Source: an optimization exercise on an open RTL-to-GDS flow (aim: small area). Production flows keep margins and buffers that such runs may drop.
The RTL was checked by simulation tests, not by an equivalence proof against the original design.
Not every run is shown, and edits may drop behaviour that the tests do not exercise.

===== config.mk =====
export PLATFORM = sky130hd
export DESIGN_NAME = TwoDigitAdder
export DESIGN_NICKNAME = TwoDigitAdder
export VERILOG_FILES = /design/flow/design.v
export SDC_FILE = /design/flow/constraint.sdc
export NUM_CORES = 4
export LEC_CHECK = 0
export CAP_MARGIN = 20
export CORE_MARGIN = 2
export CORE_UTILIZATION = 40
export SLEW_MARGIN = 20

===== constraint.sdc =====
create_clock -name core_clock -period 40.0 [get_ports {clk}]
set_input_delay 8.0000 -clock core_clock [delete_from_list [all_inputs] [get_ports {clk}]]
set_output_delay 8.0000 -clock core_clock [all_outputs]
set_load 0.01 [all_outputs]

===== design.v =====
module ButtonDebounce(
    input wire clk,         
    input wire reset,       
    input wire button_in,   
    output reg button_out   
);
parameter DEBOUNCE_LIMIT = 20'h3FFFF;
reg [19:0] counter;
reg button_ff1, button_ff2;     
reg button_state;               
reg button_state_prev;          
always @(posedge clk) begin
    if (reset) begin
        button_ff1 <= 0;
        button_ff2 <= 0;
    end else begin
        button_ff1 <= button_in;
        button_ff2 <= button_ff1;
    end
end
always @(posedge clk) begin
    if (reset) begin
        counter <= 0;
        button_state <= 0;
    end else begin
        if (button_ff2 != button_state && counter < DEBOUNCE_LIMIT) begin
            counter <= counter + 1;
        end else if (counter == DEBOUNCE_LIMIT) begin
            button_state <= button_ff2;
            counter <= 0;
        end else begin
            counter <= 0;
        end
    end
end
always @(posedge clk) begin
    if (reset) begin
        button_state_prev <= 0;
        button_out <= 0;
    end else begin
        button_state_prev <= button_state;
        if (button_state && !button_state_prev) begin
            button_out <= 1;
        end else begin
            button_out <= 0;
        end
    end
end
endmodule
module uart_tx
#(parameter CLKS_PER_BIT = 10416)   
(
    input wire i_Clock,
    input wire i_Reset,
    input wire i_Tx_DV,
    input wire [7:0] i_Tx_Byte,
    output reg o_Tx_Active,
    output reg o_Tx_Serial,
    output reg o_Tx_Done
);
    localparam IDLE         = 3'b000;
    localparam TX_START_BIT = 3'b001;
    localparam TX_DATA_BITS = 3'b010;
    localparam TX_STOP_BIT  = 3'b011;
    localparam CLEANUP      = 3'b100;
    reg [2:0] r_SM_Main;
    reg [15:0] r_Clock_Count;
    reg [2:0] r_Bit_Index;
    reg [7:0] r_Tx_Data;
    always @(posedge i_Clock) begin
        if (i_Reset) begin
            r_SM_Main <= IDLE;
            r_Clock_Count <= 0;
            r_Bit_Index <= 0;
            o_Tx_Active <= 1'b0;
            o_Tx_Serial <= 1'b1;
            o_Tx_Done <= 1'b0;
        end else
        case (r_SM_Main)
            IDLE: begin
                o_Tx_Done <= 0;
                o_Tx_Serial <= 1'b1;
                r_Clock_Count <= 0;
                r_Bit_Index <= 0;
                if (i_Tx_DV) begin
                    r_Tx_Data <= i_Tx_Byte;
                    o_Tx_Active <= 1'b1;
                    r_SM_Main <= TX_START_BIT;
                end else begin
                    o_Tx_Active <= 1'b0;
                end
            end
            TX_START_BIT: begin
                o_Tx_Serial <= 1'b0;
                if (r_Clock_Count < CLKS_PER_BIT - 1) begin
                    r_Clock_Count <= r_Clock_Count + 1;
                end else begin
                    r_Clock_Count <= 0;
                    r_SM_Main <= TX_DATA_BITS;
                end
            end
            TX_DATA_BITS: begin
                o_Tx_Serial <= r_Tx_Data[r_Bit_Index];
                if (r_Clock_Count < CLKS_PER_BIT - 1) begin
                    r_Clock_Count <= r_Clock_Count + 1;
                end else begin
                    r_Clock_Count <= 0;
                    if (r_Bit_Index < 7) begin
                        r_Bit_Index <= r_Bit_Index + 1;
                    end else begin
                        r_Bit_Index <= 0;
                        r_SM_Main <= TX_STOP_BIT;
                    end
                end
            end
            TX_STOP_BIT: begin
                o_Tx_Serial <= 1'b1;
                if (r_Clock_Count < CLKS_PER_BIT - 1) begin
                    r_Clock_Count <= r_Clock_Count + 1;
                end else begin
                    r_Clock_Count <= 0;
                    r_SM_Main <= CLEANUP;
                    o_Tx_Done <= 1'b1;
                end
            end
            CLEANUP: begin
                o_Tx_Done <= 1'b0;
                r_SM_Main <= IDLE;
                o_Tx_Active <= 1'b0;
            end
            default: r_SM_Main <= IDLE;
        endcase
    end
endmodule
module TwoDigitAdder(
    input wire clk,
    input wire rst,
    input wire rx,
    input wire [3:0] switches,    
    input wire btn_right,    
    input wire btn_left,     
    input wire btn_up,       
    input wire btn_down,     
    input wire btn_calc,     
    output wire tx,
    output reg [3:0] an,
    output reg [6:0] seg,
    output reg [3:0] led
);
localparam CLK_FREQ = 100_000_000;
localparam BAUD_RATE = 9600;
localparam CLKS_PER_BIT = CLK_FREQ / BAUD_RATE;
wire btn_right_debounced;
wire btn_left_debounced;
wire btn_up_debounced;
wire btn_down_debounced;
wire btn_calc_debounced;
ButtonDebounce #(.DEBOUNCE_LIMIT(20'h3FFFF)) debounce_calc (
    .clk(clk),
    .reset(rst),
    .button_in(btn_calc),
    .button_out(btn_calc_debounced)
);
ButtonDebounce #(.DEBOUNCE_LIMIT(20'h3FFFF)) debounce_right (
    .clk(clk),
    .reset(rst),
    .button_in(btn_right),
    .button_out(btn_right_debounced)
);
ButtonDebounce #(.DEBOUNCE_LIMIT(20'h3FFFF)) debounce_left (
    .clk(clk),
    .reset(rst),
    .button_in(btn_left),
    .button_out(btn_left_debounced)
);
ButtonDebounce #(.DEBOUNCE_LIMIT(20'h3FFFF)) debounce_up (
    .clk(clk),
    .reset(rst),
    .button_in(btn_up),
    .button_out(btn_up_debounced)
);
ButtonDebounce #(.DEBOUNCE_LIMIT(20'h3FFFF)) debounce_down (
    .clk(clk),
    .reset(rst),
    .button_in(btn_down),
    .button_out(btn_down_debounced)
);
wire tx_active;
wire tx_done;
reg tx_dv;
reg [7:0] tx_byte;
uart_tx #(.CLKS_PER_BIT(CLKS_PER_BIT)) uart_transmitter (
    .i_Clock(clk),
    .i_Reset(rst),
    .i_Tx_DV(tx_dv),
    .i_Tx_Byte(tx_byte),
    .o_Tx_Active(tx_active),
    .o_Tx_Serial(tx),
    .o_Tx_Done(tx_done)
);
localparam WAIT_NUM1 = 4'd0,
           STORE_NUM1 = 4'd1,
           WAIT_NUM2 = 4'd2,
           STORE_NUM2 = 4'd3,
           WAIT_COMMAND = 4'd4,
           ADDITION = 4'd5,
           SUBTRACTION = 4'd6,
           MULTIPLICATION = 4'd7,
           DIVISION = 4'd8,
           DISPLAY_RESULT = 4'd9,
           WAIT_RESTART = 4'd10,
           SENDING_RESULT = 4'd11;  
reg [3:0] control_state;
reg [7:0] num1, num2;
reg [15:0] result;
reg result_negative;
reg division_by_zero;
reg [1:0] operation_type;
localparam OP_ADD = 2'd0,
           OP_SUB = 2'd1,
           OP_MUL = 2'd2,
           OP_DIV = 2'd3;
reg [16:0] refresh_counter;
reg [1:0] display_selector;
reg [3:0] current_digit;
reg dp;
localparam SHOW_NUM1 = 2'd0,
           SHOW_NUM2 = 2'd1,
           SHOW_RESULT = 2'd2,
           SHOW_BOTH = 2'd3;
reg [1:0] display_mode;
reg [2:0] tx_state;
reg [15:0] result_buffer;
reg display_uart_done;
reg tx_done_previous;  
always @(posedge clk) begin
    if (rst) begin
        tx_state <= 0;
        tx_dv <= 0;
        tx_byte <= 0;
        result_buffer <= 0;
        tx_done_previous <= 0;
    end else begin
        if (tx_done && !tx_done_previous) begin
            tx_dv <= 0;  
        end
        tx_done_previous <= tx_done;
        if (control_state == DISPLAY_RESULT && !display_uart_done) begin
            case (tx_state)
                0: begin
                    result_buffer <= result;
                    tx_byte <= ((result / 1000) % 10) + 8'd48;
                    if (!tx_dv && !tx_done) begin
                        tx_dv <= 1;
                    end
                    if (tx_done && !tx_done_previous) begin
                        tx_state <= 1;
                    end
                end
                1: begin
                    tx_byte <= ((result / 100) % 10) + 8'd48;
                    if (!tx_dv && !tx_done) begin
                        tx_dv <= 1;
                    end
                    if (tx_done && !tx_done_previous) begin
                        tx_state <= 2;
                    end
                end
                2: begin
                    tx_byte <= ((result / 10) % 10) + 8'd48;
                    if (!tx_dv && !tx_done) begin
                        tx_dv <= 1;
                    end
                    if (tx_done && !tx_done_previous) begin
                        tx_state <= 3;
                    end
                end
                3: begin
                    tx_byte <= (result % 10) + 8'd48;
                    if (!tx_dv && !tx_done) begin
                        tx_dv <= 1;
                    end
                    if (tx_done && !tx_done_previous) begin
                        tx_state <= 4;
                    end
                end
                4: begin
                    tx_byte <= 8'd10;  
                    if (!tx_dv && !tx_done) begin
                        tx_dv <= 1;
                    end
                    if (tx_done && !tx_done_previous) begin
                        tx_state <= 5;
                    end
                end
                5: begin
                    tx_dv <= 0;
                end
            endcase
        end else if (control_state != DISPLAY_RESULT) begin
            tx_dv <= 0;
            tx_state <= 0;
        end
    end
end
localparam IDLE = 2'd0,
           START_BIT = 2'd1,
           DATA_BITS = 2'd2,
           STOP_BIT = 2'd3;
reg [1:0] uart_state;
reg rx_data_valid;
reg [7:0] rx_byte;
reg [$clog2(CLKS_PER_BIT)-1:0] clk_count;
reg [2:0] bit_index;
always @(posedge clk) begin
    if (rst) begin
        uart_state <= IDLE;
        rx_data_valid <= 0;
        rx_byte <= 0;
        clk_count <= 0;
        bit_index <= 0;
    end else begin
        rx_data_valid <= 0;
        case (uart_state)
            IDLE: begin
                clk_count <= 0;
                bit_index <= 0;
                if (rx == 1'b0)
                    uart_state <= START_BIT;
            end
            START_BIT: begin
                if (clk_count == (CLKS_PER_BIT/2)) begin
                    if (rx == 1'b0) begin
                        clk_count <= 0;
                        uart_state <= DATA_BITS;
                    end else
                        uart_state <= IDLE;
                end else
                    clk_count <= clk_count + 1;
            end
            DATA_BITS: begin
                if (clk_count == (CLKS_PER_BIT-1)) begin
                    clk_count <= 0;
                    rx_byte[bit_index] <= rx;
                    if (bit_index == 7) begin
                        bit_index <= 0;
                        uart_state <= STOP_BIT;
                    end else
                        bit_index <= bit_index + 1;
                end else
                    clk_count <= clk_count + 1;
            end
            STOP_BIT: begin
                if (clk_count == (CLKS_PER_BIT-1)) begin
                    clk_count <= 0;
                    rx_data_valid <= 1;
                    uart_state <= IDLE;
                end else
                    clk_count <= clk_count + 1;
            end
        endcase
    end
end
always @(posedge clk) begin
    if (rst) begin
        control_state <= WAIT_NUM1;
        num1 <= 0; num2 <= 0; result <= 0;
        result_negative <= 0; division_by_zero <= 0;
        operation_type <= OP_ADD;
        display_mode <= SHOW_BOTH;  
        display_uart_done <= 0;
        led <= 4'b0000;
    end else begin
        if (control_state == DISPLAY_RESULT && !display_uart_done && tx_state == 3'd4 && tx_done && !tx_done_previous)
            display_uart_done <= 1;
        if (btn_right_debounced && num1 < 99) begin
            num1 <= num1 + 1;  
        end
        if (btn_left_debounced && num1 > 0) begin
            num1 <= num1 - 1;  
        end
        if (btn_up_debounced && num2 < 99) begin
            num2 <= num2 + 1;  
        end
        if (btn_down_debounced && num2 > 0) begin
            num2 <= num2 - 1;  
        end
                if (btn_calc_debounced) begin
            case (switches)
                4'b0001: begin   
                    operation_type <= OP_ADD;
                    led <= 4'b0001;
                    control_state <= ADDITION;
                end
                4'b0010: begin   
                    operation_type <= OP_SUB;
                    led <= 4'b0010;
                    control_state <= SUBTRACTION;
                end
                4'b0100: begin   
                    operation_type <= OP_MUL;
                    led <= 4'b0100;
                    control_state <= MULTIPLICATION;
                end
                4'b1000: begin   
                    operation_type <= OP_DIV;
                    led <= 4'b1000;
                    control_state <= DIVISION;
                end
                default: begin   
                    operation_type <= OP_ADD;
                    led <= 4'b0001;
                    control_state <= ADDITION;
                end
            endcase
        end
        if (rx_data_valid) begin
            case (control_state)
                WAIT_NUM1: begin
                    if (rx_byte >= 8'd48 && rx_byte <= 8'd57) begin
                        num1 <= rx_byte - 8'd48;
                        control_state <= STORE_NUM1;
                    end
                end
                STORE_NUM1: begin
                    if (rx_byte >= 8'd48 && rx_byte <= 8'd57) begin
                        num1 <= (num1 * 10) + (rx_byte - 8'd48);
                        control_state <= WAIT_NUM2;
                    end
                end
                WAIT_NUM2: begin
                    if (rx_byte >= 8'd48 && rx_byte <= 8'd57) begin
                        num2 <= rx_byte - 8'd48;
                        control_state <= STORE_NUM2;
                    end
                end
                STORE_NUM2: begin
                    if (rx_byte >= 8'd48 && rx_byte <= 8'd57) begin
                        num2 <= (num2 * 10) + (rx_byte - 8'd48);
                        control_state <= WAIT_COMMAND;
                    end
                end
                WAIT_COMMAND: begin
                    if (switches[0]) begin           
                        operation_type <= OP_ADD;
                        led <= 4'b0001;
                        control_state <= ADDITION;
                    end
                    else if (switches[1]) begin      
                        operation_type <= OP_SUB;
                        led <= 4'b0010;
                        control_state <= SUBTRACTION;
                    end
                    else if (switches[2]) begin      
                        operation_type <= OP_MUL;
                        led <= 4'b0100;
                        control_state <= MULTIPLICATION;
                    end
                    else if (switches[3]) begin      
                        operation_type <= OP_DIV;
                        led <= 4'b1000;
                        control_state <= DIVISION;
                    end
                    if (rx_byte == 8'd43) begin   
                        operation_type <= OP_ADD;
                        control_state <= ADDITION;
                    end else if (rx_byte == 8'd45) begin   
                        operation_type <= OP_SUB;
                        control_state <= SUBTRACTION;
                    end else if (rx_byte == 8'd42) begin   
                        operation_type <= OP_MUL;
                        control_state <= MULTIPLICATION;
                    end else if (rx_byte == 8'd47) begin   
                        operation_type <= OP_DIV;
                        control_state <= DIVISION;
                    end
                end
                DISPLAY_RESULT: begin
                    if (rx_byte == 8'd114 || rx_byte == 8'd82) begin   
                        control_state <= WAIT_NUM1;
                        display_uart_done <= 0;
                        num1 <= 0; num2 <= 0;
                    end
                    else if (rx_byte == 8'd110 || rx_byte == 8'd78) begin   
                        control_state <= WAIT_RESTART;
                        display_uart_done <= 0;
                    end
                end
                WAIT_RESTART: begin
                    if (rx_byte >= 8'd48 && rx_byte <= 8'd57) begin
                        num1 <= rx_byte - 8'd48;
                        num2 <= 0;
                        result <= 0;
                        result_negative <= 0;
                        division_by_zero <= 0;
                        led <= 4'b0000;
                        control_state <= STORE_NUM1;
                    end
                end
            endcase
        end
        case (control_state)
            ADDITION: begin
                result <= num1 + num2;
                result_negative <= 0;
                division_by_zero <= 0;
                display_uart_done <= 0;
                control_state <= DISPLAY_RESULT;
            end
            SUBTRACTION: begin
                if (num1 >= num2) begin
                    result <= num1 - num2;
                    result_negative <= 0;
                end else begin
                    result <= num2 - num1;
                    result_negative <= 1;
                end
                division_by_zero <= 0;
                display_uart_done <= 0;
                control_state <= DISPLAY_RESULT;
            end
            MULTIPLICATION: begin
                result <= num1 * num2;
                result_negative <= 0;
                division_by_zero <= 0;
                display_uart_done <= 0;
                control_state <= DISPLAY_RESULT;
            end
            DIVISION: begin
                if (num2 == 0) begin
                    result <= 0;
                    division_by_zero <= 1;
                end else begin
                    result <= num1 / num2;
                    division_by_zero <= 0;
                end
                result_negative <= 0;
                display_uart_done <= 0;
                control_state <= DISPLAY_RESULT;
            end
            DISPLAY_RESULT: begin
                display_mode <= SHOW_RESULT;
                case (operation_type)
                    OP_ADD: led <= 4'b0001;
                    OP_SUB: led <= 4'b0010;
                    OP_MUL: led <= 4'b0100;
                    OP_DIV: led <= 4'b1000;
                    default: led <= 4'b0000;
                endcase
            end
        endcase
    end
end
always @(posedge clk) begin
    if (rst) begin
        refresh_counter <= 0;
        display_selector <= 0;
        an <= 4'b1111;   
        seg <= 7'b1111111;  
        dp <= 1;  
    end else begin
        if (refresh_counter == 17'd100000) begin
            refresh_counter <= 0;
            if (display_selector == 2'd3) begin
                display_selector <= 0;
            end else begin
                display_selector <= display_selector + 1;
            end
        end else begin
            refresh_counter <= refresh_counter + 1;
        end
        dp <= 1;
        case (display_mode)
            SHOW_NUM1: begin
                case (display_selector)
                    2'd2: begin 
                        an <= 4'b1011; 
                        current_digit <= num1 % 10;         
                    end
                    2'd3: begin 
                        an <= 4'b0111; 
                        current_digit <= (num1 / 10) % 10;  
                    end
                    default: begin 
                        an <= 4'b1111; 
                        current_digit <= 0;                 
                    end
                endcase
            end
            SHOW_NUM2: begin
                case (display_selector)
                    2'd2: begin 
                        an <= 4'b1011; 
                        current_digit <= num2 % 10;         
                    end
                    2'd3: begin 
                        an <= 4'b0111; 
                        current_digit <= (num2 / 10) % 10;  
                    end
                    default: begin 
                        an <= 4'b1111; 
                        current_digit <= 0;                 
                    end
                endcase
            end
            SHOW_BOTH: begin
                case (display_selector)
                    2'd0: begin 
                        an <= 4'b1110; 
                        current_digit <= num2 % 10;         
                    end
                    2'd1: begin 
                        an <= 4'b1101; 
                        current_digit <= (num2 / 10) % 10;  
                    end
                    2'd2: begin 
                        an <= 4'b1011; 
                        current_digit <= num1 % 10;         
                    end
                    2'd3: begin 
                        an <= 4'b0111; 
                        current_digit <= (num1 / 10) % 10;  
                    end
                endcase
            end
            SHOW_RESULT: begin
                if (division_by_zero) begin
                    case (display_selector)
                        2'd0: begin   
                            an <= 4'b1110; 
                            current_digit <= 11;   
                        end
                        2'd1: begin   
                            an <= 4'b1101; 
                            current_digit <= 12;   
                        end
                        2'd2: begin   
                            an <= 4'b1011; 
                            current_digit <= 11;   
                        end
                        2'd3: begin   
                            an <= 4'b0111;
                            current_digit <= 14;   
                        end
                    endcase
                end
                else if (operation_type == OP_MUL) begin
                    case (display_selector)
                        2'd0: begin   
                            an <= 4'b1110; 
                            current_digit <= result % 10;
                        end
                        2'd1: begin   
                            an <= 4'b1101; 
                            current_digit <= (result / 10) % 10;
                        end
                        2'd2: begin   
                            an <= 4'b1011; 
                            current_digit <= (result / 100) % 10;
                        end
                        2'd3: begin   
                            an <= 4'b0111;
                                current_digit <= (result / 1000) % 10;
                        end
                    endcase
                end
                else if (operation_type == OP_DIV) begin
                    case (display_selector)
                        2'd0: begin   
                            an <= 4'b1110; 
                            current_digit <= result % 10;
                        end
                        2'd1: begin   
                            an <= 4'b1101; 
                            current_digit <= (result / 10) % 10;
                        end
                        2'd2: begin   
                            an <= 4'b1011;
                            current_digit <= (result / 100) % 10;
                        end
                        2'd3: begin   
                            an <= 4'b0111;
                            current_digit <= (result / 1000) % 10;
                        end
                    endcase
                end
                else begin
                    case (display_selector)
                        2'd0: begin 
                            an <= 4'b1110; 
                            current_digit <= result % 10;          
                        end
                        2'd1: begin 
                            an <= 4'b1101; 
                            current_digit <= (result / 10) % 10;   
                        end
                        2'd2: begin 
                            an <= 4'b1011; 
                            current_digit <= (result / 100) % 10;  
                        end
                        2'd3: begin
                            an <= 4'b0111;
                            if (result_negative) begin
                                current_digit <= 10;   
                                dp <= 0;               
                            end else begin
                                    an <= 4'b0111;
                                    current_digit <= (result / 100) % 10;
                            end
                        end
                    endcase
                end
            end
            default: begin
                an <= 4'b1111;
                current_digit <= 0;
            end
        endcase
        case (current_digit)
            4'd0: seg <= 7'b1000000;   
            4'd1: seg <= 7'b1111001;   
            4'd2: seg <= 7'b0100100;   
            4'd3: seg <= 7'b0110000;   
            4'd4: seg <= 7'b0011001;   
            4'd5: seg <= 7'b0010010;   
            4'd6: seg <= 7'b0000010;   
            4'd7: seg <= 7'b1111000;   
            4'd8: seg <= 7'b0000000;   
            4'd9: seg <= 7'b0010000;   
            4'd10: seg <= 7'b0111111;  
            4'd11: seg <= 7'b0101111;  
            4'd12: seg <= 7'b0100011;  
            4'd13: seg <= 7'b1000111;  
            4'd14: seg <= 7'b0000110;  
            default: seg <= 7'b1111111;  
        endcase
    end
end
endmodule

===== run.sh =====
#!/bin/bash
# synth_recipe.tcl (not shown) runs the flow's synth.tcl, then flattens the netlist and writes it again
# the make line also repeats each setting of config.mk as NAME=value (left out here)
make -C /OpenROAD-flow-scripts/flow DESIGN_CONFIG=/design/flow/config.mk WORK_HOME=/design/flow/orfs CLKGATE_MAP_FILE= SYNTH_SCRIPT=/design/flow/synth_recipe.tcl finish

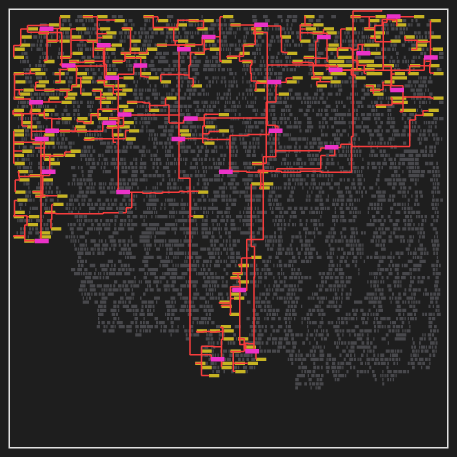
run_1/clock_map.png
(1.5 px per um)
- flip-flops: yellow (count 278)
- cells driving clock nets: magenta (count 31)
- clock wires: red (length 4470 um)
- routed clock nets: 32
clock latency on the worst-skew pair: 620 ps

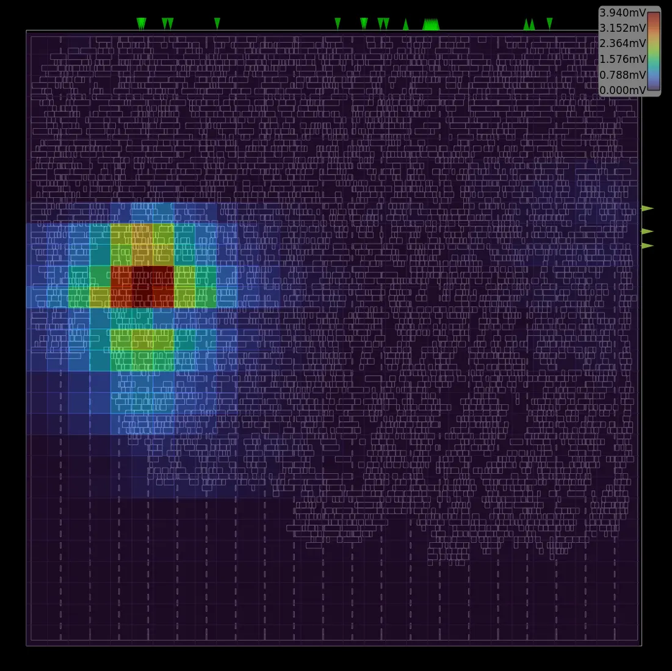
run_1/final_ir_drop.png

==> impl_metrics.csv, run 1 <==
group,metric,value,unit
finish,design.final.nets,4773,
timing,grt_setup_unrepaired,"false",
synth,dominantRegCellSynth,"sky130_fd_sc_hd__dfxtp_1",
synth,synthesis.area_per_instance,7.26,um2
finish,most_common_cell_after_layout_fill_and_taps_aside,"sky130_fd_sc_hd__nor2_1",
setup_path,worstSetupStartpointType,"flip-flop",
synth,synth_top_family_by_area,"simple AND/OR/NAND/NOR gates",
floorplanning,fp.dieW,291,um
grt,grt.busiest_layer,"met2",
grt,grt_total_ovfl,0,
synth,synth-seq-cells,278,
outcome,status,"complete, no violations",
synth,ys_types,126,
grt,global_route.usage.total,21.7,%
finish,fin_cells,5558,
cts,cts_sinks,278,
synth,yosys.area_share.simple,26.7,%
setup_path,crit_top_cell,"sky130_fd_sc_hd__o21a_1",
cts,max-clock-path-buffers,3,
routing,post_drt_wl_per_cell,17.2,um
floorplanning,top_level_ports,28,
run,max-cap-violations,0,
grt,gr-usage-met1,29.3,%
cts,cts_tree,"built",
synth,post_synth_inst_count,4549,
routing,drc,0,
grt,grt_antenna_before_repair,0,
floorplanning,initial_core_util,40.3,%
timing,worst_clock_skew,21.6,ps
cts,postCtsResizedCells,0,
synth,synth_mux_area_share,3.47,%
grt,met3_usage,1.93,%
synth,synth_async_sr_flop_share,0,%
timing,maxSlewHeadroom,27.7,%
synth,ys_warn_count,3,
setup_path,cp-startpoint,"num2[1]$_SDFF_PP0_",
grt,grt_max_degree,73,
timing,final.setup.tns,0,ps
timing,timing_hold_violations_final,0,
placed_design,placement_setup_slack,6460,ps
finish,layout.area.seq,0.00569,mm2
setup_path,timing.critical_path.slowest_stage_cell,"sky130_fd_sc_hd__dfxtp_1",
setup_path,stages_on_worst_setup_path,153,
setup_path,critical_path.max_stage_delay,790,ps
finish,final_design_area_no_fill,0.0352,mm2
synth,synth-xor-area-share,8.15,%
setup_path,critPathCapture,"result[0]$_SDFFE_PP0P_",
routing,via_count,33000,
placed_design,port_buffers,27,
cts,post-cts-setup-buffers,0,
setup_path,worstSetupEndpointType,"flip-flop",
cts,cts-buffers-inserted,31,
synth,synth_enable_flop_cells,12,
setup_path,cp_num_buf_inv,4,
routing,route.detailed.vias_per_inst,5.93,
finish,most-common-layout-cells,"sky130_fd_sc_hd__nor2_1 (579), sky130_fd_sc_hd__nand2_1 (435), sky130_fd_sc_hd__a21oi_1 (284)",
routing,drt_pre_antenna_iters,6,
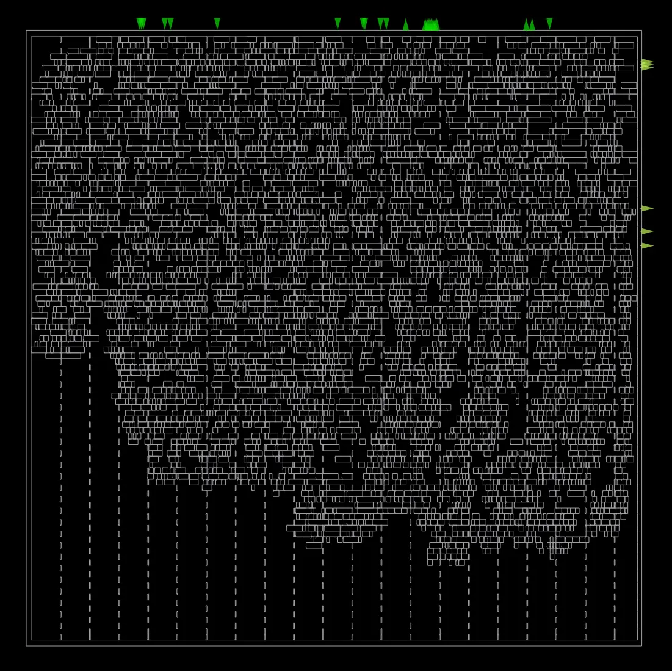
run_1/final_placement.png
number of fillers in the final layout: 8524
count of flip-flops and latches: 278
share of the core filled with cells: 43.0%

==> run 1: flip-flops by register name, summed over array words and instances (netlist names), 4 cells and up, named ones only <==
| signal | cells |
|---|---|
| debounce_up.counter | 20 |
| uart_transmitter.r_Tx_Data | 8 |
| current_digit | 4 |
| refresh_counter | 17 |
| num2 | 8 |
| result | 16 |
| led | 4 |
| an | 4 |
| num1 | 8 |
| debounce_calc.counter | 20 |
| clk_count | 14 |
| tx_byte | 8 |
| seg | 7 |
| debounce_down.counter | 20 |
| uart_transmitter.r_Clock_Count | 16 |
| control_state | 4 |
| debounce_left.counter | 20 |
| rx_byte | 8 |
| debounce_right.counter | 20 |
==> run 1: cell usage after synthesis, drive strengths merged (108+ instances only) <==
master,count,area (um2)
dfxtp,266,5330
xor2,108,946
nor3,181,922
inv,198,743
nor2,583,2220
a21oi,288,1460
clkbuf,168,632
xnor2,196,1750
o21ai,260,1320
nand2,437,1650
ha,256,3200
nand3,170,861
==> run 1: stage by stage <==
stage | hold slack (ps) | util (%)
floorplan | 367 | -
global placement | 371 | 41.7
detailed placement | 378 | 41.7
CTS | 387 | 43.0
global route | 389 | 43.0
finish | 384 | 43.0
==> run 1: worst reg2reg max path: cells and delay by family (launching register included) <==
| kind | cells | cell delay (ps) |
|---|---|---|
| AO/OA/AOI/OAI | 91 | 17600 |
| AND/OR/NAND/NOR | 37 | 8170 |
| adder cells (fa/ha/maj) | 16 | 4820 |
| multiplexers | 5 | 1700 |
| flip-flops | 1 | 790 |
| buffers and inverters | 4 | 650 |
==> run 1: layout make-up <==
cell class	count	area share (%)
multi-input combinational	3856	72.9
sequential	278	16.1
tap	1070	3.80
clock buffer	39	2.43
inverter	207	2.20
timing repair buffer	88	2.05
clock inverter	19	0.522
antenna	1	0.00710
==> run 1: per-layer routing <==
metal	share of wire [%]	routed length, um
met4	2.5	2420
met3	5.4	5190
met5	0	0
met1	46	43800
met2	46	44200
==> run 1: cells by family after synthesis <==
group | Yosys count
compound gates | 1274
xor+xnor | 304
fa+ha+maj | 319
buf+inv | 432
flops | 278
mux | 102
other cells | 1
simple gates | 1839
==> run 2: a larger rewrite; changed files in full <==
==> design.v <==
module ButtonDebounce(
    input wire clk,
    input wire reset,
    input wire button_in,
    output reg button_out
);
reg button_ff1, button_ff2;
reg button_state;
reg button_state_prev;
reg [17:0] counter;
wire at_limit = (counter == 18'd0);
wire fb = counter[17] ^ counter[10] ^ (counter[16:0] == 17'd0);
wire run = ~reset & ~at_limit & (button_ff2 ^ button_state);
always @(posedge clk) begin
    if (reset) begin
        button_ff1 <= 1'b0;
        button_ff2 <= 1'b0;
        button_state <= 1'b0;
        button_state_prev <= 1'b0;
        button_out <= 1'b0;
    end else begin
        button_ff1 <= button_in;
        button_ff2 <= button_ff1;
        if (at_limit)
            button_state <= button_ff2;
        button_state_prev <= button_state;
        button_out <= button_state & ~button_state_prev;
    end
end
always @(posedge clk) begin
    counter[0] <= ~run | fb;
    counter[17:1] <= counter[16:0] & {17{run}};
end
endmodule
module uart_tx (
    input wire i_Clock,
    input wire i_Reset,
    input wire i_Tx_DV,
    input wire [3:0] i_Tx_Code,
    output reg o_Tx_Serial,
    output wire o_Tx_Done,
    output wire o_Tx_Done_Prev
);
    localparam IDLE    = 4'd0;
    localparam IDLE_D  = 4'd1;
    localparam START   = 4'd2;
    localparam STOP    = 4'd3;
    localparam CLEANUP = 4'd4;
    reg [3:0] r_SM;
    reg [13:0] r_Clock_Count;
    reg [3:0] r_Tx_Code;
    wire bit_end = (r_Clock_Count == 14'h0729);    
    wire idle = (r_SM[3:1] == 3'b000);
    wire is_nl = r_Tx_Code[3] & r_Tx_Code[1];
    reg data_bit;
    always @* begin
        case (r_SM[2:0])
            3'd0: data_bit = r_Tx_Code[0];
            3'd1: data_bit = r_Tx_Code[1];
            3'd2: data_bit = r_Tx_Code[2];
            3'd3: data_bit = r_Tx_Code[3];
            3'd4: data_bit = ~is_nl;
            3'd5: data_bit = ~is_nl;
            default: data_bit = 1'b0;
        endcase
    end
    assign o_Tx_Done = (r_SM == CLEANUP);
    assign o_Tx_Done_Prev = (r_SM == IDLE_D);
    always @(posedge i_Clock) begin
        if (i_Reset | idle | bit_end)
            r_Clock_Count <= 14'd0;
        else
            r_Clock_Count <= {r_Clock_Count[12:0], ~(r_Clock_Count[13] ^ r_Clock_Count[12])};
    end
    always @(posedge i_Clock) begin
        if (idle & i_Tx_DV)
            r_Tx_Code <= i_Tx_Code;
    end
    always @(posedge i_Clock) begin
        if (i_Reset) begin
            r_SM <= IDLE;
            o_Tx_Serial <= 1'b1;
        end else if (r_SM[3]) begin
            o_Tx_Serial <= data_bit;
            if (bit_end)
                r_SM <= (r_SM == 4'd15) ? STOP : r_SM + 4'd1;
        end else begin
            case (r_SM)
                IDLE, IDLE_D: begin
                    o_Tx_Serial <= 1'b1;
                    r_SM <= i_Tx_DV ? START : IDLE;
                end
                START: begin
                    o_Tx_Serial <= 1'b0;
                    if (bit_end) r_SM <= 4'd8;
                end
                STOP: begin
                    o_Tx_Serial <= 1'b1;
                    if (bit_end) r_SM <= CLEANUP;
                end
                CLEANUP: r_SM <= IDLE_D;
                default: r_SM <= IDLE;
            endcase
        end
    end
endmodule
module fa_cell(input wire a, input wire b, input wire c, output wire s, output wire co);
    assign s = a ^ b ^ c;
    assign co = (a & b) | (a & c) | (b & c);
endmodule
module add3(input wire [3:0] d, output wire [3:0] o);
    assign o[3] = d[3] | (d[2] & d[0]) | (d[2] & d[1]);
    assign o[2] = (d[3] & d[0]) | (d[2] & ~d[1] & ~d[0]);
    assign o[1] = (~d[3] & d[1] & (~d[2] | d[0])) | (d[3] & ~d[0]);
    assign o[0] = (d[3] & ~d[0]) | (~d[3] & ~d[2] & d[0]) | (d[2] & d[1] & ~d[0]);
endmodule
module mul8(input wire [7:0] a, input wire [7:0] b, output wire [15:0] p);
    wire [8:0] r [0:7];
    assign r[0] = {1'b0, a & {8{b[0]}}};
    assign p[0] = r[0][0];
    genvar i, j;
    generate
        for (i = 1; i < 8; i = i + 1) begin : row
            wire [8:0] c;
            assign c[0] = 1'b0;
            for (j = 0; j < 8; j = j + 1) begin : col
                fa_cell u(.a(r[i-1][j+1]), .b(a[j] & b[i]), .c(c[j]), .s(r[i][j]), .co(c[j+1]));
            end
            assign r[i][8] = c[8];
            assign p[i] = r[i][0];
        end
    endgenerate
    assign p[15:8] = r[7][8:1];
endmodule
module div8(input wire [7:0] a, input wire [7:0] b, output wire [7:0] q);
    wire [7:0] nb = ~b;
    wire [8:0] hz;
    assign hz[8] = 1'b1;
    genvar i, j;
    generate
        for (i = 7; i >= 0; i = i - 1) begin : hzg
            assign hz[i] = hz[i+1] & ~b[i];
        end
    endgenerate
    wire [7:0] rem [0:8];
    assign rem[8] = 8'd0;
    generate
        for (i = 7; i >= 0; i = i - 1) begin : st
            localparam W = 8 - i;
            wire [W-1:0] t;
            if (W > 1) begin : tw
                assign t = {rem[i+1][W-2:0], a[i]};
            end else begin : t1
                assign t = a[i];
            end
            wire [W:0] c;
            wire [W-1:0] d;
            assign c[0] = 1'b1;
            for (j = 0; j < W; j = j + 1) begin : sb
                fa_cell u(.a(t[j]), .b(nb[j]), .c(c[j]), .s(d[j]), .co(c[j+1]));
            end
            assign q[i] = hz[W] & c[W];
            if (i > 0) begin : rm
                assign rem[i][W-1:0] = q[i] ? d : t;
                if (W < 8) begin : pad
                    assign rem[i][7:W] = {(8-W){1'b0}};
                end
            end else begin : rm0
                assign rem[i] = 8'd0;
            end
        end
    endgenerate
endmodule
module bin2bcd16(input wire [15:0] x, output wire [15:0] bcd);
    wire [15:0] s [0:16];
    assign s[0] = 16'd0;
    genvar i, k;
    generate
        for (i = 0; i < 16; i = i + 1) begin : sh
            wire [15:0] adj;
            for (k = 0; k < 4; k = k + 1) begin : dg
                add3 u(.d(s[i][4*k+3:4*k]), .o(adj[4*k+3:4*k]));
            end
            assign s[i+1] = {adj[14:0], x[15-i]};
        end
    endgenerate
    assign bcd = s[16];
endmodule
module bin2bcd8(input wire [7:0] x, output wire [7:0] bcd);
    wire [7:0] s [0:8];
    assign s[0] = 8'd0;
    genvar i, k;
    generate
        for (i = 0; i < 8; i = i + 1) begin : sh
            wire [7:0] adj;
            for (k = 0; k < 2; k = k + 1) begin : dg
                add3 u(.d(s[i][4*k+3:4*k]), .o(adj[4*k+3:4*k]));
            end
            assign s[i+1] = {adj[6:0], x[7-i]};
        end
    endgenerate
    assign bcd = s[8];
endmodule
module TwoDigitAdder(
    input wire clk,
    input wire rst,
    input wire rx,
    input wire [3:0] switches,
    input wire btn_right,
    input wire btn_left,
    input wire btn_up,
    input wire btn_down,
    input wire btn_calc,
    output wire tx,
    output reg [3:0] an,
    output wire [6:0] seg,
    output reg [3:0] led
);
wire btn_right_debounced, btn_left_debounced;
wire btn_up_debounced, btn_down_debounced, btn_calc_debounced;
ButtonDebounce debounce_calc  (.clk(clk), .reset(rst), .button_in(btn_calc),  .button_out(btn_calc_debounced));
ButtonDebounce debounce_right (.clk(clk), .reset(rst), .button_in(btn_right), .button_out(btn_right_debounced));
ButtonDebounce debounce_left  (.clk(clk), .reset(rst), .button_in(btn_left),  .button_out(btn_left_debounced));
ButtonDebounce debounce_up    (.clk(clk), .reset(rst), .button_in(btn_up),    .button_out(btn_up_debounced));
ButtonDebounce debounce_down  (.clk(clk), .reset(rst), .button_in(btn_down),  .button_out(btn_down_debounced));
localparam WAIT_NUM1 = 4'd0,
           STORE_NUM1 = 4'd1,
           WAIT_NUM2 = 4'd2,
           STORE_NUM2 = 4'd3,
           WAIT_COMMAND = 4'd4,
           ADDITION = 4'd5,
           SUBTRACTION = 4'd6,
           MULTIPLICATION = 4'd7,
           DIVISION = 4'd8,
           DISPLAY_RESULT = 4'd9,
           WAIT_RESTART = 4'd10;
localparam OP_ADD = 2'd0,
           OP_SUB = 2'd1,
           OP_MUL = 2'd2,
           OP_DIV = 2'd3;
reg [3:0] control_state;
reg [7:0] num1, num2;
reg [15:0] result;           
reg result_negative;
reg division_by_zero;
reg [1:0] operation_type;
reg show_result;             
reg display_uart_done;
reg [2:0] tx_state;
reg tx_dv;
wire tx_done, tx_done_previous;
wire tx_done_edge = tx_done;     
reg [3:0] tx_code;
always @* begin
    case (tx_state)
        3'd0: tx_code = result[15:12];
        3'd1: tx_code = result[11:8];
        3'd2: tx_code = result[7:4];
        3'd3: tx_code = result[3:0];
        default: tx_code = 4'd10;
    endcase
end
uart_tx uart_transmitter (
    .i_Clock(clk),
    .i_Reset(rst),
    .i_Tx_DV(tx_dv),
    .i_Tx_Code(tx_code),
    .o_Tx_Serial(tx),
    .o_Tx_Done(tx_done),
    .o_Tx_Done_Prev(tx_done_previous)
);
wire in_display = (control_state == DISPLAY_RESULT);
always @(posedge clk) begin
    if (rst) begin
        tx_state <= 3'd0;
        tx_dv <= 1'b0;
    end else begin
        if (tx_done_edge)
            tx_dv <= 1'b0;
        if (in_display && !display_uart_done) begin
            if (tx_state == 3'd5) begin
                tx_dv <= 1'b0;
            end else begin
                if (!tx_dv && !tx_done)
                    tx_dv <= 1'b1;
                if (tx_done_edge)
                    tx_state <= tx_state + 3'd1;
            end
        end else if (!in_display) begin
            tx_dv <= 1'b0;
            tx_state <= 3'd0;
        end
    end
end
reg [3:0] rx_state;
reg [13:0] clk_count;
reg [7:0] rx_byte;
wire rx_data_valid = (rx_state == 4'd1);
wire rx_idle = (rx_state[3:1] == 3'b000);
wire half_bit = (clk_count == 14'h3a31);    
wire full_bit = (clk_count == 14'h0729);    
wire rx_sample = rx_state[3] ? full_bit :
                 (rx_state == 4'd2) ? half_bit :
                 (rx_state == 4'd3) ? full_bit : 1'b0;
always @(posedge clk) begin
    if (rst | rx_idle | rx_sample)
        clk_count <= 14'd0;
    else
        clk_count <= {clk_count[12:0], ~(clk_count[13] ^ clk_count[12])};
end
always @(posedge clk) begin
    if (rx_state[3] & full_bit)
        rx_byte <= {rx, rx_byte[7:1]};
end
always @(posedge clk) begin
    if (rst) begin
        rx_state <= 4'd0;
    end else if (rx_idle) begin
        rx_state <= rx ? 4'd0 : 4'd2;
    end else if (rx_sample) begin
        if (rx_state == 4'd2)
            rx_state <= rx ? 4'd0 : 4'd8;
        else if (rx_state == 4'd3)
            rx_state <= 4'd1;
        else if (rx_state == 4'd15)
            rx_state <= 4'd3;
        else
            rx_state <= rx_state + 4'd1;
    end
end
wire [15:0] product;
wire [7:0] quotient;
mul8 u_mul(.a(num1), .b(num2), .p(product));
div8 u_div(.a(num1), .b(num2), .q(quotient));
wire [8:0] sum = {1'b0, num1} + {1'b0, num2};
wire [8:0] diff = {1'b0, num1} - {1'b0, num2};    
wire num1_lt = diff[8];
wire [7:0] absdiff = num1_lt ? (~diff[7:0] + 8'd1) : diff[7:0];
wire num2_zero = (num2 == 8'd0);
reg [15:0] calc_bin;
always @* begin
    case (control_state)
        ADDITION:       calc_bin = {7'd0, sum};
        SUBTRACTION:    calc_bin = {8'd0, absdiff};
        MULTIPLICATION: calc_bin = product;
        default:        calc_bin = num2_zero ? 16'd0 : {8'd0, quotient};
    endcase
end
wire [15:0] calc_bcd;
bin2bcd16 u_conv(.x(calc_bin), .bcd(calc_bcd));
wire rx_is_digit = (rx_byte >= 8'd48) && (rx_byte <= 8'd57);
wire [7:0] rx_digit = {4'd0, rx_byte[3:0]};
always @(posedge clk) begin
    if (rst) begin
        control_state <= WAIT_NUM1;
        num1 <= 8'd0; num2 <= 8'd0; result <= 16'd0;
        result_negative <= 1'b0; division_by_zero <= 1'b0;
        operation_type <= OP_ADD;
        show_result <= 1'b0;
        display_uart_done <= 1'b0;
        led <= 4'b0000;
    end else begin
        if (in_display && !display_uart_done && tx_state == 3'd4 && tx_done_edge)
            display_uart_done <= 1'b1;
        if (btn_right_debounced && num1 < 8'd99) num1 <= num1 + 8'd1;
        if (btn_left_debounced && num1 != 8'd0) num1 <= num1 - 8'd1;
        if (btn_up_debounced && num2 < 8'd99) num2 <= num2 + 8'd1;
        if (btn_down_debounced && num2 != 8'd0) num2 <= num2 - 8'd1;
        if (btn_calc_debounced) begin
            case (switches)
                4'b0010: begin operation_type <= OP_SUB; led <= 4'b0010; control_state <= SUBTRACTION; end
                4'b0100: begin operation_type <= OP_MUL; led <= 4'b0100; control_state <= MULTIPLICATION; end
                4'b1000: begin operation_type <= OP_DIV; led <= 4'b1000; control_state <= DIVISION; end
                default: begin operation_type <= OP_ADD; led <= 4'b0001; control_state <= ADDITION; end
            endcase
        end
        if (rx_data_valid) begin
            case (control_state)
                WAIT_NUM1: if (rx_is_digit) begin
                    num1 <= rx_digit;
                    control_state <= STORE_NUM1;
                end
                STORE_NUM1: if (rx_is_digit) begin
                    num1 <= (num1 * 8'd10) + rx_digit;
                    control_state <= WAIT_NUM2;
                end
                WAIT_NUM2: if (rx_is_digit) begin
                    num2 <= rx_digit;
                    control_state <= STORE_NUM2;
                end
                STORE_NUM2: if (rx_is_digit) begin
                    num2 <= (num2 * 8'd10) + rx_digit;
                    control_state <= WAIT_COMMAND;
                end
                WAIT_COMMAND: begin
                    if (switches[0]) begin
                        operation_type <= OP_ADD; led <= 4'b0001; control_state <= ADDITION;
                    end else if (switches[1]) begin
                        operation_type <= OP_SUB; led <= 4'b0010; control_state <= SUBTRACTION;
                    end else if (switches[2]) begin
                        operation_type <= OP_MUL; led <= 4'b0100; control_state <= MULTIPLICATION;
                    end else if (switches[3]) begin
                        operation_type <= OP_DIV; led <= 4'b1000; control_state <= DIVISION;
                    end
                    if (rx_byte == 8'd43) begin
                        operation_type <= OP_ADD; control_state <= ADDITION;
                    end else if (rx_byte == 8'd45) begin
                        operation_type <= OP_SUB; control_state <= SUBTRACTION;
                    end else if (rx_byte == 8'd42) begin
                        operation_type <= OP_MUL; control_state <= MULTIPLICATION;
                    end else if (rx_byte == 8'd47) begin
                        operation_type <= OP_DIV; control_state <= DIVISION;
                    end
                end
                DISPLAY_RESULT: begin
                    if (rx_byte == 8'd114 || rx_byte == 8'd82) begin
                        control_state <= WAIT_NUM1;
                        display_uart_done <= 1'b0;
                        num1 <= 8'd0; num2 <= 8'd0;
                    end else if (rx_byte == 8'd110 || rx_byte == 8'd78) begin
                        control_state <= WAIT_RESTART;
                        display_uart_done <= 1'b0;
                    end
                end
                WAIT_RESTART: if (rx_is_digit) begin
                    num1 <= rx_digit;
                    num2 <= 8'd0;
                    result <= 16'd0;
                    result_negative <= 1'b0;
                    division_by_zero <= 1'b0;
                    led <= 4'b0000;
                    control_state <= STORE_NUM1;
                end
                default: ;
            endcase
        end
        case (control_state)
            ADDITION, SUBTRACTION, MULTIPLICATION, DIVISION: begin
                result <= calc_bcd;
                result_negative <= (control_state == SUBTRACTION) & num1_lt;
                division_by_zero <= (control_state == DIVISION) & num2_zero;
                display_uart_done <= 1'b0;
                control_state <= DISPLAY_RESULT;
            end
            DISPLAY_RESULT: begin
                show_result <= 1'b1;
                case (operation_type)
                    OP_ADD: led <= 4'b0001;
                    OP_SUB: led <= 4'b0010;
                    OP_MUL: led <= 4'b0100;
                    default: led <= 4'b1000;
                endcase
            end
            default: ;
        endcase
    end
end
reg [16:0] refresh_counter;
reg [1:0] display_selector;
reg [3:0] current_digit;
reg [3:0] shown_digit;       
wire refresh_end = (refresh_counter == 17'h0a8d7);    
always @(posedge clk) begin
    if (rst | refresh_end)
        refresh_counter <= 17'd0;
    else
        refresh_counter <= {refresh_counter[15:0], ~(refresh_counter[16] ^ refresh_counter[13])};
end
always @(posedge clk) begin
    if (rst)
        display_selector <= 2'd0;
    else if (refresh_end)
        display_selector <= display_selector + 2'd1;
end
always @(posedge clk) begin
    if (rst)
        an <= 4'b1111;
    else
        an <= ~(4'b0001 << display_selector);
end
wire [7:0] num_shown = display_selector[1] ? num1 : num2;
wire [7:0] num_bcd;
bin2bcd8 u_numconv(.x(num_shown), .bcd(num_bcd));
always @(posedge clk) begin
    if (!show_result) begin
        current_digit <= display_selector[0] ? num_bcd[7:4] : num_bcd[3:0];
    end else if (division_by_zero) begin
        case (display_selector)
            2'd0: current_digit <= 4'd11;
            2'd1: current_digit <= 4'd12;
            2'd2: current_digit <= 4'd11;
            default: current_digit <= 4'd14;
        endcase
    end else begin
        case (display_selector)
            2'd0: current_digit <= result[3:0];
            2'd1: current_digit <= result[7:4];
            2'd2: current_digit <= result[11:8];
            default: current_digit <= operation_type[1] ? result[15:12] :
                                      result_negative ? 4'd10 : result[11:8];
        endcase
    end
end
always @(posedge clk) begin
    if (rst)
        shown_digit <= 4'd15;
    else
        shown_digit <= current_digit;
end
reg [6:0] seg_r;
always @* begin
    case (shown_digit)
        4'd0: seg_r = 7'b1000000;
        4'd1: seg_r = 7'b1111001;
        4'd2: seg_r = 7'b0100100;
        4'd3: seg_r = 7'b0110000;
        4'd4: seg_r = 7'b0011001;
        4'd5: seg_r = 7'b0010010;
        4'd6: seg_r = 7'b0000010;
        4'd7: seg_r = 7'b1111000;
        4'd8: seg_r = 7'b0000000;
        4'd9: seg_r = 7'b0010000;
        4'd10: seg_r = 7'b0111111;
        4'd11: seg_r = 7'b0101111;
        4'd12: seg_r = 7'b0100011;
        4'd13: seg_r = 7'b1000111;
        4'd14: seg_r = 7'b0000110;
        default: seg_r = 7'b1111111;
    endcase
end
assign seg = seg_r;
endmodule
==> config.mk <==
export PLATFORM = sky130hd
export DESIGN_NAME = TwoDigitAdder
export DESIGN_NICKNAME = TwoDigitAdder
export VERILOG_FILES = /design/flow/design.v
export SDC_FILE = /design/flow/constraint.sdc
export NUM_CORES = 4
export LEC_CHECK = 0
export ABC_AREA = 1
export CAP_MARGIN = 20
export CORE_MARGIN = 2
export CORE_UTILIZATION = 40
export SLEW_MARGIN = 20
==> run 2 against run 1 <==
Still clean. Clock skew fell by 5.9 ps. Flip-flop and latch count fell by 30. Via count fell by 50%. Cell area fell by 44%. Cell count fell by 41%. Critical path depth fell by 94. Die area fell by 45%. Worst hold slack got worse by 0.89 ps. Highest routed layer unchanged.
==> impl_metrics.csv, run 2 <==
group,metric,value,unit
synth,synth_enable_flop_cells,12,
grt,global_route_wire_length_before_repair,74400,um
timing,timing_hold_violations_final,0,
timing,final.setup.tns,0,ps
routing,route.detailed.vias_per_inst,5.02,
cts,clk_latency,550,ps
synth,synth_async_sr_flop_share,0,%
placed_design,placed_area,0.0190,mm2
cts,clockRootBuffer,"sky130_fd_sc_hd__clkbuf_16",
routing,drc,0,
routing,via_count,16400,
finish,most_common_cell_after_layout_fill_and_taps_aside,"sky130_fd_sc_hd__nand2_1",
run,max-cap-violations,0,
synth,post_synth_inst_count,2624,
floorplanning,placeableCoreArea,0.0443,mm2
setup_path,cp_num_buf_inv,7,
finish,final_design_area_no_fill,0.0198,mm2
grt,grt_max_degree,74,
finish,drive_above_1_share,8.82,%
finish,antennaDiodeCount,0,
synth,synthesis.area_per_instance,6.85,um2
synth,synth_mux_area_share,0.369,%
placed_design,gp_routability_congestion,0.892,
cts,max-clock-path-buffers,3,
floorplanning,initial_core_util,40.6,%
timing,grt_setup_unrepaired,"false",
setup_path,critical_path.max_stage_delay,710,ps
timing,worst_clock_skew,15.7,ps
synth,synth-seq-cells,248,
grt,global_route.usage.total,18.8,%
cts,cts-buffers-inserted,26,
synth,dominantRegCellSynth,"sky130_fd_sc_hd__dfxtp_1",
setup_path,crit_top_cell,"sky130_fd_sc_hd__fa_1",
grt,grt_total_ovfl,0,
cts,cts_tree,"built",
floorplanning,die_area,0.0467,mm2
routing,detailedRoute.firstIterationViolations,1117,
finish,most-common-layout-cells,"sky130_fd_sc_hd__nand2_1 (548), sky130_fd_sc_hd__inv_1 (443), sky130_fd_sc_hd__nor2_1 (336)",
synth,synth_top_cell_by_area,"sky130_fd_sc_hd__dfxtp_1",
setup_path,path_delay_family,"adder cells",
routing,drt_pre_antenna_iters,7,
setup_path,worstSetupStartpointType,"flip-flop",
grt,first_global_vias,15800,
setup_path,crit_type,"flip-flop to flip-flop",
timing,hold_slack,383,ps
setup_path,critPathRequiredTime,40470,ps
setup_path,critPathArrivalTime,16280,ps
timing,setup_viol,0,
setup_path,cp_max_fo,13,
synth,ys_types,65,
cts,htree_levels,1,
synth,yosys.area_share.simple,32.0,%
timing,timing.final.crit_period,15810,ps
cts,cts.hold.buffers_added,0,
timing,maxSlewHeadroom,40.2,%
setup_path,worstSetupEndpointType,"flip-flop",
timing,max_freq,63.2,MHz
synth,mappedNetlistArea,0.0180,mm2
timing,timing.final.max_slew_violations,0,
floorplanning,top_level_ports,28,
hold_path,hold_path.class,"flip-flop to flip-flop",
synth,synth_most_common_cell,"sky130_fd_sc_hd__nand2_1",
cts,postCtsResizedCells,0,
timing,tightestPinTransition,897,ps
synth,synthTopCellsByArea,"sky130_fd_sc_hd__dfxtp_1 (26%), sky130_fd_sc_hd__nand2_1 (11%), sky130_fd_sc_hd__inv_1 (9.2%), sky130_fd_sc_hd__fa_1 (8.1%), sky130_fd_sc_hd__nor2_1 (7.0%)",
finish,design.final.nets,2835,
synth,synth-xor-area-share,1.56,%
synth,synth-seq-area-share,28.3,%
cts,post-cts-setup-buffers,0,
synth,synth_top_family_by_area,"simple AND/OR/NAND/NOR gates",
synth,ys_warn_count,7,
synth,post_synth_most_frequent_cells,"sky130_fd_sc_hd__nand2_1 (548), sky130_fd_sc_hd__inv_1 (443), sky130_fd_sc_hd__nor2_1 (336), sky130_fd_sc_hd__dfxtp_1 (236), sky130_fd_sc_hd__nand3_1 (171)",
finish,filler_cell_count,4548,
placed_design,dp_hpwl,33800,um
timing,period_share,39.5,%
finish,area_growth_syn_to_layout,10.3,%
setup_path,timing.critical_path.slowest_stage_cell,"sky130_fd_sc_hd__dfxtp_1",
routing,post_drt_wl_per_cell,13.4,um
outcome,status,"complete, no violations",
grt,grt_antenna_before_repair,0,
cts,clk_pin_slew_worst_paths,60,ps
synth,synth-compound-area-share,11.8,%
routing,drtAntennaViolNets,0,
cts,cts_sinks,248,
synth,post-synth-top-area-fraction,26.3,%
synth,post_synth_fa_ha_maj_area_fraction,14.9,%
[run 2: layout make-up]
cell class	instances	area [um2]	area share (%)
sequential	248	5080	25.6
tap	592	741	3.74
multi-input combinational	1853	10900	55.1
clock buffer	39	719	3.63
inverter	476	1790	9.02
clock inverter	9	129	0.650
timing repair buffer	51	445	2.25
[run 2: metal layers]
layer | up-vias | wire, um | global-route usage (%)
li1 | 8402 | - | -
met1 | 7674 | 21000 | 25.3
met2 | 282 | 20600 | 32.9
met3 | 45 | 1530 | 1.85
met4 | 0 | 623 | 3.24
met5 | - | 0 | 0
[run 2: final timing paths]
path	from	to	slack, ps	cells past startpoint
worst min register to register	debounce_up.button_state_prev$_SDFF_PP0_	debounce_up.button_out$_SDFF_PP0_	380	1
worst max-delay path	num1[7]$_SDFF_PP0_	result[0]$_SDFFE_PP0P_	24190	59
worst min-delay path	debounce_up.button_state_prev$_SDFF_PP0_	debounce_up.button_out$_SDFF_PP0_	380	1
worst max register to register	num1[7]$_SDFF_PP0_	result[0]$_SDFFE_PP0P_	24190	59
[run 2: logic make-up after synthesis]
group                      Yosys count
buffers and inverters              523
AOI/OAI and AO/OA                  357
muxes                                6
and+or+nand+nor                   1286
xor gates and xnor gates            32
DFF                                248
adders and majority gates          172
[run 2: stage by stage]
stage                     setup WS (ps)  cells  utilization [%]
after CTS                         24420   3268             44.7
after global placement            24900   3217             42.8
after global routing              23210   3268             44.7
after detailed placement          24510   3220             42.8
after floorplan                   26140   2624                -
final                             24190   3268             44.7
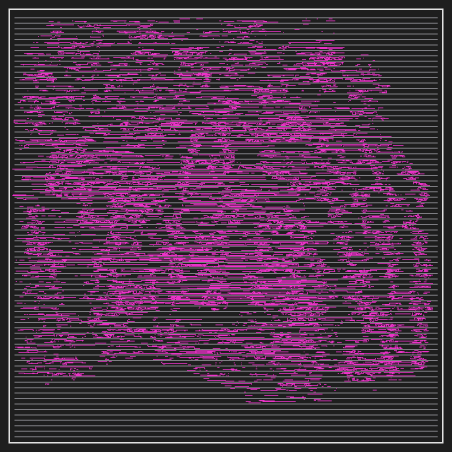
run_2/met1.png
(2 px per um) Supply wires on this layer in gray.
- nets with wire on the layer: 2707
- main direction: horizontal
- longest straight run: 51.1 um
- share of all routed wire: 48%
final WL: 43800 um
routing usage on met1: 25.3%

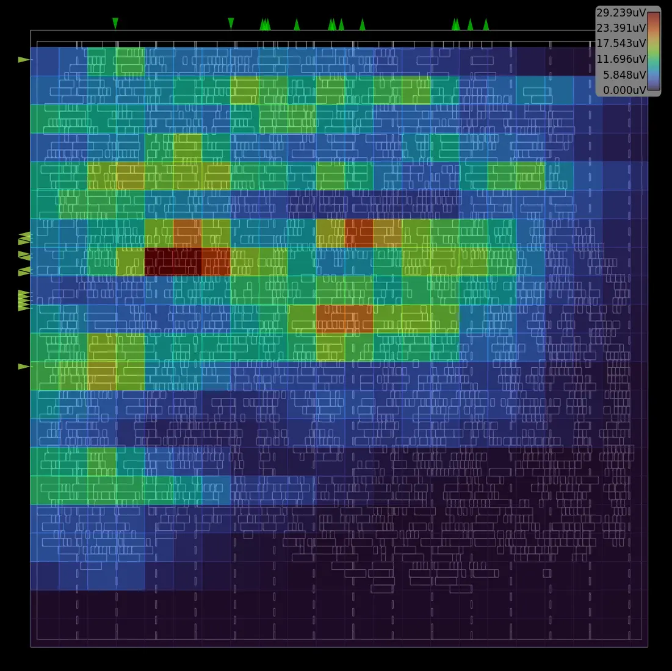
run_2/final_ir_drop.png

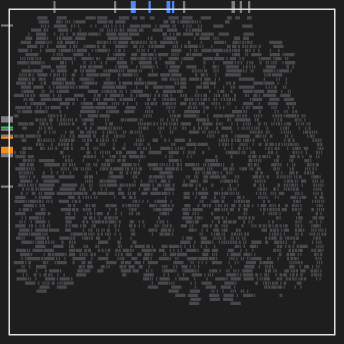
run_2/pins.png
(1.5 px per um) Pins as bars across the die edge, other pins in gray.
- btn_left: green (pins 1; direction input; edge left)
- seg: blue (pins 7; direction output; edge top)
- switches: orange (pins 4; direction input; edge left)
- all pins by edge: 14 top, 14 left
horizontal die dimension: 216 um
number of buffers added on ports: 27
vertical die dimension: 216 um

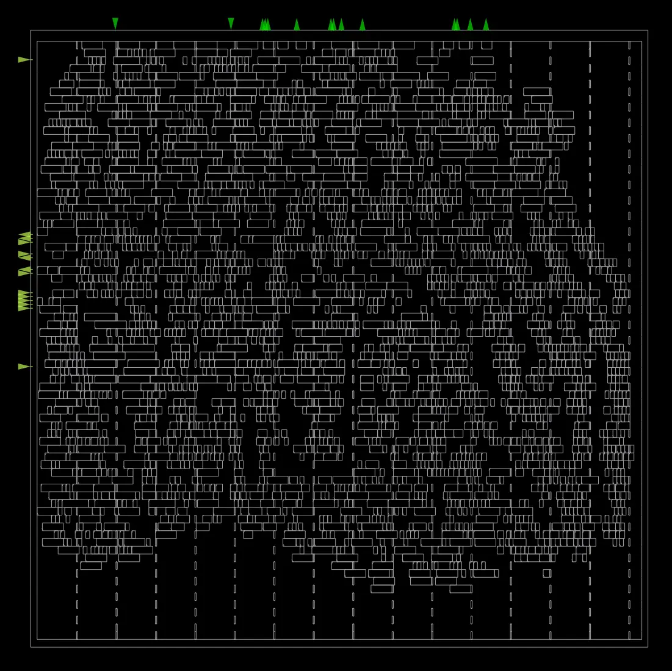
run_2/final_placement.png
count of flip-flops and latches: 248
row cnt: 77

==> run 3: a larger rewrite; changed files in full <==
==> design.v <==
module ButtonDebounce(
    input wire clk,
    input wire reset,
    input wire button_in,
    output reg button_out
);
reg button_ff1, button_ff2;
reg button_state;
reg button_state_prev;
reg [17:0] cnt_q;
localparam [17:0] INV = 18'h2AAAA;
wire [17:0] counter = cnt_q ^ INV;
wire at_limit = (counter == 18'd0);
wire fb = counter[17] ^ counter[10] ^ (counter[16:0] == 17'd0);
wire run = ~reset & ~at_limit & (button_ff2 ^ button_state);
always @(posedge clk) begin
    if (reset) begin
        button_ff1 <= 1'b0;
        button_ff2 <= 1'b0;
        button_state <= 1'b0;
        button_out <= 1'b0;
    end else begin
        button_ff1 <= button_in;
        button_ff2 <= button_ff1;
        if (at_limit)
            button_state <= button_ff2;
        button_out <= button_state & ~button_state_prev;
    end
end
always @(posedge clk)
    button_state_prev <= button_state;
always @(posedge clk) begin
    cnt_q <= {counter[16:0] & {17{run}}, ~run | fb} ^ INV;
end
endmodule
module uart_tx (
    input wire i_Clock,
    input wire i_Reset,
    input wire i_Tx_DV,
    input wire [3:0] i_Tx_Code,
    output reg o_Tx_Serial,
    output wire o_Tx_Done,
    output wire o_Tx_Done_Prev
);
    localparam IDLE    = 4'd0;
    localparam IDLE_D  = 4'd1;
    localparam START   = 4'd2;
    localparam STOP    = 4'd3;
    localparam CLEANUP = 4'd4;
    localparam [13:0] INV = 14'h2AAA;
    reg [3:0] r_SM;
    reg [13:0] cnt_q;
    reg [3:0] r_Tx_Code;
    wire [13:0] r_Clock_Count = cnt_q ^ INV;
    wire bit_end = (r_Clock_Count == 14'h0729);    
    wire idle = (r_SM[3:1] == 3'b000);
    wire cnt_run = ~(idle | bit_end);    
    wire is_nl = r_Tx_Code[3] & r_Tx_Code[1];
    reg data_bit;
    always @* begin
        case (r_SM[2:0])
            3'd0: data_bit = r_Tx_Code[0];
            3'd1: data_bit = r_Tx_Code[1];
            3'd2: data_bit = r_Tx_Code[2];
            3'd3: data_bit = r_Tx_Code[3];
            3'd4: data_bit = ~is_nl;
            3'd5: data_bit = ~is_nl;
            default: data_bit = 1'b0;
        endcase
    end
    assign o_Tx_Done = (r_SM == CLEANUP);
    assign o_Tx_Done_Prev = (r_SM == IDLE_D);
    always @(posedge i_Clock) begin
        cnt_q <= ({r_Clock_Count[12:0], ~(r_Clock_Count[13] ^ r_Clock_Count[12])} & {14{cnt_run}}) ^ INV;
    end
    always @(posedge i_Clock) begin
        if (idle & i_Tx_DV)
            r_Tx_Code <= i_Tx_Code;
    end
    always @(posedge i_Clock) begin
        if (i_Reset) begin
            r_SM <= IDLE;
            o_Tx_Serial <= 1'b1;
        end else if (r_SM[3]) begin
            o_Tx_Serial <= data_bit;
            if (bit_end)
                r_SM <= (r_SM == 4'd15) ? STOP : r_SM + 4'd1;
        end else begin
            case (r_SM)
                IDLE, IDLE_D: begin
                    o_Tx_Serial <= 1'b1;
                    r_SM <= i_Tx_DV ? START : IDLE;
                end
                START: begin
                    o_Tx_Serial <= 1'b0;
                    if (bit_end) r_SM <= 4'd8;
                end
                STOP: begin
                    o_Tx_Serial <= 1'b1;
                    if (bit_end) r_SM <= CLEANUP;
                end
                CLEANUP: r_SM <= IDLE_D;
                default: r_SM <= IDLE;
            endcase
        end
    end
endmodule
module fa_cell(input wire a, input wire b, input wire c, output wire s, output wire co);
    assign s = a ^ b ^ c;
    assign co = (a & b) | (a & c) | (b & c);
endmodule
module add3(input wire [3:0] d, output wire [3:0] o);
    assign o[3] = d[3] | (d[2] & (d[1] | d[0]));
    assign o[2] = d[0] ? d[3] : (d[2] & ~d[1]);
    assign o[1] = d[0] ? d[1] : (d[3] | (~d[2] & d[1]));
    assign o[0] = d[0] ? ~(d[3] | d[2]) : o[3];
endmodule
module mac8(input wire [7:0] x, input wire [7:0] y, input wire [7:0] z,
            input wire cin, output wire [15:0] p);
    wire [8:0] r [0:7];
    genvar i, j;
    generate
        wire [8:0] c0;
        assign c0[0] = cin;
        for (j = 0; j < 8; j = j + 1) begin : row0
            fa_cell u(.a(x[j] & y[0]), .b(z[j]), .c(c0[j]), .s(r[0][j]), .co(c0[j+1]));
        end
        assign r[0][8] = c0[8];
        assign p[0] = r[0][0];
        for (i = 1; i < 8; i = i + 1) begin : row
            wire [8:0] c;
            assign c[0] = 1'b0;
            for (j = 0; j < 8; j = j + 1) begin : col
                fa_cell u(.a(r[i-1][j+1]), .b(x[j] & y[i]), .c(c[j]), .s(r[i][j]), .co(c[j+1]));
            end
            assign r[i][8] = c[8];
            assign p[i] = r[i][0];
        end
    endgenerate
    assign p[15:8] = r[7][8:1];
endmodule
module div8(input wire [7:0] a, input wire [7:0] b, output wire [7:0] q);
    wire [7:0] nb = ~b;
    wire [8:0] hz;
    assign hz[8] = 1'b1;
    genvar i, j;
    generate
        for (i = 7; i >= 0; i = i - 1) begin : hzg
            assign hz[i] = hz[i+1] & ~b[i];
        end
    endgenerate
    wire [7:0] rem [0:8];
    assign rem[8] = 8'd0;
    generate
        for (i = 7; i >= 0; i = i - 1) begin : st
            localparam W = 8 - i;
            wire [W-1:0] t;
            if (W > 1) begin : tw
                assign t = {rem[i+1][W-2:0], a[i]};
            end else begin : t1
                assign t = a[i];
            end
            wire [W:0] c;
            wire [W-1:0] d;
            assign c[0] = 1'b1;
            for (j = 0; j < W; j = j + 1) begin : sb
                fa_cell u(.a(t[j]), .b(nb[j]), .c(c[j]), .s(d[j]), .co(c[j+1]));
            end
            assign q[i] = hz[W] & c[W];
            if (i > 0) begin : rm
                assign rem[i][W-1:0] = q[i] ? d : t;
                if (W < 8) begin : pad
                    assign rem[i][7:W] = {(8-W){1'b0}};
                end
            end else begin : rm0
                assign rem[i] = 8'd0;
            end
        end
    endgenerate
endmodule
module bin2bcd16(input wire [15:0] x, output wire [15:0] bcd);
    wire [15:0] s [0:16];
    assign s[0] = 16'd0;
    genvar i, k;
    generate
        for (i = 0; i < 16; i = i + 1) begin : sh
            wire [15:0] adj;
            for (k = 0; k < 4; k = k + 1) begin : dg
                add3 u(.d(s[i][4*k+3:4*k]), .o(adj[4*k+3:4*k]));
            end
            assign s[i+1] = {adj[14:0], x[15-i]};
        end
    endgenerate
    assign bcd = s[16];
endmodule
module bin2bcd8(input wire [7:0] x, output wire [7:0] bcd);
    wire [7:0] s [0:8];
    assign s[0] = 8'd0;
    genvar i, k;
    generate
        for (i = 0; i < 8; i = i + 1) begin : sh
            wire [7:0] adj;
            for (k = 0; k < 2; k = k + 1) begin : dg
                add3 u(.d(s[i][4*k+3:4*k]), .o(adj[4*k+3:4*k]));
            end
            assign s[i+1] = {adj[6:0], x[7-i]};
        end
    endgenerate
    assign bcd = s[8];
endmodule
module calc_unit(
    input wire st_add, input wire st_sub, input wire st_mul, input wire st_div,
    input wire st_s1, input wire st_s2,
    input wire [7:0] num1, input wire [7:0] num2, input wire [3:0] digit,
    output wire [15:0] bcd, output wire [7:0] mac_lo,
    output wire num1_lt, output wire num2_zero
);
    wire st_store = st_s1 | st_s2;
    wire [7:0] quotient;
    div8 u_div(.a(num1), .b(num2), .q(quotient));
    assign num2_zero = (num2 == 8'd0);
    assign num1_lt = ~num2_zero & (quotient == 8'd0);
    wire x_q  = st_div & ~num2_zero;
    wire x_n2 = st_s2 | (st_sub & num1_lt);
    wire x_n1 = ~st_div & ~x_n2;
    wire [7:0] mac_x = ({8{x_n1}} & num1) | ({8{x_n2}} & num2) | ({8{x_q}} & quotient);
    wire [7:0] mac_y = st_mul ? num2 : {4'b0000, st_store, 1'b0, st_store, ~st_store};
    wire z_n2  = st_add;
    wire z_nn1 = st_sub & num1_lt;
    wire z_nn2 = st_sub & ~num1_lt;
    wire [7:0] mac_z = ({8{z_n2}} & num2) | ({8{z_nn1}} & ~num1) | ({8{z_nn2}} & ~num2) |
                       ({8{st_store}} & {4'b0000, digit});
    wire [15:0] mac_p;
    mac8 u_mac(.x(mac_x), .y(mac_y), .z(mac_z), .cin(st_sub), .p(mac_p));
    assign mac_lo = mac_p[7:0];
    wire [15:0] calc_bin = {mac_p[15:9], mac_p[8] & ~st_sub, mac_p[7:0]};
    bin2bcd16 u_conv(.x(calc_bin), .bcd(bcd));
endmodule
module lt99(input wire [7:0] x, output wire lt);
    wire l1 = ~x[1] | ~x[0];
    wire l4 = ~x[4] & ~x[3] & ~x[2] & l1;
    assign lt = ~x[7] & (~x[6] | ~x[5] | l4);
endmodule
module incdec8(input wire [7:0] x, input wire dec, output wire [7:0] y);
    wire [8:0] t;
    assign t[0] = 1'b1;
    genvar i;
    generate
        for (i = 0; i < 8; i = i + 1) begin : b
            assign y[i] = x[i] ^ t[i];
            assign t[i+1] = t[i] & (x[i] ^ dec);
        end
    endgenerate
endmodule
module TwoDigitAdder(
    input wire clk,
    input wire rst,
    input wire rx,
    input wire [3:0] switches,
    input wire btn_right,
    input wire btn_left,
    input wire btn_up,
    input wire btn_down,
    input wire btn_calc,
    output wire tx,
    output reg [3:0] an,
    output wire [6:0] seg,
    output reg [3:0] led
);
wire btn_right_debounced, btn_left_debounced;
wire btn_up_debounced, btn_down_debounced, btn_calc_debounced;
ButtonDebounce debounce_calc  (.clk(clk), .reset(rst), .button_in(btn_calc),  .button_out(btn_calc_debounced));
ButtonDebounce debounce_right (.clk(clk), .reset(rst), .button_in(btn_right), .button_out(btn_right_debounced));
ButtonDebounce debounce_left  (.clk(clk), .reset(rst), .button_in(btn_left),  .button_out(btn_left_debounced));
ButtonDebounce debounce_up    (.clk(clk), .reset(rst), .button_in(btn_up),    .button_out(btn_up_debounced));
ButtonDebounce debounce_down  (.clk(clk), .reset(rst), .button_in(btn_down),  .button_out(btn_down_debounced));
localparam WAIT_NUM1      = 4'd0,
           STORE_NUM1     = 4'd1,
           WAIT_NUM2      = 4'd2,
           STORE_NUM2     = 4'd3,
           WAIT_COMMAND   = 4'd4,
           DISPLAY_RESULT = 4'd5,
           WAIT_RESTART   = 4'd6,
           ADDITION       = 4'd12,
           SUBTRACTION    = 4'd13,
           MULTIPLICATION = 4'd14,
           DIVISION       = 4'd15;
localparam OP_ADD = 2'd0,
           OP_SUB = 2'd1,
           OP_MUL = 2'd2,
           OP_DIV = 2'd3;
reg [3:0] control_state;
reg [7:0] num1, num2;
reg [15:0] result;           
reg result_negative;
reg division_by_zero;
reg [1:0] operation_type;
reg show_result;             
reg display_uart_done;
wire in_op   = control_state[3] & control_state[2];
wire st_add  = (control_state == ADDITION);
wire st_sub  = (control_state == SUBTRACTION);
wire st_mul  = (control_state == MULTIPLICATION);
wire st_div  = (control_state == DIVISION);
wire st_s1   = (control_state == STORE_NUM1);
wire st_s2   = (control_state == STORE_NUM2);
wire st_store = st_s1 | st_s2;
wire in_display = (control_state == DISPLAY_RESULT);
reg [2:0] tx_state;
reg tx_dv;
wire tx_done, tx_done_previous;
wire tx_done_edge = tx_done;     
reg [3:0] tx_code;
always @* begin
    case (tx_state)
        3'd0: tx_code = result[15:12];
        3'd1: tx_code = result[11:8];
        3'd2: tx_code = result[7:4];
        3'd3: tx_code = result[3:0];
        default: tx_code = 4'd10;
    endcase
end
uart_tx uart_transmitter (
    .i_Clock(clk),
    .i_Reset(rst),
    .i_Tx_DV(tx_dv),
    .i_Tx_Code(tx_code),
    .o_Tx_Serial(tx),
    .o_Tx_Done(tx_done),
    .o_Tx_Done_Prev(tx_done_previous)
);
always @(posedge clk) begin
    if (rst) begin
        tx_state <= 3'd0;
        tx_dv <= 1'b0;
    end else begin
        if (tx_done_edge)
            tx_dv <= 1'b0;
        if (in_display && !display_uart_done) begin
            if (tx_state == 3'd5) begin
                tx_dv <= 1'b0;
            end else begin
                if (!tx_dv && !tx_done)
                    tx_dv <= 1'b1;
                if (tx_done_edge)
                    tx_state <= tx_state + 3'd1;
            end
        end else if (!in_display) begin
            tx_dv <= 1'b0;
            tx_state <= 3'd0;
        end
    end
end
localparam [13:0] RX_INV = 14'h2AAA;
reg [3:0] rx_state;
reg [13:0] rx_cnt_q;
reg [7:0] rx_byte;
wire [13:0] clk_count = rx_cnt_q ^ RX_INV;
wire rx_data_valid = (rx_state == 4'd1);
wire rx_idle = (rx_state[3:1] == 3'b000);
wire half_bit = (clk_count == 14'h3a31);    
wire full_bit = (clk_count == 14'h0729);    
wire rx_sample = rx_state[3] ? full_bit :
                 (rx_state == 4'd2) ? half_bit :
                 (rx_state == 4'd3) ? full_bit : 1'b0;
wire rx_cnt_run = ~(rx_idle | rx_sample);    
always @(posedge clk) begin
    rx_cnt_q <= ({clk_count[12:0], ~(clk_count[13] ^ clk_count[12])} & {14{rx_cnt_run}}) ^ RX_INV;
end
always @(posedge clk) begin
    if (rx_state[3] & full_bit)
        rx_byte <= {rx, rx_byte[7:1]};
end
always @(posedge clk) begin
    if (rst) begin
        rx_state <= 4'd0;
    end else if (rx_idle) begin
        rx_state <= rx ? 4'd0 : 4'd2;
    end else if (rx_sample) begin
        if (rx_state == 4'd2)
            rx_state <= rx ? 4'd0 : 4'd8;
        else if (rx_state == 4'd3)
            rx_state <= 4'd1;
        else if (rx_state == 4'd15)
            rx_state <= 4'd3;
        else
            rx_state <= rx_state + 4'd1;
    end
end
wire rx_is_digit = (rx_byte[7:4] == 4'h3) & ~(rx_byte[3] & (rx_byte[2] | rx_byte[1]));
wire [3:0] rx_digit = rx_byte[3:0];
wire [15:0] calc_bcd;
wire [7:0] mac_lo;
wire num1_lt, num2_zero;
calc_unit u_calc(.st_add(st_add), .st_sub(st_sub), .st_mul(st_mul), .st_div(st_div),
                 .st_s1(st_s1), .st_s2(st_s2), .num1(num1), .num2(num2), .digit(rx_digit),
                 .bcd(calc_bcd), .mac_lo(mac_lo), .num1_lt(num1_lt), .num2_zero(num2_zero));
wire num1_lt99, num2_lt99;
lt99 u_lt1(.x(num1), .lt(num1_lt99));
lt99 u_lt2(.x(num2), .lt(num2_lt99));
wire [7:0] num1_step, num2_step;
incdec8 u_step1(.x(num1), .dec(btn_left_debounced), .y(num1_step));
incdec8 u_step2(.x(num2), .dec(btn_down_debounced), .y(num2_step));
always @(posedge clk) begin
    if (rst) begin
        control_state <= WAIT_NUM1;
        num1 <= 8'd0; num2 <= 8'd0; result <= 16'd0;
        result_negative <= 1'b0; division_by_zero <= 1'b0;
        operation_type <= OP_ADD;
        show_result <= 1'b0;
        display_uart_done <= 1'b0;
        led <= 4'b0000;
    end else begin
        if (in_display && !display_uart_done && tx_state == 3'd4 && tx_done_edge)
            display_uart_done <= 1'b1;
        if ((btn_right_debounced && num1_lt99) || (btn_left_debounced && num1 != 8'd0))
            num1 <= num1_step;
        if ((btn_up_debounced && num2_lt99) || (btn_down_debounced && num2 != 8'd0))
            num2 <= num2_step;
        if (btn_calc_debounced) begin
            case (switches)
                4'b0010: begin operation_type <= OP_SUB; led <= 4'b0010; control_state <= SUBTRACTION; end
                4'b0100: begin operation_type <= OP_MUL; led <= 4'b0100; control_state <= MULTIPLICATION; end
                4'b1000: begin operation_type <= OP_DIV; led <= 4'b1000; control_state <= DIVISION; end
                default: begin operation_type <= OP_ADD; led <= 4'b0001; control_state <= ADDITION; end
            endcase
        end
        if (rx_data_valid) begin
            case (control_state)
                WAIT_NUM1: if (rx_is_digit) begin
                    num1 <= {4'd0, rx_digit};
                    control_state <= STORE_NUM1;
                end
                STORE_NUM1: if (rx_is_digit) begin
                    num1 <= mac_lo;
                    control_state <= WAIT_NUM2;
                end
                WAIT_NUM2: if (rx_is_digit) begin
                    num2 <= {4'd0, rx_digit};
                    control_state <= STORE_NUM2;
                end
                STORE_NUM2: if (rx_is_digit) begin
                    num2 <= mac_lo;
                    control_state <= WAIT_COMMAND;
                end
                WAIT_COMMAND: begin
                    if (switches[0]) begin
                        operation_type <= OP_ADD; led <= 4'b0001; control_state <= ADDITION;
                    end else if (switches[1]) begin
                        operation_type <= OP_SUB; led <= 4'b0010; control_state <= SUBTRACTION;
                    end else if (switches[2]) begin
                        operation_type <= OP_MUL; led <= 4'b0100; control_state <= MULTIPLICATION;
                    end else if (switches[3]) begin
                        operation_type <= OP_DIV; led <= 4'b1000; control_state <= DIVISION;
                    end
                    if (rx_byte == 8'd43) begin
                        operation_type <= OP_ADD; control_state <= ADDITION;
                    end else if (rx_byte == 8'd45) begin
                        operation_type <= OP_SUB; control_state <= SUBTRACTION;
                    end else if (rx_byte == 8'd42) begin
                        operation_type <= OP_MUL; control_state <= MULTIPLICATION;
                    end else if (rx_byte == 8'd47) begin
                        operation_type <= OP_DIV; control_state <= DIVISION;
                    end
                end
                DISPLAY_RESULT: begin
                    if (rx_byte == 8'd114 || rx_byte == 8'd82) begin
                        control_state <= WAIT_NUM1;
                        display_uart_done <= 1'b0;
                        num1 <= 8'd0; num2 <= 8'd0;
                    end else if (rx_byte == 8'd110 || rx_byte == 8'd78) begin
                        control_state <= WAIT_RESTART;
                        display_uart_done <= 1'b0;
                    end
                end
                WAIT_RESTART: if (rx_is_digit) begin
                    num1 <= {4'd0, rx_digit};
                    num2 <= 8'd0;
                    result <= 16'd0;
                    result_negative <= 1'b0;
                    division_by_zero <= 1'b0;
                    led <= 4'b0000;
                    control_state <= STORE_NUM1;
                end
                default: ;
            endcase
        end
        if (in_op) begin
            result <= calc_bcd;
            result_negative <= st_sub & num1_lt;
            division_by_zero <= st_div & num2_zero;
            display_uart_done <= 1'b0;
            control_state <= DISPLAY_RESULT;
        end
        if (in_display) begin
            show_result <= 1'b1;
            led <= 4'b0001 << operation_type;
        end
    end
end
localparam [16:0] RF_INV = 17'h0AAAA;
reg [16:0] rf_cnt_q;
reg [1:0] display_selector;
reg [3:0] current_digit;
reg [3:0] shown_digit;       
wire [16:0] refresh_counter = rf_cnt_q ^ RF_INV;
wire refresh_end = (refresh_counter == 17'h0a8d7);    
wire rf_run = ~(rst | refresh_end);
always @(posedge clk) begin
    rf_cnt_q <= ({refresh_counter[15:0], ~(refresh_counter[16] ^ refresh_counter[13])} & {17{rf_run}}) ^ RF_INV;
end
always @(posedge clk) begin
    if (rst)
        display_selector <= 2'd0;
    else if (refresh_end)
        display_selector <= display_selector + 2'd1;
end
always @(posedge clk) begin
    if (rst)
        an <= 4'b1111;
    else
        an <= ~(4'b0001 << display_selector);
end
wire [7:0] num_shown = display_selector[1] ? num1 : num2;
wire [7:0] num_bcd;
bin2bcd8 u_numconv(.x(num_shown), .bcd(num_bcd));
always @(posedge clk) begin
    if (!show_result) begin
        current_digit <= display_selector[0] ? num_bcd[7:4] : num_bcd[3:0];
    end else if (division_by_zero) begin
        case (display_selector)
            2'd0: current_digit <= 4'd11;
            2'd1: current_digit <= 4'd12;
            2'd2: current_digit <= 4'd11;
            default: current_digit <= 4'd14;
        endcase
    end else begin
        case (display_selector)
            2'd0: current_digit <= result[3:0];
            2'd1: current_digit <= result[7:4];
            2'd2: current_digit <= result[11:8];
            default: current_digit <= operation_type[1] ? result[15:12] :
                                      result_negative ? 4'd10 : result[11:8];
        endcase
    end
end
always @(posedge clk) begin
    if (rst)
        shown_digit <= 4'd15;
    else
        shown_digit <= current_digit;
end
reg [6:0] seg_r;
always @* begin
    case (shown_digit)
        4'd0: seg_r = 7'b1000000;
        4'd1: seg_r = 7'b1111001;
        4'd2: seg_r = 7'b0100100;
        4'd3: seg_r = 7'b0110000;
        4'd4: seg_r = 7'b0011001;
        4'd5: seg_r = 7'b0010010;
        4'd6: seg_r = 7'b0000010;
        4'd7: seg_r = 7'b1111000;
        4'd8: seg_r = 7'b0000000;
        4'd9: seg_r = 7'b0010000;
        4'd10: seg_r = 7'b0111111;
        4'd11: seg_r = 7'b0101111;
        4'd12: seg_r = 7'b0100011;
        4'd13: seg_r = 7'b1000111;
        4'd14: seg_r = 7'b0000110;
        default: seg_r = 7'b1111111;
    endcase
end
assign seg = seg_r;
endmodule
==> run 3 against run 2 <==
Area after synthesis shrank 13%. Worst setup slack worse by 15000 ps. Die area fell by 13%. Utilization increased by 0.18 points. Count of clock-buffer cells in the layout fell by 4. Global-route usage down 0.44 points. First-iteration DRC count decreased by 11%. Clock skew rose by 1.2 ps. Critical path depth grew 68. Via count is 14% lower. Worst hold slack got worse by 4.3 ps.
==> impl_metrics.csv, run 3 <==
group,metric,value,unit
finish,most_common_cell_after_layout_fill_and_taps_aside,"sky130_fd_sc_hd__nand2_1",
synth,synth-seq-area-share,32.7,%
timing,max_freq,32.6,MHz
synth,ys_warn_count,7,
grt,met3_usage,2.56,%
setup_path,worstSetupStartpointType,"flip-flop",
finish,layout.area.seq,0.00508,mm2
hold_path,hold_path.class,"flip-flop to flip-flop",
synth,post_synth_most_frequent_cells,"sky130_fd_sc_hd__nand2_1 (492), sky130_fd_sc_hd__nor2_1 (280), sky130_fd_sc_hd__inv_1 (247), sky130_fd_sc_hd__dfxtp_1 (236), sky130_fd_sc_hd__nand3_1 (127)",
finish,drive_above_1_share,9.07,%
cts,clockRootBuffer,"sky130_fd_sc_hd__clkbuf_16",
grt,first_global_vias,13700,
finish,antennaDiodeCount,0,
routing,drt_pre_antenna_iters,6,
timing,grt_setup_unrepaired,"false",
routing,wl_met1,17500,um
grt,gr-usage-met1,24.4,%
cts,max-clock-path-buffers,3,
timing,timing_hold_violations_final,0,
setup_path,r2r.worst_path.cells,127,
finish,design.final.nets,2306,
outcome,status,"complete, no violations",
routing,via_count,14000,
cts,postCtsResizedCells,0,
cts,post-cts-setup-buffers,0,
routing,routed.top_layer,"met4",
synth,synth_top_cell_by_area,"sky130_fd_sc_hd__dfxtp_1",
setup_path,crit_type,"flip-flop to flip-flop",
setup_path,cp_max_fo,13,
timing,tightestPinTransition,1040,ps
cts,cts_sinks,248,
routing,route.detailed.vias_per_inst,5.17,
run,max-cap-violations,0,
synth,ys_types,76,
synth,synth_most_common_cell,"sky130_fd_sc_hd__nand2_1",
synth,dominantRegCellSynth,"sky130_fd_sc_hd__dfxtp_1",
grt,grt_antenna_before_repair,0,
routing,drc,0,
grt,grt_total_ovfl,0,
synth,post-synth-top-area-fraction,30.4,%
cts,htree_levels,1,
setup_path,timing.critical_path.slowest_stage_cell,"sky130_fd_sc_hd__a21oi_1",
routing,met2WireLength,17000,um
routing,post_drt_wl_per_cell,13.7,um
hold_path,holdPathStages,0,
timing,final.setup.tns,0,ps
cts,cts.hold.buffers_added,0,
finish,fin_cells,2713,
setup_path,critPathArrivalTime,31020,ps
finish,multi_input_comb_area,0.00923,mm2
timing,timing.final.crit_period,30640,ps
placed_design,placed_cells_incl_taps,2665,
grt,global_route_wire_length_before_repair,63700,um
setup_path,critPathRequiredTime,40380,ps
grt,globalRouteMet2Util,31.6,%
setup_path,worst-r2r-setup-slack,9360,ps
grt,grt.busiest_layer,"met2",
routing,drt-total-wl,37100,um
timing,setup_viol,0,
finish,most-common-layout-cells,"sky130_fd_sc_hd__nand2_1 (492), sky130_fd_sc_hd__nor2_1 (280), sky130_fd_sc_hd__inv_1 (247)",
routing,routed-wl-met3,1820,um
grt,global_route.usage.total,18.3,%
==> run 3: changes by cell type after synthesis, moves of 11 or more <==
| cell | change |
|---|---|
| sky130_fd_sc_hd__nor2_1 | -56 |
| sky130_fd_sc_hd__nand3_1 | -44 |
| sky130_fd_sc_hd__o22ai_1 | +19 |
| sky130_fd_sc_hd__nand2_2 | -42 |
| sky130_fd_sc_hd__clkbuf_1 | -16 |
| sky130_fd_sc_hd__ha_1 | -51 |
| sky130_fd_sc_hd__xor2_1 | -11 |
| sky130_fd_sc_hd__inv_2 | +13 |
| sky130_fd_sc_hd__a21oi_1 | -29 |
| sky130_fd_sc_hd__nand2_1 | -56 |
| sky130_fd_sc_hd__inv_1 | -196 |
==> run 3: area by class of cell <==
cell class / instances / share of cell area (%)
tap: 518 / 3.74
inverter: 295 / 6.42
multi-input combinational: 1571 / 53.3
timing repair buffer: 33 / 1.79
clock inverter: 13 / 1.07
sequential: 248 / 29.4
clock buffer: 35 / 4.36
==> run 3: per-stage QoR <==
stage / cell area [um2] / util (%)
after floorplan: 15600 / -
after global placement: 16400 / 42.5
after detailed placement: 16400 / 42.5
after CTS: 17300 / 44.9
after global routing: 17300 / 44.9
final: 17300 / 44.9
==> run 3: cell families (layout without fill, tap and decap cells) <==
group / after synthesis / after routing / synth area share (%)
compound gates: 358 / 358 / 14.3
xor+xnor: 15 / 15 / 0.844
fa+ha+maj: 121 / 121 / 13.4
buf+inv: 328 / 376 / 8.07
flops: 248 / 248 / 32.7
simple gates: 1077 / 1077 / 30.7
==> run 3: path summary, 6_finish.rpt <==
path | start | to
setup / recovery | num2[5]$_SDFF_PP0_ | result[13]$_SDFFE_PP0P_
hold / removal | debounce_down.button_state$_SDFFE_PP0P_ | debounce_down.button_state_prev$_DFF_P_
setup reg to reg | num2[5]$_SDFF_PP0_ | result[13]$_SDFFE_PP0P_
hold reg to reg | debounce_down.button_state$_SDFFE_PP0P_ | debounce_down.button_state_prev$_DFF_P_
==> run 3: worst max-delay path: cells and delay by family, from the launching register on <==
family | cells | cell delay, ps
simple gates | 47 | 6160
compound gates | 20 | 3520
flops | 1 | 480
fa+ha+maj | 45 | 18790
buf+inv | 15 | 1510
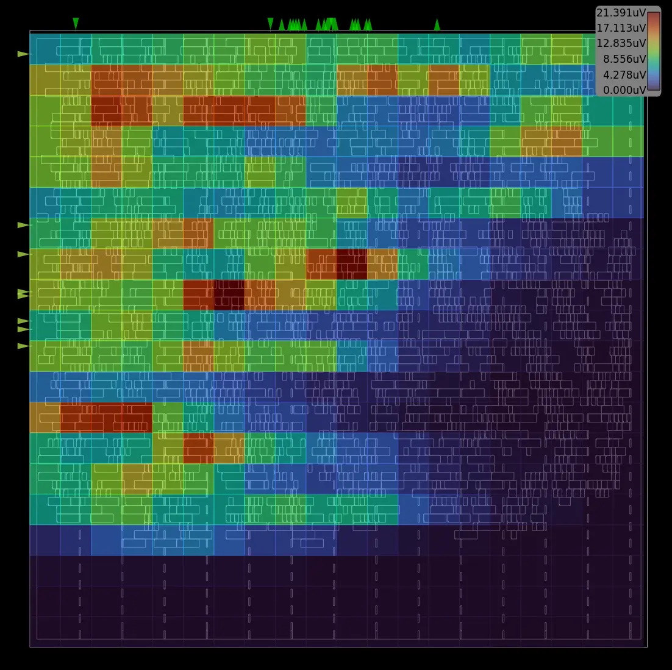
run_3/final_ir_drop.png

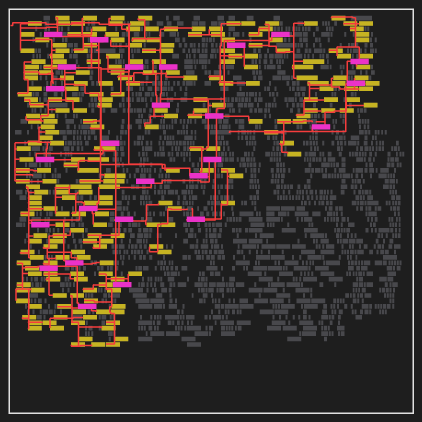
run_3/clock_map.png
(2 px per um)
- cells driving clock nets: magenta (count 26)
- flip-flops: yellow (count 248)
- clock wires: red (length 2980 um)
- flops lie: widely spread
clock latency on the worst-skew pair: 540 ps
worst clock skew: 16.9 ps

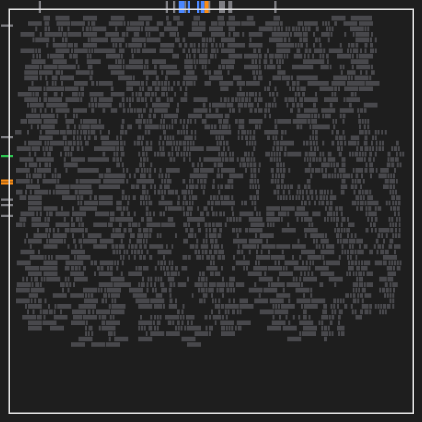
run_3/pins.png
(2 px per um) Pins as bars across the die edge, other pins in gray.
- seg: blue (pins 7; direction output; edge top)
- switches: orange (pins 4; direction input; edge 2 left, 2 top)
- btn_left: green (pins 1; direction input; edge left)
- all pins by edge: 20 top, 8 left
vertical die dimension: 201 um
horizontal die dimension: 201 um

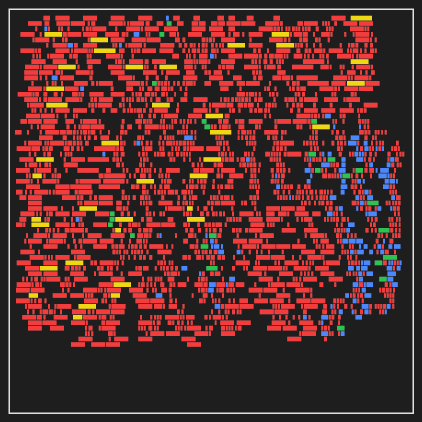
run_3/drive_strength.png
(2 px per um)
- drive 3 to 4: green (cells 24; share 1.1%)
- drive 6 and up: yellow (cells 38; share 1.7%)
- drive 2: blue (cells 137; share 6.2%)
- drive 1 or less: red (cells 1996; share 91%)
design area: 0.0173 mm2
final worst-path setup slack: 9360 ps
Area growth syn-to-layout: 11.3%
Buffers, non-clock: 33

==> run 4, diff against run 3 <==
==> flow/run.sh (new file) <==
#!/bin/bash
# Own layout flow: the standard synthesis, then the combinational logic of its netlist is
# mapped again with a stronger ABC script (every flip-flop instance, name and cell type is kept),
# then the standard layout from the floorplan on. The new netlist is used only if ABC's cec
# proves it equivalent to the standard one (flip-flops cut into inputs and outputs); otherwise the
# standard netlist is laid out unchanged.
# Logs: log_synth.txt, log_reopt.txt, log_cec.txt, log_layout.txt in the work folder.
set -uo pipefail
W=$(pwd)
F=$W/flow
YOSYS=$(command -v yosys || true)
[[ -x "$YOSYS" ]] || YOSYS=$FLOW_HOME/../tools/install/yosys/bin/yosys
ABC=$(dirname "$YOSYS")/yosys-abc
R=$W/orfs/results/$FLOW_PLATFORM/TwoDigitAdder/base
LIB=$FLOW_HOME/platforms/$FLOW_PLATFORM/lib/sky130_fd_sc_hd__tt_025C_1v80.lib
TOP=$FLOW_TOP

bash standard.sh synth > "$W/log_synth.txt" 2>&1 || exit 1
cp "$R/1_2_yosys.v" "$W/synth_std.v"

# don't-use cells of the platform
DU=""
for c in $(grep -o "lpflow_[a-z0-9_]*\|probe[a-z_0-9]*" "$FLOW_HOME/platforms/$FLOW_PLATFORM/config.mk" | sort -u); do
  DU="$DU -dont_use sky130_fd_sc_hd__$c"
done
SEQ="sky130_fd_sc_hd__dfxtp_1 sky130_fd_sc_hd__dfxtp_2 sky130_fd_sc_hd__dfxtp_4 sky130_fd_sc_hd__edfxtp_1 sky130_fd_sc_hd__dfrtp_1 sky130_fd_sc_hd__dfrtp_2 sky130_fd_sc_hd__dfrtp_4 sky130_fd_sc_hd__dfstp_1 sky130_fd_sc_hd__dfxbp_1"

cat > "$W/reopt.ys" <<EOS
read_liberty -overwrite -ignore_miss_func $LIB
blackbox $SEQ
read_verilog -sv $W/synth_std.v
hierarchy -top $TOP
flatten
opt_clean -purge
abc -liberty $LIB $DU -script $F/abc_area.script -D $(awk "BEGIN{print $FLOW_PERIOD_NS*1000}")
opt_clean -purge
hilomap -singleton -hicell sky130_fd_sc_hd__conb_1 HI -locell sky130_fd_sc_hd__conb_1 LO
splitnets
opt_clean -purge
insbuf -buf sky130_fd_sc_hd__buf_4 A X
rename -hide w:_*
read_liberty -overwrite -setattr liberty_cell -lib $LIB
check -assert -mapped
stat -liberty $LIB
write_verilog -noattr -nohex -nodec $W/synth_reopt.v
EOS

use_reopt=0
if "$YOSYS" -l "$W/log_reopt.txt" "$W/reopt.ys" > /dev/null 2>&1; then
  # equivalence: flip-flops cut into ports in both netlists, then ABC cec
  ok=1
  for n in std reopt; do
    python3 "$F/cutff.py" "$W/synth_$n.v" "$W/cut_$n.v" >> "$W/log_cec.txt" 2>&1 || ok=0
    "$YOSYS" -q -p "read_liberty -overwrite -ignore_miss_func $LIB; read_verilog -sv $W/cut_$n.v; hierarchy -top $TOP; flatten; techmap; opt_clean -purge; setundef -zero; write_blif $W/cut_$n.blif" >> "$W/log_cec.txt" 2>&1 || ok=0
  done
  if [[ $ok == 1 ]]; then
    timeout 1200 "$ABC" -c "cec $W/cut_std.blif $W/cut_reopt.blif" >> "$W/log_cec.txt" 2>&1 || true
    if grep -q "Networks are equivalent" "$W/log_cec.txt"; then use_reopt=1; fi
  fi
fi
if [[ $use_reopt == 1 ]]; then
  echo "using the re-mapped netlist" | tee -a "$W/log_cec.txt"
  cp "$W/synth_reopt.v" "$R/1_2_yosys.v"
  touch "$R/1_2_yosys.v"
else
  echo "using the standard netlist" | tee -a "$W/log_cec.txt"
fi

bash standard.sh finish > "$W/log_layout.txt" 2>&1 || exit 1
==> flow/abc_area.script (new file) <==
&get -n
&deepsyn -T 60
&put
dch -f
amap
strash
dch -f
amap
topo
==> flow/cutff.py (new file) <==
#!/usr/bin/env python3
# cutff.py in.v out.v : turn every flip-flop instance into a port pair (Q -> input, next state -> output)
import re, sys
src = open(sys.argv[1]).read()
inst_re = re.compile(r'^\s*(sky130_fd_sc_hd__(e?dfxtp|dfrtp|dfxbp)_\d)\s+(\\\S+\s|\S+)\s*\((.*?)\);', re.S | re.M)
ports = []; decl = []; assigns = []
def pins(body):
    return dict(re.findall(r'\.(\w+)\(\s*(.*?)\s*\)\s*(?:,|$)', body.strip(), re.S))
n = 0
def repl(m):
    global n
    cell, kind, name, body = m.group(1), m.group(2), m.group(3).strip(), m.group(4)
    p = pins(body)
    tag = re.sub(r'[^A-Za-z0-9_]', '_', name)
    q, d = p['Q'], p['D']
    ports.append(f'ffq_{tag}'); ports.append(f'ffd_{tag}')
    decl.append(f'  input ffq_{tag};\n  output ffd_{tag};')
    assigns.append(f'  assign {q} = ffq_{tag} ;')
    if kind == 'edfxtp':
        assigns.append(f'  assign ffd_{tag} = {p["DE"]} ? {d} : {q} ;')
    else:
        assigns.append(f'  assign ffd_{tag} = {d} ;')
    n += 1
    return ''
out = inst_re.sub(repl, src)
# add ports to module header and declarations after header
m = re.search(r'module\s+TwoDigitAdder\s*\((.*?)\);', out, re.S)
hdr = m.group(0)
newhdr = hdr[:-2] + ', ' + ', '.join(ports) + ');\n' + '\n'.join(decl)
out = out.replace(hdr, newhdr, 1)
out = out.replace('endmodule', '\n'.join(assigns) + '\nendmodule', 1)
open(sys.argv[2], 'w').write(out)
print("cut", n, "flops", file=sys.stderr)
==> standard.sh (new file) <==
#!/bin/bash
# synth_recipe.tcl (not shown) runs the flow's synth.tcl, then flattens the netlist and writes it again
# the make line also repeats each setting of config.mk as NAME=value (left out here)
make -C /OpenROAD-flow-scripts/flow DESIGN_CONFIG=/design/flow/config.mk WORK_HOME=/design/flow/orfs CLKGATE_MAP_FILE= SYNTH_SCRIPT=/design/flow/synth_recipe.tcl "${@:-finish}"
--- a/config.mk
+++ b/config.mk
@@ -9,4 +9,5 @@
 export CAP_MARGIN = 20
 export CORE_MARGIN = 2
 export CORE_UTILIZATION = 40
+export CTS_BUF_LIST = sky130_fd_sc_hd__clkbuf_4
 export SLEW_MARGIN = 20
removed: run.sh
==> run 4 against run 3 <==
Register-to-register slack lost 3900 ps. Utilization grew 0.67 points. Critical path depth grew 63. Flip-flop and latch count is the same. Via count shrank 0.24%. Cell count shrank 6.8%. Fmax shrank 11%. Critical endpoint is now result[10]$_SDFFE_PP0P_. Largest cell class unchanged.
==> impl_metrics.csv, run 4 <==
group,metric,value,unit
finish,most_common_cell_after_layout_fill_and_taps_aside,"sky130_fd_sc_hd__nor2_1",
setup_path,critPathArrivalTime,35120,ps
timing,timing.final.crit_period,34550,ps
cts,clockRootBuffer,"sky130_fd_sc_hd__clkbuf_4",
finish,most-common-layout-cells,"sky130_fd_sc_hd__nor2_1 (470), sky130_fd_sc_hd__dfxtp_1 (236), sky130_fd_sc_hd__clkinv_1 (201)",
timing,setup_viol,0,
synth,mappedNetlistArea,0.0134,mm2
grt,global_route_wire_length_before_repair,61800,um
timing,worst_clock_skew,61.7,ps
setup_path,critical_path.max_stage_delay,850,ps
setup_path,crit_type,"flip-flop to flip-flop",
grt,first_global_vias,13100,
timing,final.setup.tns,0,ps
routing,drtAntennaViolNets,0,
hold_path,hold_path.class,"flip-flop to flip-flop",
placed_design,placement_setup_slack,6330,ps
setup_path,r2r-end,"result[10]$_SDFFE_PP0P_",
finish,filler_cell_count,3448,
setup_path,critPathRequiredTime,40580,ps
run,max-cap-violations,0,
floorplanning,top_level_ports,28,
finish,drive_above_1_share,5.77,%
setup_path,worst-r2r-setup-slack,5450,ps
grt,grt_max_degree,55,
floorplanning,placeableCoreArea,0.0333,mm2
timing,period_share,86.4,%
setup_path,worstSetupEndpointType,"flip-flop",
cts,cts_sinks,248,
setup_path,timing.critical_path.slowest_stage_cell,"sky130_fd_sc_hd__o21ai_0",
timing,max_freq,28.9,MHz
routing,drt-total-wl,36800,um
routing,drc,0,
cts,cts_tree,"built",
outcome,status,"complete, no violations",
finish,layout.area.seq,0.00508,mm2
timing,grt_setup_unrepaired,"false",
finish,multi_input_comb_area,0.00758,mm2
setup_path,worstSetupStartpointType,"flip-flop",
grt,global_route.usage.total,21.0,%
routing,route.detailed.vias_per_inst,5.54,
cts,post-cts-setup-buffers,0,
synth,post_synth_inst_count,1930,
floorplanning,fp-row-count,67,
placed_design,gp_routability_congestion,0.928,
setup_path,critPathCapture,"result[10]$_SDFFE_PP0P_",
timing,setup_slack,5450,ps
cts,postCtsResizedCells,0,
floorplanning,die_area,0.0350,mm2
setup_path,crit_top_cell,"sky130_fd_sc_hd__nor2_1",
timing,timing_hold_violations_final,0,
cts,max-clock-path-buffers,3,
grt,grt_total_ovfl,0,
routing,via_count,14000,
setup_path,reg2reg_from,"num2[5]$_SDFF_PP0_",
cts,clk_latency,740,ps
placed_design,port_buffers,27,
routing,post_drt_wl_per_cell,14.6,um
cts,htree_levels,3,
floorplanning,initial_core_util,40.3,%
cts,cts-buffers-inserted,67,
synth,ys_warn_count,7,
placed_design,dp_hpwl,27100,um
[run 4: layout make-up]
type | count | area share (%)
inverter | 191 | 4.72
clock buffer | 96 | 4.75
timing repair buffer | 39 | 2.34
tap | 448 | 3.69
sequential | 248 | 33.5
clock inverter | 19 | 0.981
multi-input combinational | 1487 | 50.0
antenna | 1 | 0.0165
[run 4: metrics by stage]
step	instances	cell area (um2)	util, %	hold slack [ps]
after CTS	2528	15200	45.6	357
after floorplan	1930	13400	-	338
after global placement	2413	14300	42.9	345
final	2529	15200	45.6	356
after detailed placement	2413	14300	42.9	346
after global routing	2529	15200	45.6	370
[run 4: worst min-delay path by stage]
| stage | end | slack (ps) | start | depth (start not counted) |
|---|---|---|---|---|
| floorplan | debounce_up.button_state_prev$_DFF_P_ | 340 | debounce_up.button_state$_SDFFE_PP0P_ | 0 |
| global placement | debounce_up.button_state_prev$_DFF_P_ | 340 | debounce_up.button_state$_SDFFE_PP0P_ | 0 |
| detailed placement | debounce_up.button_state_prev$_DFF_P_ | 350 | debounce_up.button_state$_SDFFE_PP0P_ | 0 |
| CTS | debounce_calc.cnt_q[12]$_DFF_P_ | 360 | debounce_calc.cnt_q[11]$_DFF_P_ | 1 |
| global route | debounce_calc.cnt_q[7]$_DFF_P_ | 370 | debounce_calc.cnt_q[6]$_DFF_P_ | 1 |
| finish | debounce_calc.cnt_q[7]$_DFF_P_ | 360 | debounce_calc.cnt_q[6]$_DFF_P_ | 1 |
[run 4: per-layer routing]
metal / vias up / global-route usage, % / share of wire (%)
met4: 0 / 9.07 / 3.3
met5: - / 0 / 0
li1: 7160 / - / -
met3: 91 / 4.90 / 6.7
met1: 6313 / 27.8 / 47
met2: 439 / 32.9 / 43
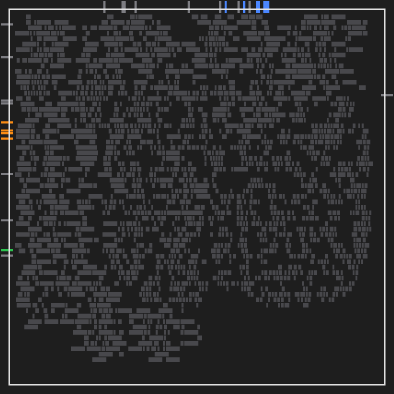
run_4/pins.png
(2 px per um) Pins as bars across the die edge, other pins in gray.
- switches: orange (pins 4; direction input; edge left)
- seg: blue (pins 7; direction output; edge top)
- btn_left: green (pins 1; direction input; edge left)
horizontal die dimension: 187 um
vertical die dimension: 187 um

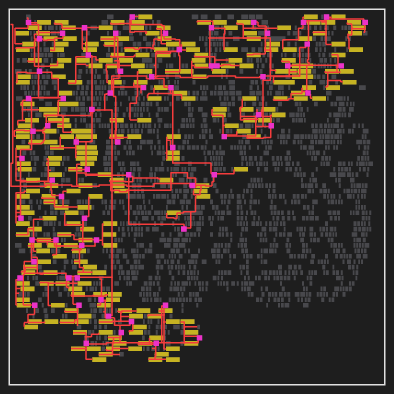
run_4/clock_map.png
(2 px per um)
- clock wires: red (length 3520 um)
- flip-flops: yellow (count 248)
- cells driving clock nets: magenta (count 67)
- routed clock nets: 68

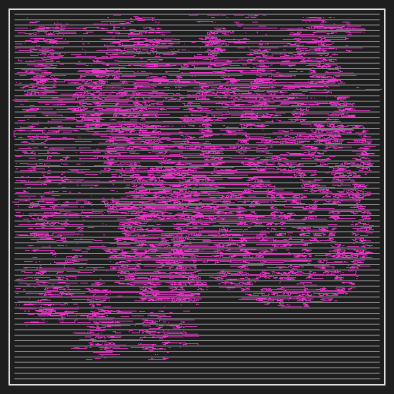
run_4/met1.png
(2 px per um) Supply wires on this layer in gray.
- wire length on this layer: 17200 um
- main direction: horizontal
- share of all routed wire: 47%
- longest straight run: 55.2 um

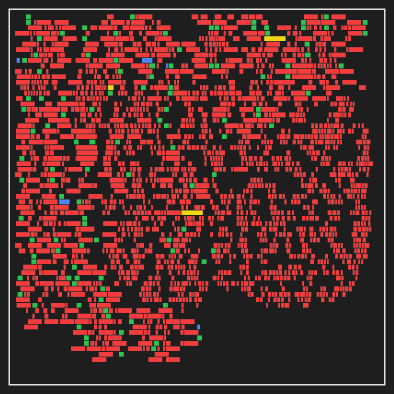
run_4/drive_strength.png
(2 px per um)
- drive 3 to 4: green (cells 112; share 5.4%)
- drive 2: blue (cells 5; share 0.24%)
- drive 1 or less: red (cells 1960; share 94%)
- drive 6 and up: yellow (cells 3; share 0.14%)

==> run 5, diff against run 4 <==
--- a/config.mk
+++ b/config.mk
@@ -9,5 +9,4 @@
 export CAP_MARGIN = 20
 export CORE_MARGIN = 2
 export CORE_UTILIZATION = 40
-export CTS_BUF_LIST = sky130_fd_sc_hd__clkbuf_4
 export SLEW_MARGIN = 20
==> run 5 against run 4 <==
Worst hold slack lost 8.9 ps. Routed wire length shrank 1.2%. Highest routed layer unchanged. Critical endpoint unchanged. Cell count shrank 2.6%. Still clean on timing, DRC and antenna.
==> impl_metrics.csv, run 5 <==
group,metric,value,unit
outcome,status,"complete, no violations",
setup_path,critPathRequiredTime,40400,ps
cts,cts.hold.buffers_added,0,
finish,area_growth_syn_to_layout,13.9,%
routing,via_count,13700,
hold_path,holdPathStages,0,
timing,timing.final.max_slew_violations,0,
finish,most-common-layout-cells,"sky130_fd_sc_hd__nor2_1 (470), sky130_fd_sc_hd__dfxtp_1 (236), sky130_fd_sc_hd__clkinv_1 (190)",
setup_path,r2r-end,"result[10]$_SDFFE_PP0P_",
finish,antennaDiodeCount,0,
synth,synthesis.area_per_instance,6.95,um2
timing,worst_clock_skew,61.5,ps
grt,grt_total_ovfl,0,
timing,setup_slack,5490,ps
grt,grt_antenna_before_repair,0,
cts,clk_pin_slew_worst_paths,70,ps
floorplanning,fp-row-count,67,
cts,postCtsResizedCells,0,
floorplanning,top_level_ports,28,
timing,grt_setup_unrepaired,"false",
timing,final.setup.tns,0,ps
setup_path,critPathArrivalTime,34900,ps
setup_path,cp_max_fo,9,
setup_path,cp_num_buf_inv,16,
timing,period_share,86.3,%
setup_path,crit_top_cell,"sky130_fd_sc_hd__o21ai_0",
grt,grt_max_degree,55,
hold_path,min_to,"debounce_calc.button_state_prev$_DFF_P_",
routing,route.detailed.vias_per_inst,5.57,
floorplanning,die_area,0.0350,mm2
synth,mappedNetlistArea,0.0134,mm2
setup_path,worstSetupEndpointType,"flip-flop",
finish,most_common_cell_after_layout_fill_and_taps_aside,"sky130_fd_sc_hd__nor2_1",
setup_path,reg2reg_from,"num2[5]$_SDFF_PP0_",
floorplanning,placeableCoreArea,0.0333,mm2
timing,tightestPinTransition,1090,ps
floorplanning,die_h,187,um
timing,max_freq,29.0,MHz
setup_path,path_delay_family,"compound AO/OA/AOI/OAI gates",
routing,post_drt_wl_per_cell,14.8,um
timing,timing_hold_violations_final,0,
routing,drt_pre_antenna_iters,7,
timing,timing.final.crit_period,34510,ps
placed_design,dp_hpwl,27100,um
cts,cts-buffers-inserted,28,
routing,drtAntennaViolNets,0,
grt,first_global_vias,12800,
grt,global_route_wire_length_before_repair,61400,um
cts,max-clock-path-buffers,3,
setup_path,worst-r2r-setup-slack,5490,ps
setup_path,critical_path.max_stage_delay,870,ps
cts,clk_latency,570,ps
setup_path,worstSetupStartpointType,"flip-flop",
routing,detailedRoute.firstIterationViolations,1002,
synth,post_synth_inst_count,1930,
cts,post-cts-setup-buffers,0,
grt,global_route.usage.total,20.5,%
hold_path,hp-start,"debounce_calc.button_state$_SDFFE_PP0P_",
synth,ys_warn_count,7,
cts,cts_tree,"built",
routing,drc,0,
routing,drt-total-wl,36400,um
finish,filler_cell_count,3427,
timing,maxSlewHeadroom,26.6,%
cts,cts_sinks,248,
cts,clockRootBuffer,"sky130_fd_sc_hd__clkbuf_16",
timing,setup_viol,0,
finish,drive_above_1_share,3.03,%
setup_path,timing.critical_path.slowest_stage_cell,"sky130_fd_sc_hd__o21ai_0",
placed_design,port_buffers,27,
run,max-cap-violations,0,
hold_path,hold_path.class,"flip-flop to flip-flop",
placed_design,placement_setup_slack,6330,ps
setup_path,r2r.worst_path.cells,189,
floorplanning,fp.dieW,187,um
cts,htree_levels,1,
floorplanning,initial_core_util,40.3,%
finish,design.final.nets,2007,
placed_design,gp_routability_congestion,0.928,
setup_path,crit_type,"flip-flop to flip-flop",
-- run 5: area by class of cell --
cell class / count / area [um2] / area share, %
Multi-Input combinational cell: 1487 / 7580 / 49.7
Clock buffer: 39 / 815 / 5.34
Timing Repair Buffer: 39 / 355 / 2.33
Clock inverter: 12 / 148 / 0.967
Tap cell: 448 / 561 / 3.67
Sequential cell: 248 / 5080 / 33.3
Inverter: 191 / 717 / 4.70
-- run 5: how the worst max path moves through the flow --
stage	end	from	cells past startpoint
6_report	result[10]$_SDFFE_PP0P_	num2[5]$_SDFF_PP0_	189
5_1_grt	result[10]$_SDFFE_PP0P_	num2[5]$_SDFF_PP0_	192
4_1_cts	result[10]$_SDFFE_PP0P_	num2[5]$_SDFF_PP0_	189
3_5_place_dp	result[10]$_SDFFE_PP0P_	num2[5]$_SDFF_PP0_	189
3_3_place_gp	result[10]$_SDFFE_PP0P_	num2[5]$_SDFF_PP0_	191
2_1_floorplan	result[10]$_SDFFE_PP0P_	num2[5]$_SDFF_PP0_	190
-- run 5: per-stage QoR --
stage          instance area (um2)  std cells  hold slack, ps  util (%)
2_1_floorplan                13400       1930             338         -
3_3_place_gp                 14300       2413             345      42.9
3_5_place_dp                 14300       2413             346      42.9
4_1_cts                      15300       2464             322      45.8
5_1_grt                      15300       2464             349      45.9
6_report                     15300       2464             347      45.9
-- run 5: routing by layer --
| layer | up-vias | global-route usage (%) | routed length (um) |
|---|---|---|---|
| met5 | - | 0 | 0 |
| met4 | 0 | 5.80 | 1010 |
| met3 | 70 | 3.10 | 2150 |
| met2 | 365 | 33.6 | 15800 |
| met1 | 6246 | 28.1 | 17400 |
| li1 | 7035 | - | - |
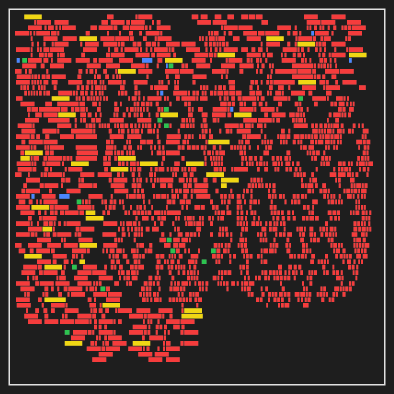
run_5/drive_strength.png
(2 px per um)
- drive 3 to 4: green (cells 14; share 0.69%)
- drive 6 and up: yellow (cells 38; share 1.9%)
- drive 2: blue (cells 9; share 0.45%)
- drive 1 or less: red (cells 1955; share 97%)

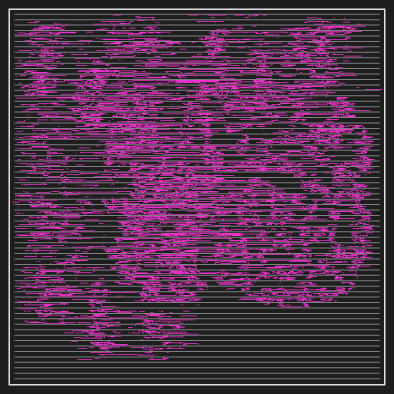
run_5/met1.png
(2 px per um) Supply wires on this layer in gray.
- wire length on this layer: 17400 um
- nets with wire on the layer: 1950
- share of all routed wire: 48%
- longest straight run: 52.0 um
- main direction: horizontal

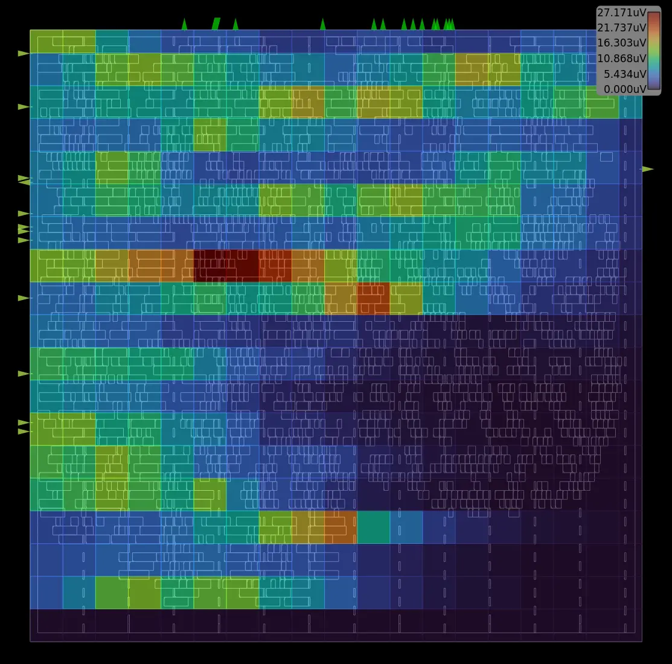
run_5/final_ir_drop.png

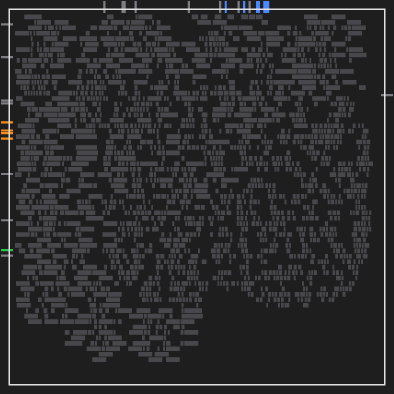
run_5/pins.png
(2 px per um) Pins as bars across the die edge, other pins in gray.
- switches: orange (pins 4; direction input; edge left)
- seg: blue (pins 7; direction output; edge top)
- btn_left: green (pins 1; direction input; edge left)
- all pins by edge: 15 top, 12 left, 1 right

==> run 6, diff against run 5 <==
--- a/design.v
+++ b/design.v
@@ -296,7 +296,6 @@
 reg division_by_zero;
 reg [1:0] operation_type;
 reg show_result;             
-reg display_uart_done;
 wire in_op   = control_state[3] & control_state[2];
 wire st_add  = (control_state == ADDITION);
 wire st_sub  = (control_state == SUBTRACTION);
@@ -336,15 +335,11 @@
     end else begin
         if (tx_done_edge)
             tx_dv <= 1'b0;
-        if (in_display && !display_uart_done) begin
-            if (tx_state == 3'd5) begin
-                tx_dv <= 1'b0;
-            end else begin
-                if (!tx_dv && !tx_done)
-                    tx_dv <= 1'b1;
-                if (tx_done_edge)
-                    tx_state <= tx_state + 3'd1;
-            end
+        if (in_display && tx_state != 3'd5) begin
+            if (!tx_dv && !tx_done)
+                tx_dv <= 1'b1;
+            if (tx_done_edge)
+                tx_state <= tx_state + 3'd1;
         end else if (!in_display) begin
             tx_dv <= 1'b0;
             tx_state <= 3'd0;
@@ -398,9 +393,13 @@
 wire num1_lt99, num2_lt99;
 lt99 u_lt1(.x(num1), .lt(num1_lt99));
 lt99 u_lt2(.x(num2), .lt(num2_lt99));
+wire num1_nz = (num1 != 8'd0);
+wire num2_nz = (num2 != 8'd0);
+wire num1_dec = btn_left_debounced & num1_nz;
+wire num2_dec = btn_down_debounced & num2_nz;
 wire [7:0] num1_step, num2_step;
-incdec8 u_step1(.x(num1), .dec(btn_left_debounced), .y(num1_step));
-incdec8 u_step2(.x(num2), .dec(btn_down_debounced), .y(num2_step));
+incdec8 u_step1(.x(num1), .dec(num1_dec), .y(num1_step));
+incdec8 u_step2(.x(num2), .dec(num2_dec), .y(num2_step));
 always @(posedge clk) begin
     if (rst) begin
         control_state <= WAIT_NUM1;
@@ -408,14 +407,11 @@
         result_negative <= 1'b0; division_by_zero <= 1'b0;
         operation_type <= OP_ADD;
         show_result <= 1'b0;
-        display_uart_done <= 1'b0;
         led <= 4'b0000;
     end else begin
-        if (in_display && !display_uart_done && tx_state == 3'd4 && tx_done_edge)
-            display_uart_done <= 1'b1;
-        if ((btn_right_debounced && num1_lt99) || (btn_left_debounced && num1 != 8'd0))
+        if ((btn_right_debounced && num1_lt99) || num1_dec)
             num1 <= num1_step;
-        if ((btn_up_debounced && num2_lt99) || (btn_down_debounced && num2 != 8'd0))
+        if ((btn_up_debounced && num2_lt99) || num2_dec)
             num2 <= num2_step;
         if (btn_calc_debounced) begin
             case (switches)
@@ -466,11 +462,9 @@
                 DISPLAY_RESULT: begin
                     if (rx_byte == 8'd114 || rx_byte == 8'd82) begin
                         control_state <= WAIT_NUM1;
-                        display_uart_done <= 1'b0;
                         num1 <= 8'd0; num2 <= 8'd0;
                     end else if (rx_byte == 8'd110 || rx_byte == 8'd78) begin
                         control_state <= WAIT_RESTART;
-                        display_uart_done <= 1'b0;
                     end
                 end
                 WAIT_RESTART: if (rx_is_digit) begin
@@ -489,7 +483,6 @@
             result <= calc_bcd;
             result_negative <= st_sub & num1_lt;
             division_by_zero <= st_div & num2_zero;
-            display_uart_done <= 1'b0;
             control_state <= DISPLAY_RESULT;
         end
         if (in_display) begin
==> run 6 against run 5 <==
Via count is 0.35% lower. Worst hold slack better by 19 ps. First-iteration DRC count is 4.6% higher. Global-route usage is 0.20 points higher. Count of clock-buffer cells in the layout is 6 lower. Cell area is 0.71% lower. Non-clock buffer count stayed put. Synthesized cell count is 0.36% lower. Still clean. Highest routed layer unchanged.
==> impl_metrics.csv, run 6 <==
group,metric,value,unit
outcome,status,"complete, no violations",
routing,detailedRoute.firstIterationViolations,1048,
setup_path,critPathRequiredTime,40440,ps
cts,postCtsResizedCells,0,
cts,max-clock-path-buffers,3,
grt,global_route.usage.total,20.7,%
floorplanning,die_area,0.0349,mm2
cts,clk_pin_slew_worst_paths,60,ps
floorplanning,initial_core_util,40.9,%
timing,maxSlewHeadroom,35.8,%
cts,cts.hold.buffers_added,0,
setup_path,cp-startpoint,"num2[2]$_SDFF_PP0_",
timing,grt_setup_unrepaired,"false",
routing,drt_pre_antenna_iters,6,
setup_path,crit_top_cell,"sky130_fd_sc_hd__nor2_1",
setup_path,cp_max_fo,13,
cts,post-cts-setup-buffers,0,
cts,cts_sinks,247,
routing,via_count,13700,
grt,global_route_wire_length_before_repair,61400,um
timing,max_freq,28.3,MHz
finish,drive_above_1_share,3.09,%
setup_path,worstSetupEndpointType,"flip-flop",
timing,worst_clock_skew,16.6,ps
timing,tightestPinTransition,955,ps
synth,post_synth_inst_count,1923,
setup_path,worstSetupStartpointType,"flip-flop",
finish,most-common-layout-cells,"sky130_fd_sc_hd__nor2_1 (431), sky130_fd_sc_hd__dfxtp_1 (235), sky130_fd_sc_hd__clkinv_1 (215)",
routing,drt-total-wl,37100,um
timing,hold_slack,366,ps
setup_path,crit_type,"flip-flop to flip-flop",
floorplanning,die_h,187,um
placed_design,gp_routability_congestion,0.945,
finish,filler_cell_count,3365,
grt,grt_antenna_before_repair,0,
setup_path,critPathArrivalTime,35800,ps
hold_path,hp-start,"debounce_calc.button_state$_SDFFE_PP0P_",
finish,most_common_cell_after_layout_fill_and_taps_aside,"sky130_fd_sc_hd__nor2_1",
cts,cts_tree,"built",
hold_path,min_to,"debounce_calc.button_state_prev$_DFF_P_",
finish,design.final.nets,1998,
timing,period_share,88.4,%
setup_path,timing.critical_path.slowest_stage_cell,"sky130_fd_sc_hd__dfxtp_1",
finish,area_growth_syn_to_layout,13.4,%
placed_design,port_buffers,27,
timing,timing.final.crit_period,35370,ps
placed_design,dp_hpwl,27800,um
timing,final.setup.tns,0,ps
setup_path,r2r-end,"result[2]$_SDFFE_PP0P_",
grt,first_global_vias,12500,
routing,post_drt_wl_per_cell,15.2,um
finish,antennaDiodeCount,0,
synth,ys_warn_count,7,
routing,drc,0,
setup_path,r2r.worst_path.cells,197,
hold_path,holdPathStages,0,
setup_path,worst-r2r-setup-slack,4630,ps
floorplanning,fp-row-count,66,
floorplanning,fp.dieW,187,um
setup_path,reg2reg_from,"num2[2]$_SDFF_PP0_",
floorplanning,placeableCoreArea,0.0327,mm2
routing,route.detailed.vias_per_inst,5.58,
run,max-cap-violations,0,
routing,drtAntennaViolNets,0,
synth,mappedNetlistArea,0.0134,mm2
timing,timing_hold_violations_final,0,
cts,cts-buffers-inserted,26,
cts,clockRootBuffer,"sky130_fd_sc_hd__clkbuf_16",
synth,synthesis.area_per_instance,6.95,um2
floorplanning,top_level_ports,28,
setup_path,critical_path.max_stage_delay,750,ps
timing,timing.final.max_slew_violations,0,
==> run 6: cell types whose count changed in the layout (fill, tap and decap cells not counted), sizes merged, moves of 7 or more <==
cell    previous run  this run
a211oi            31        17
a21oi            141       116
clkinv           196       222
nand2            155       196
nand4             35        18
nor2             470       431
nor3              63        56
o22ai             79        67
o32ai              8        18
or3               16        23
==> run 6: how the worst max path moves through the flow <==
stage                     cells after the start                endpoint
after floorplan                             200  result[2]$_SDFFE_PP0P_
after global placement                      197  result[2]$_SDFFE_PP0P_
after detailed placement                    199  result[2]$_SDFFE_PP0P_
after CTS                                   199  result[2]$_SDFFE_PP0P_
after global routing                        200  result[2]$_SDFFE_PP0P_
final                                       197  result[2]$_SDFFE_PP0P_
==> run 6: per-layer routing <==
| layer | wire length [um] | GRT usage [%] | vias up |
|---|---|---|---|
| li1 | - | - | 7012 |
| met1 | 17800 | 28.8 | 6238 |
| met2 | 16400 | 33.8 | 343 |
| met3 | 1990 | 2.56 | 75 |
| met4 | 912 | 5.71 | 0 |
| met5 | 0 | 0 | - |
==> run 6: worst max-delay path: cells and delay by family, from the launching register on <==
family | cells | cell delay [ps]
flip-flops | 1 | 750
AO/OA/AOI/OAI | 92 | 19320
AND/OR/NAND/NOR | 81 | 11060
buffers and inverters | 24 | 4180
==> run 6: area by class of cell <==
cell class	instances	area [um2]	area share, %
multi-input cells	1456	7470	49.3
inverters	216	815	5.37
well taps	442	553	3.65
clock inverters	15	154	1.02
repair buffers	39	353	2.33
flip-flops and latches	247	5060	33.4
clock buffers	33	748	4.94
==> run 6: metrics by stage <==
step	cell area (um2)	cells	setup WS, ps	utilization, %
after detailed placement	14200	2399	5110	43.5
after CTS	15100	2447	4980	46.3
after floorplan	13400	1923	11130	-
after global routing	15200	2448	116	46.3
final	15200	2448	4630	46.3
after global placement	14200	2399	6840	43.5
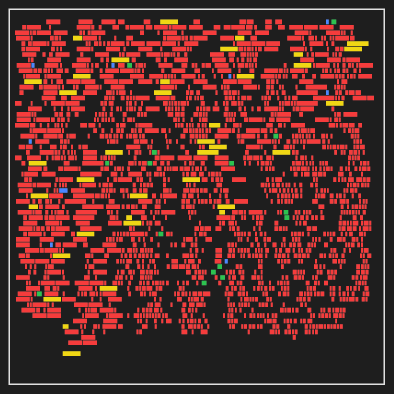
run_6/drive_strength.png
(2 px per um)
- drive 3 to 4: green (cells 15; share 0.75%)
- drive 6 and up: yellow (cells 38; share 1.9%)
- drive 2: blue (cells 9; share 0.45%)
- drive 1 or less: red (cells 1944; share 97%)

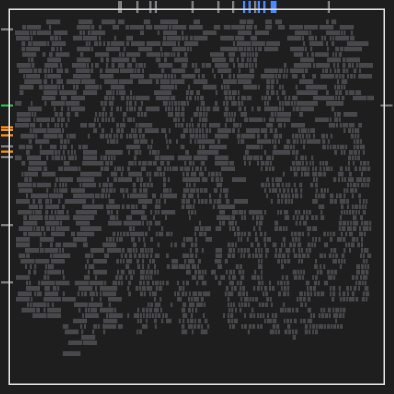
run_6/pins.png
(2 px per um) Pins as bars across the die edge, other pins in gray.
- btn_left: green (pins 1; direction input; edge left)
- switches: orange (pins 4; direction input; edge left)
- seg: blue (pins 7; direction output; edge top)
- all pins by edge: 17 top, 10 left, 1 right

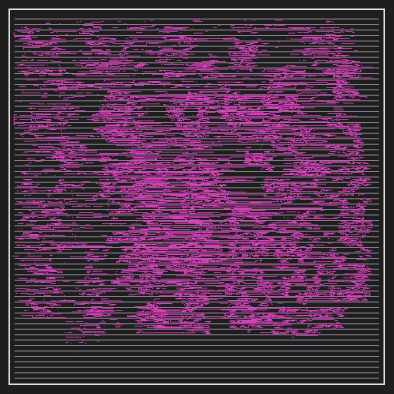
run_6/met1.png
(2 px per um) Supply wires on this layer in gray.
- nets with wire on the layer: 1944
- longest straight run: 61.6 um
- main direction: horizontal

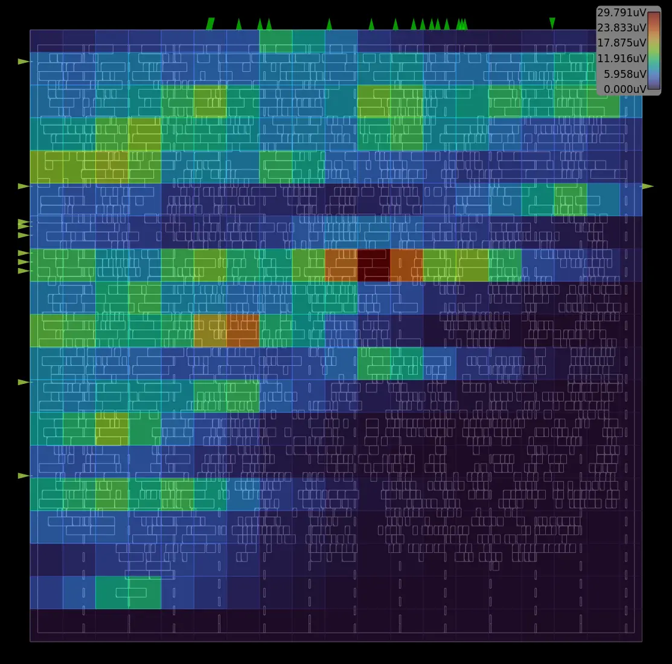
run_6/final_ir_drop.png


## Gallery

Routed clock nets over the placement.
(2 px per um)
picture 1
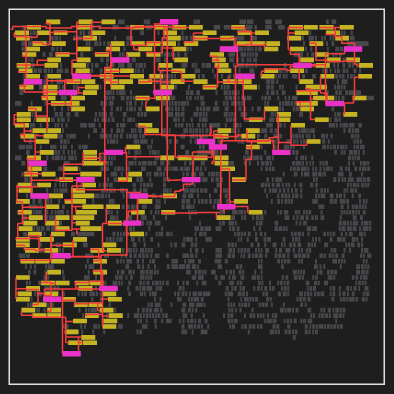
picture 2
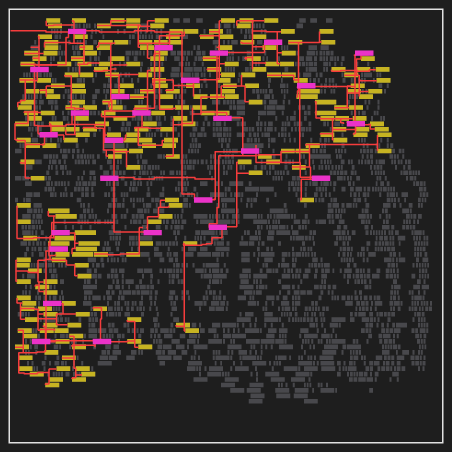
| picture | from |
|---|---|
| picture 1 | run 6 |
| picture 2 | run 2 |

Key to picture 2:
- flip-flops: yellow (count 248)
- clock wires: red (length 3120 um)
- cells driving clock nets: magenta (count 26)
- routed clock nets: 27


==> layout pictures side by side <==
Placed standard cells.
shot_01.png
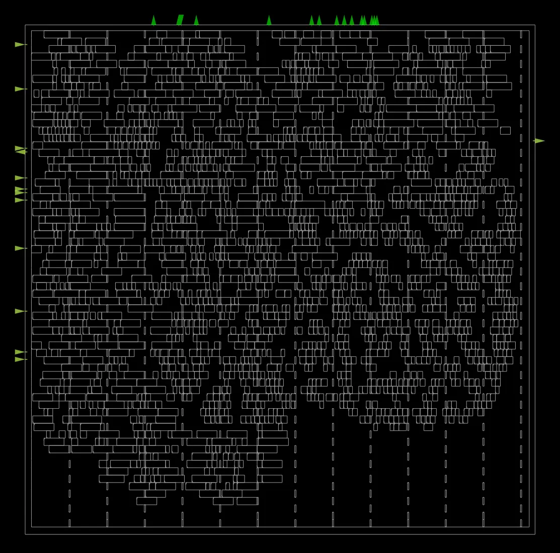
shot_02.png
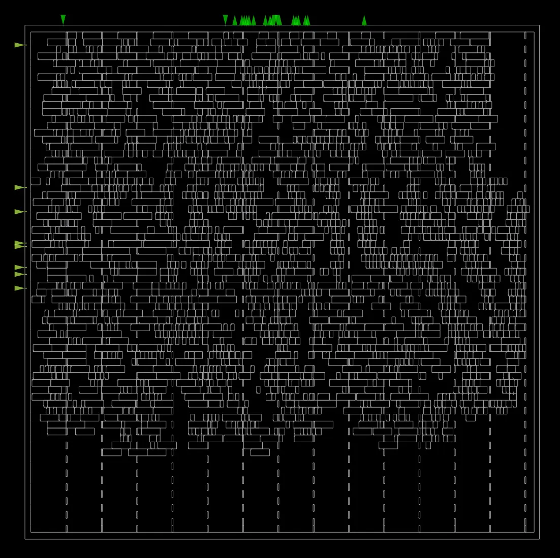
shot_01.png comes from run 5.
shot_02.png comes from run 3.

[static timing again, ports no longer ideal]
In the flow no input, the clock included, has a driving cell. The finished layouts below were timed again as built, in two steps. Step 1 assumes that a clkbuf_16 drives the clock port and a buf_2 every other input. Step 2 adds t to the input delays and takes it off the output delays; t is the mean of the earliest and latest rising clock arrival at the registers after step 1. Input paths then give back, and output paths get back, about the clock's delay inside the block. Three values: no drivers, after step 1, after step 2; two values: the first two.
| run | shift t [ns] | slack for setup (ns) | worst setup path after step 2 | slew at the worst register clock pin (ns) |
|---|---|---|---|---|
| run 1 | 0.675 | 6.153 / 6.153 / 6.153 | register to register | 0.07 / 0.07 |
| run 2 | 0.597 | 24.187 / 24.187 / 24.187 | register to register | 0.06 / 0.06 |
| run 3 | 0.589 | 9.363 / 9.363 / 9.363 | register to register | 0.07 / 0.07 |
| run 4 | 0.751 | 5.454 / 5.454 / 5.454 | register to register | 0.07 / 0.07 |
| run 5 | 0.592 | 5.495 / 5.495 / 5.495 | register to register | 0.07 / 0.07 |
| run 6 | 0.579 | 4.634 / 4.634 / 4.634 | register to register | 0.07 / 0.07 |
After both steps setup and hold are still met in every run listed.
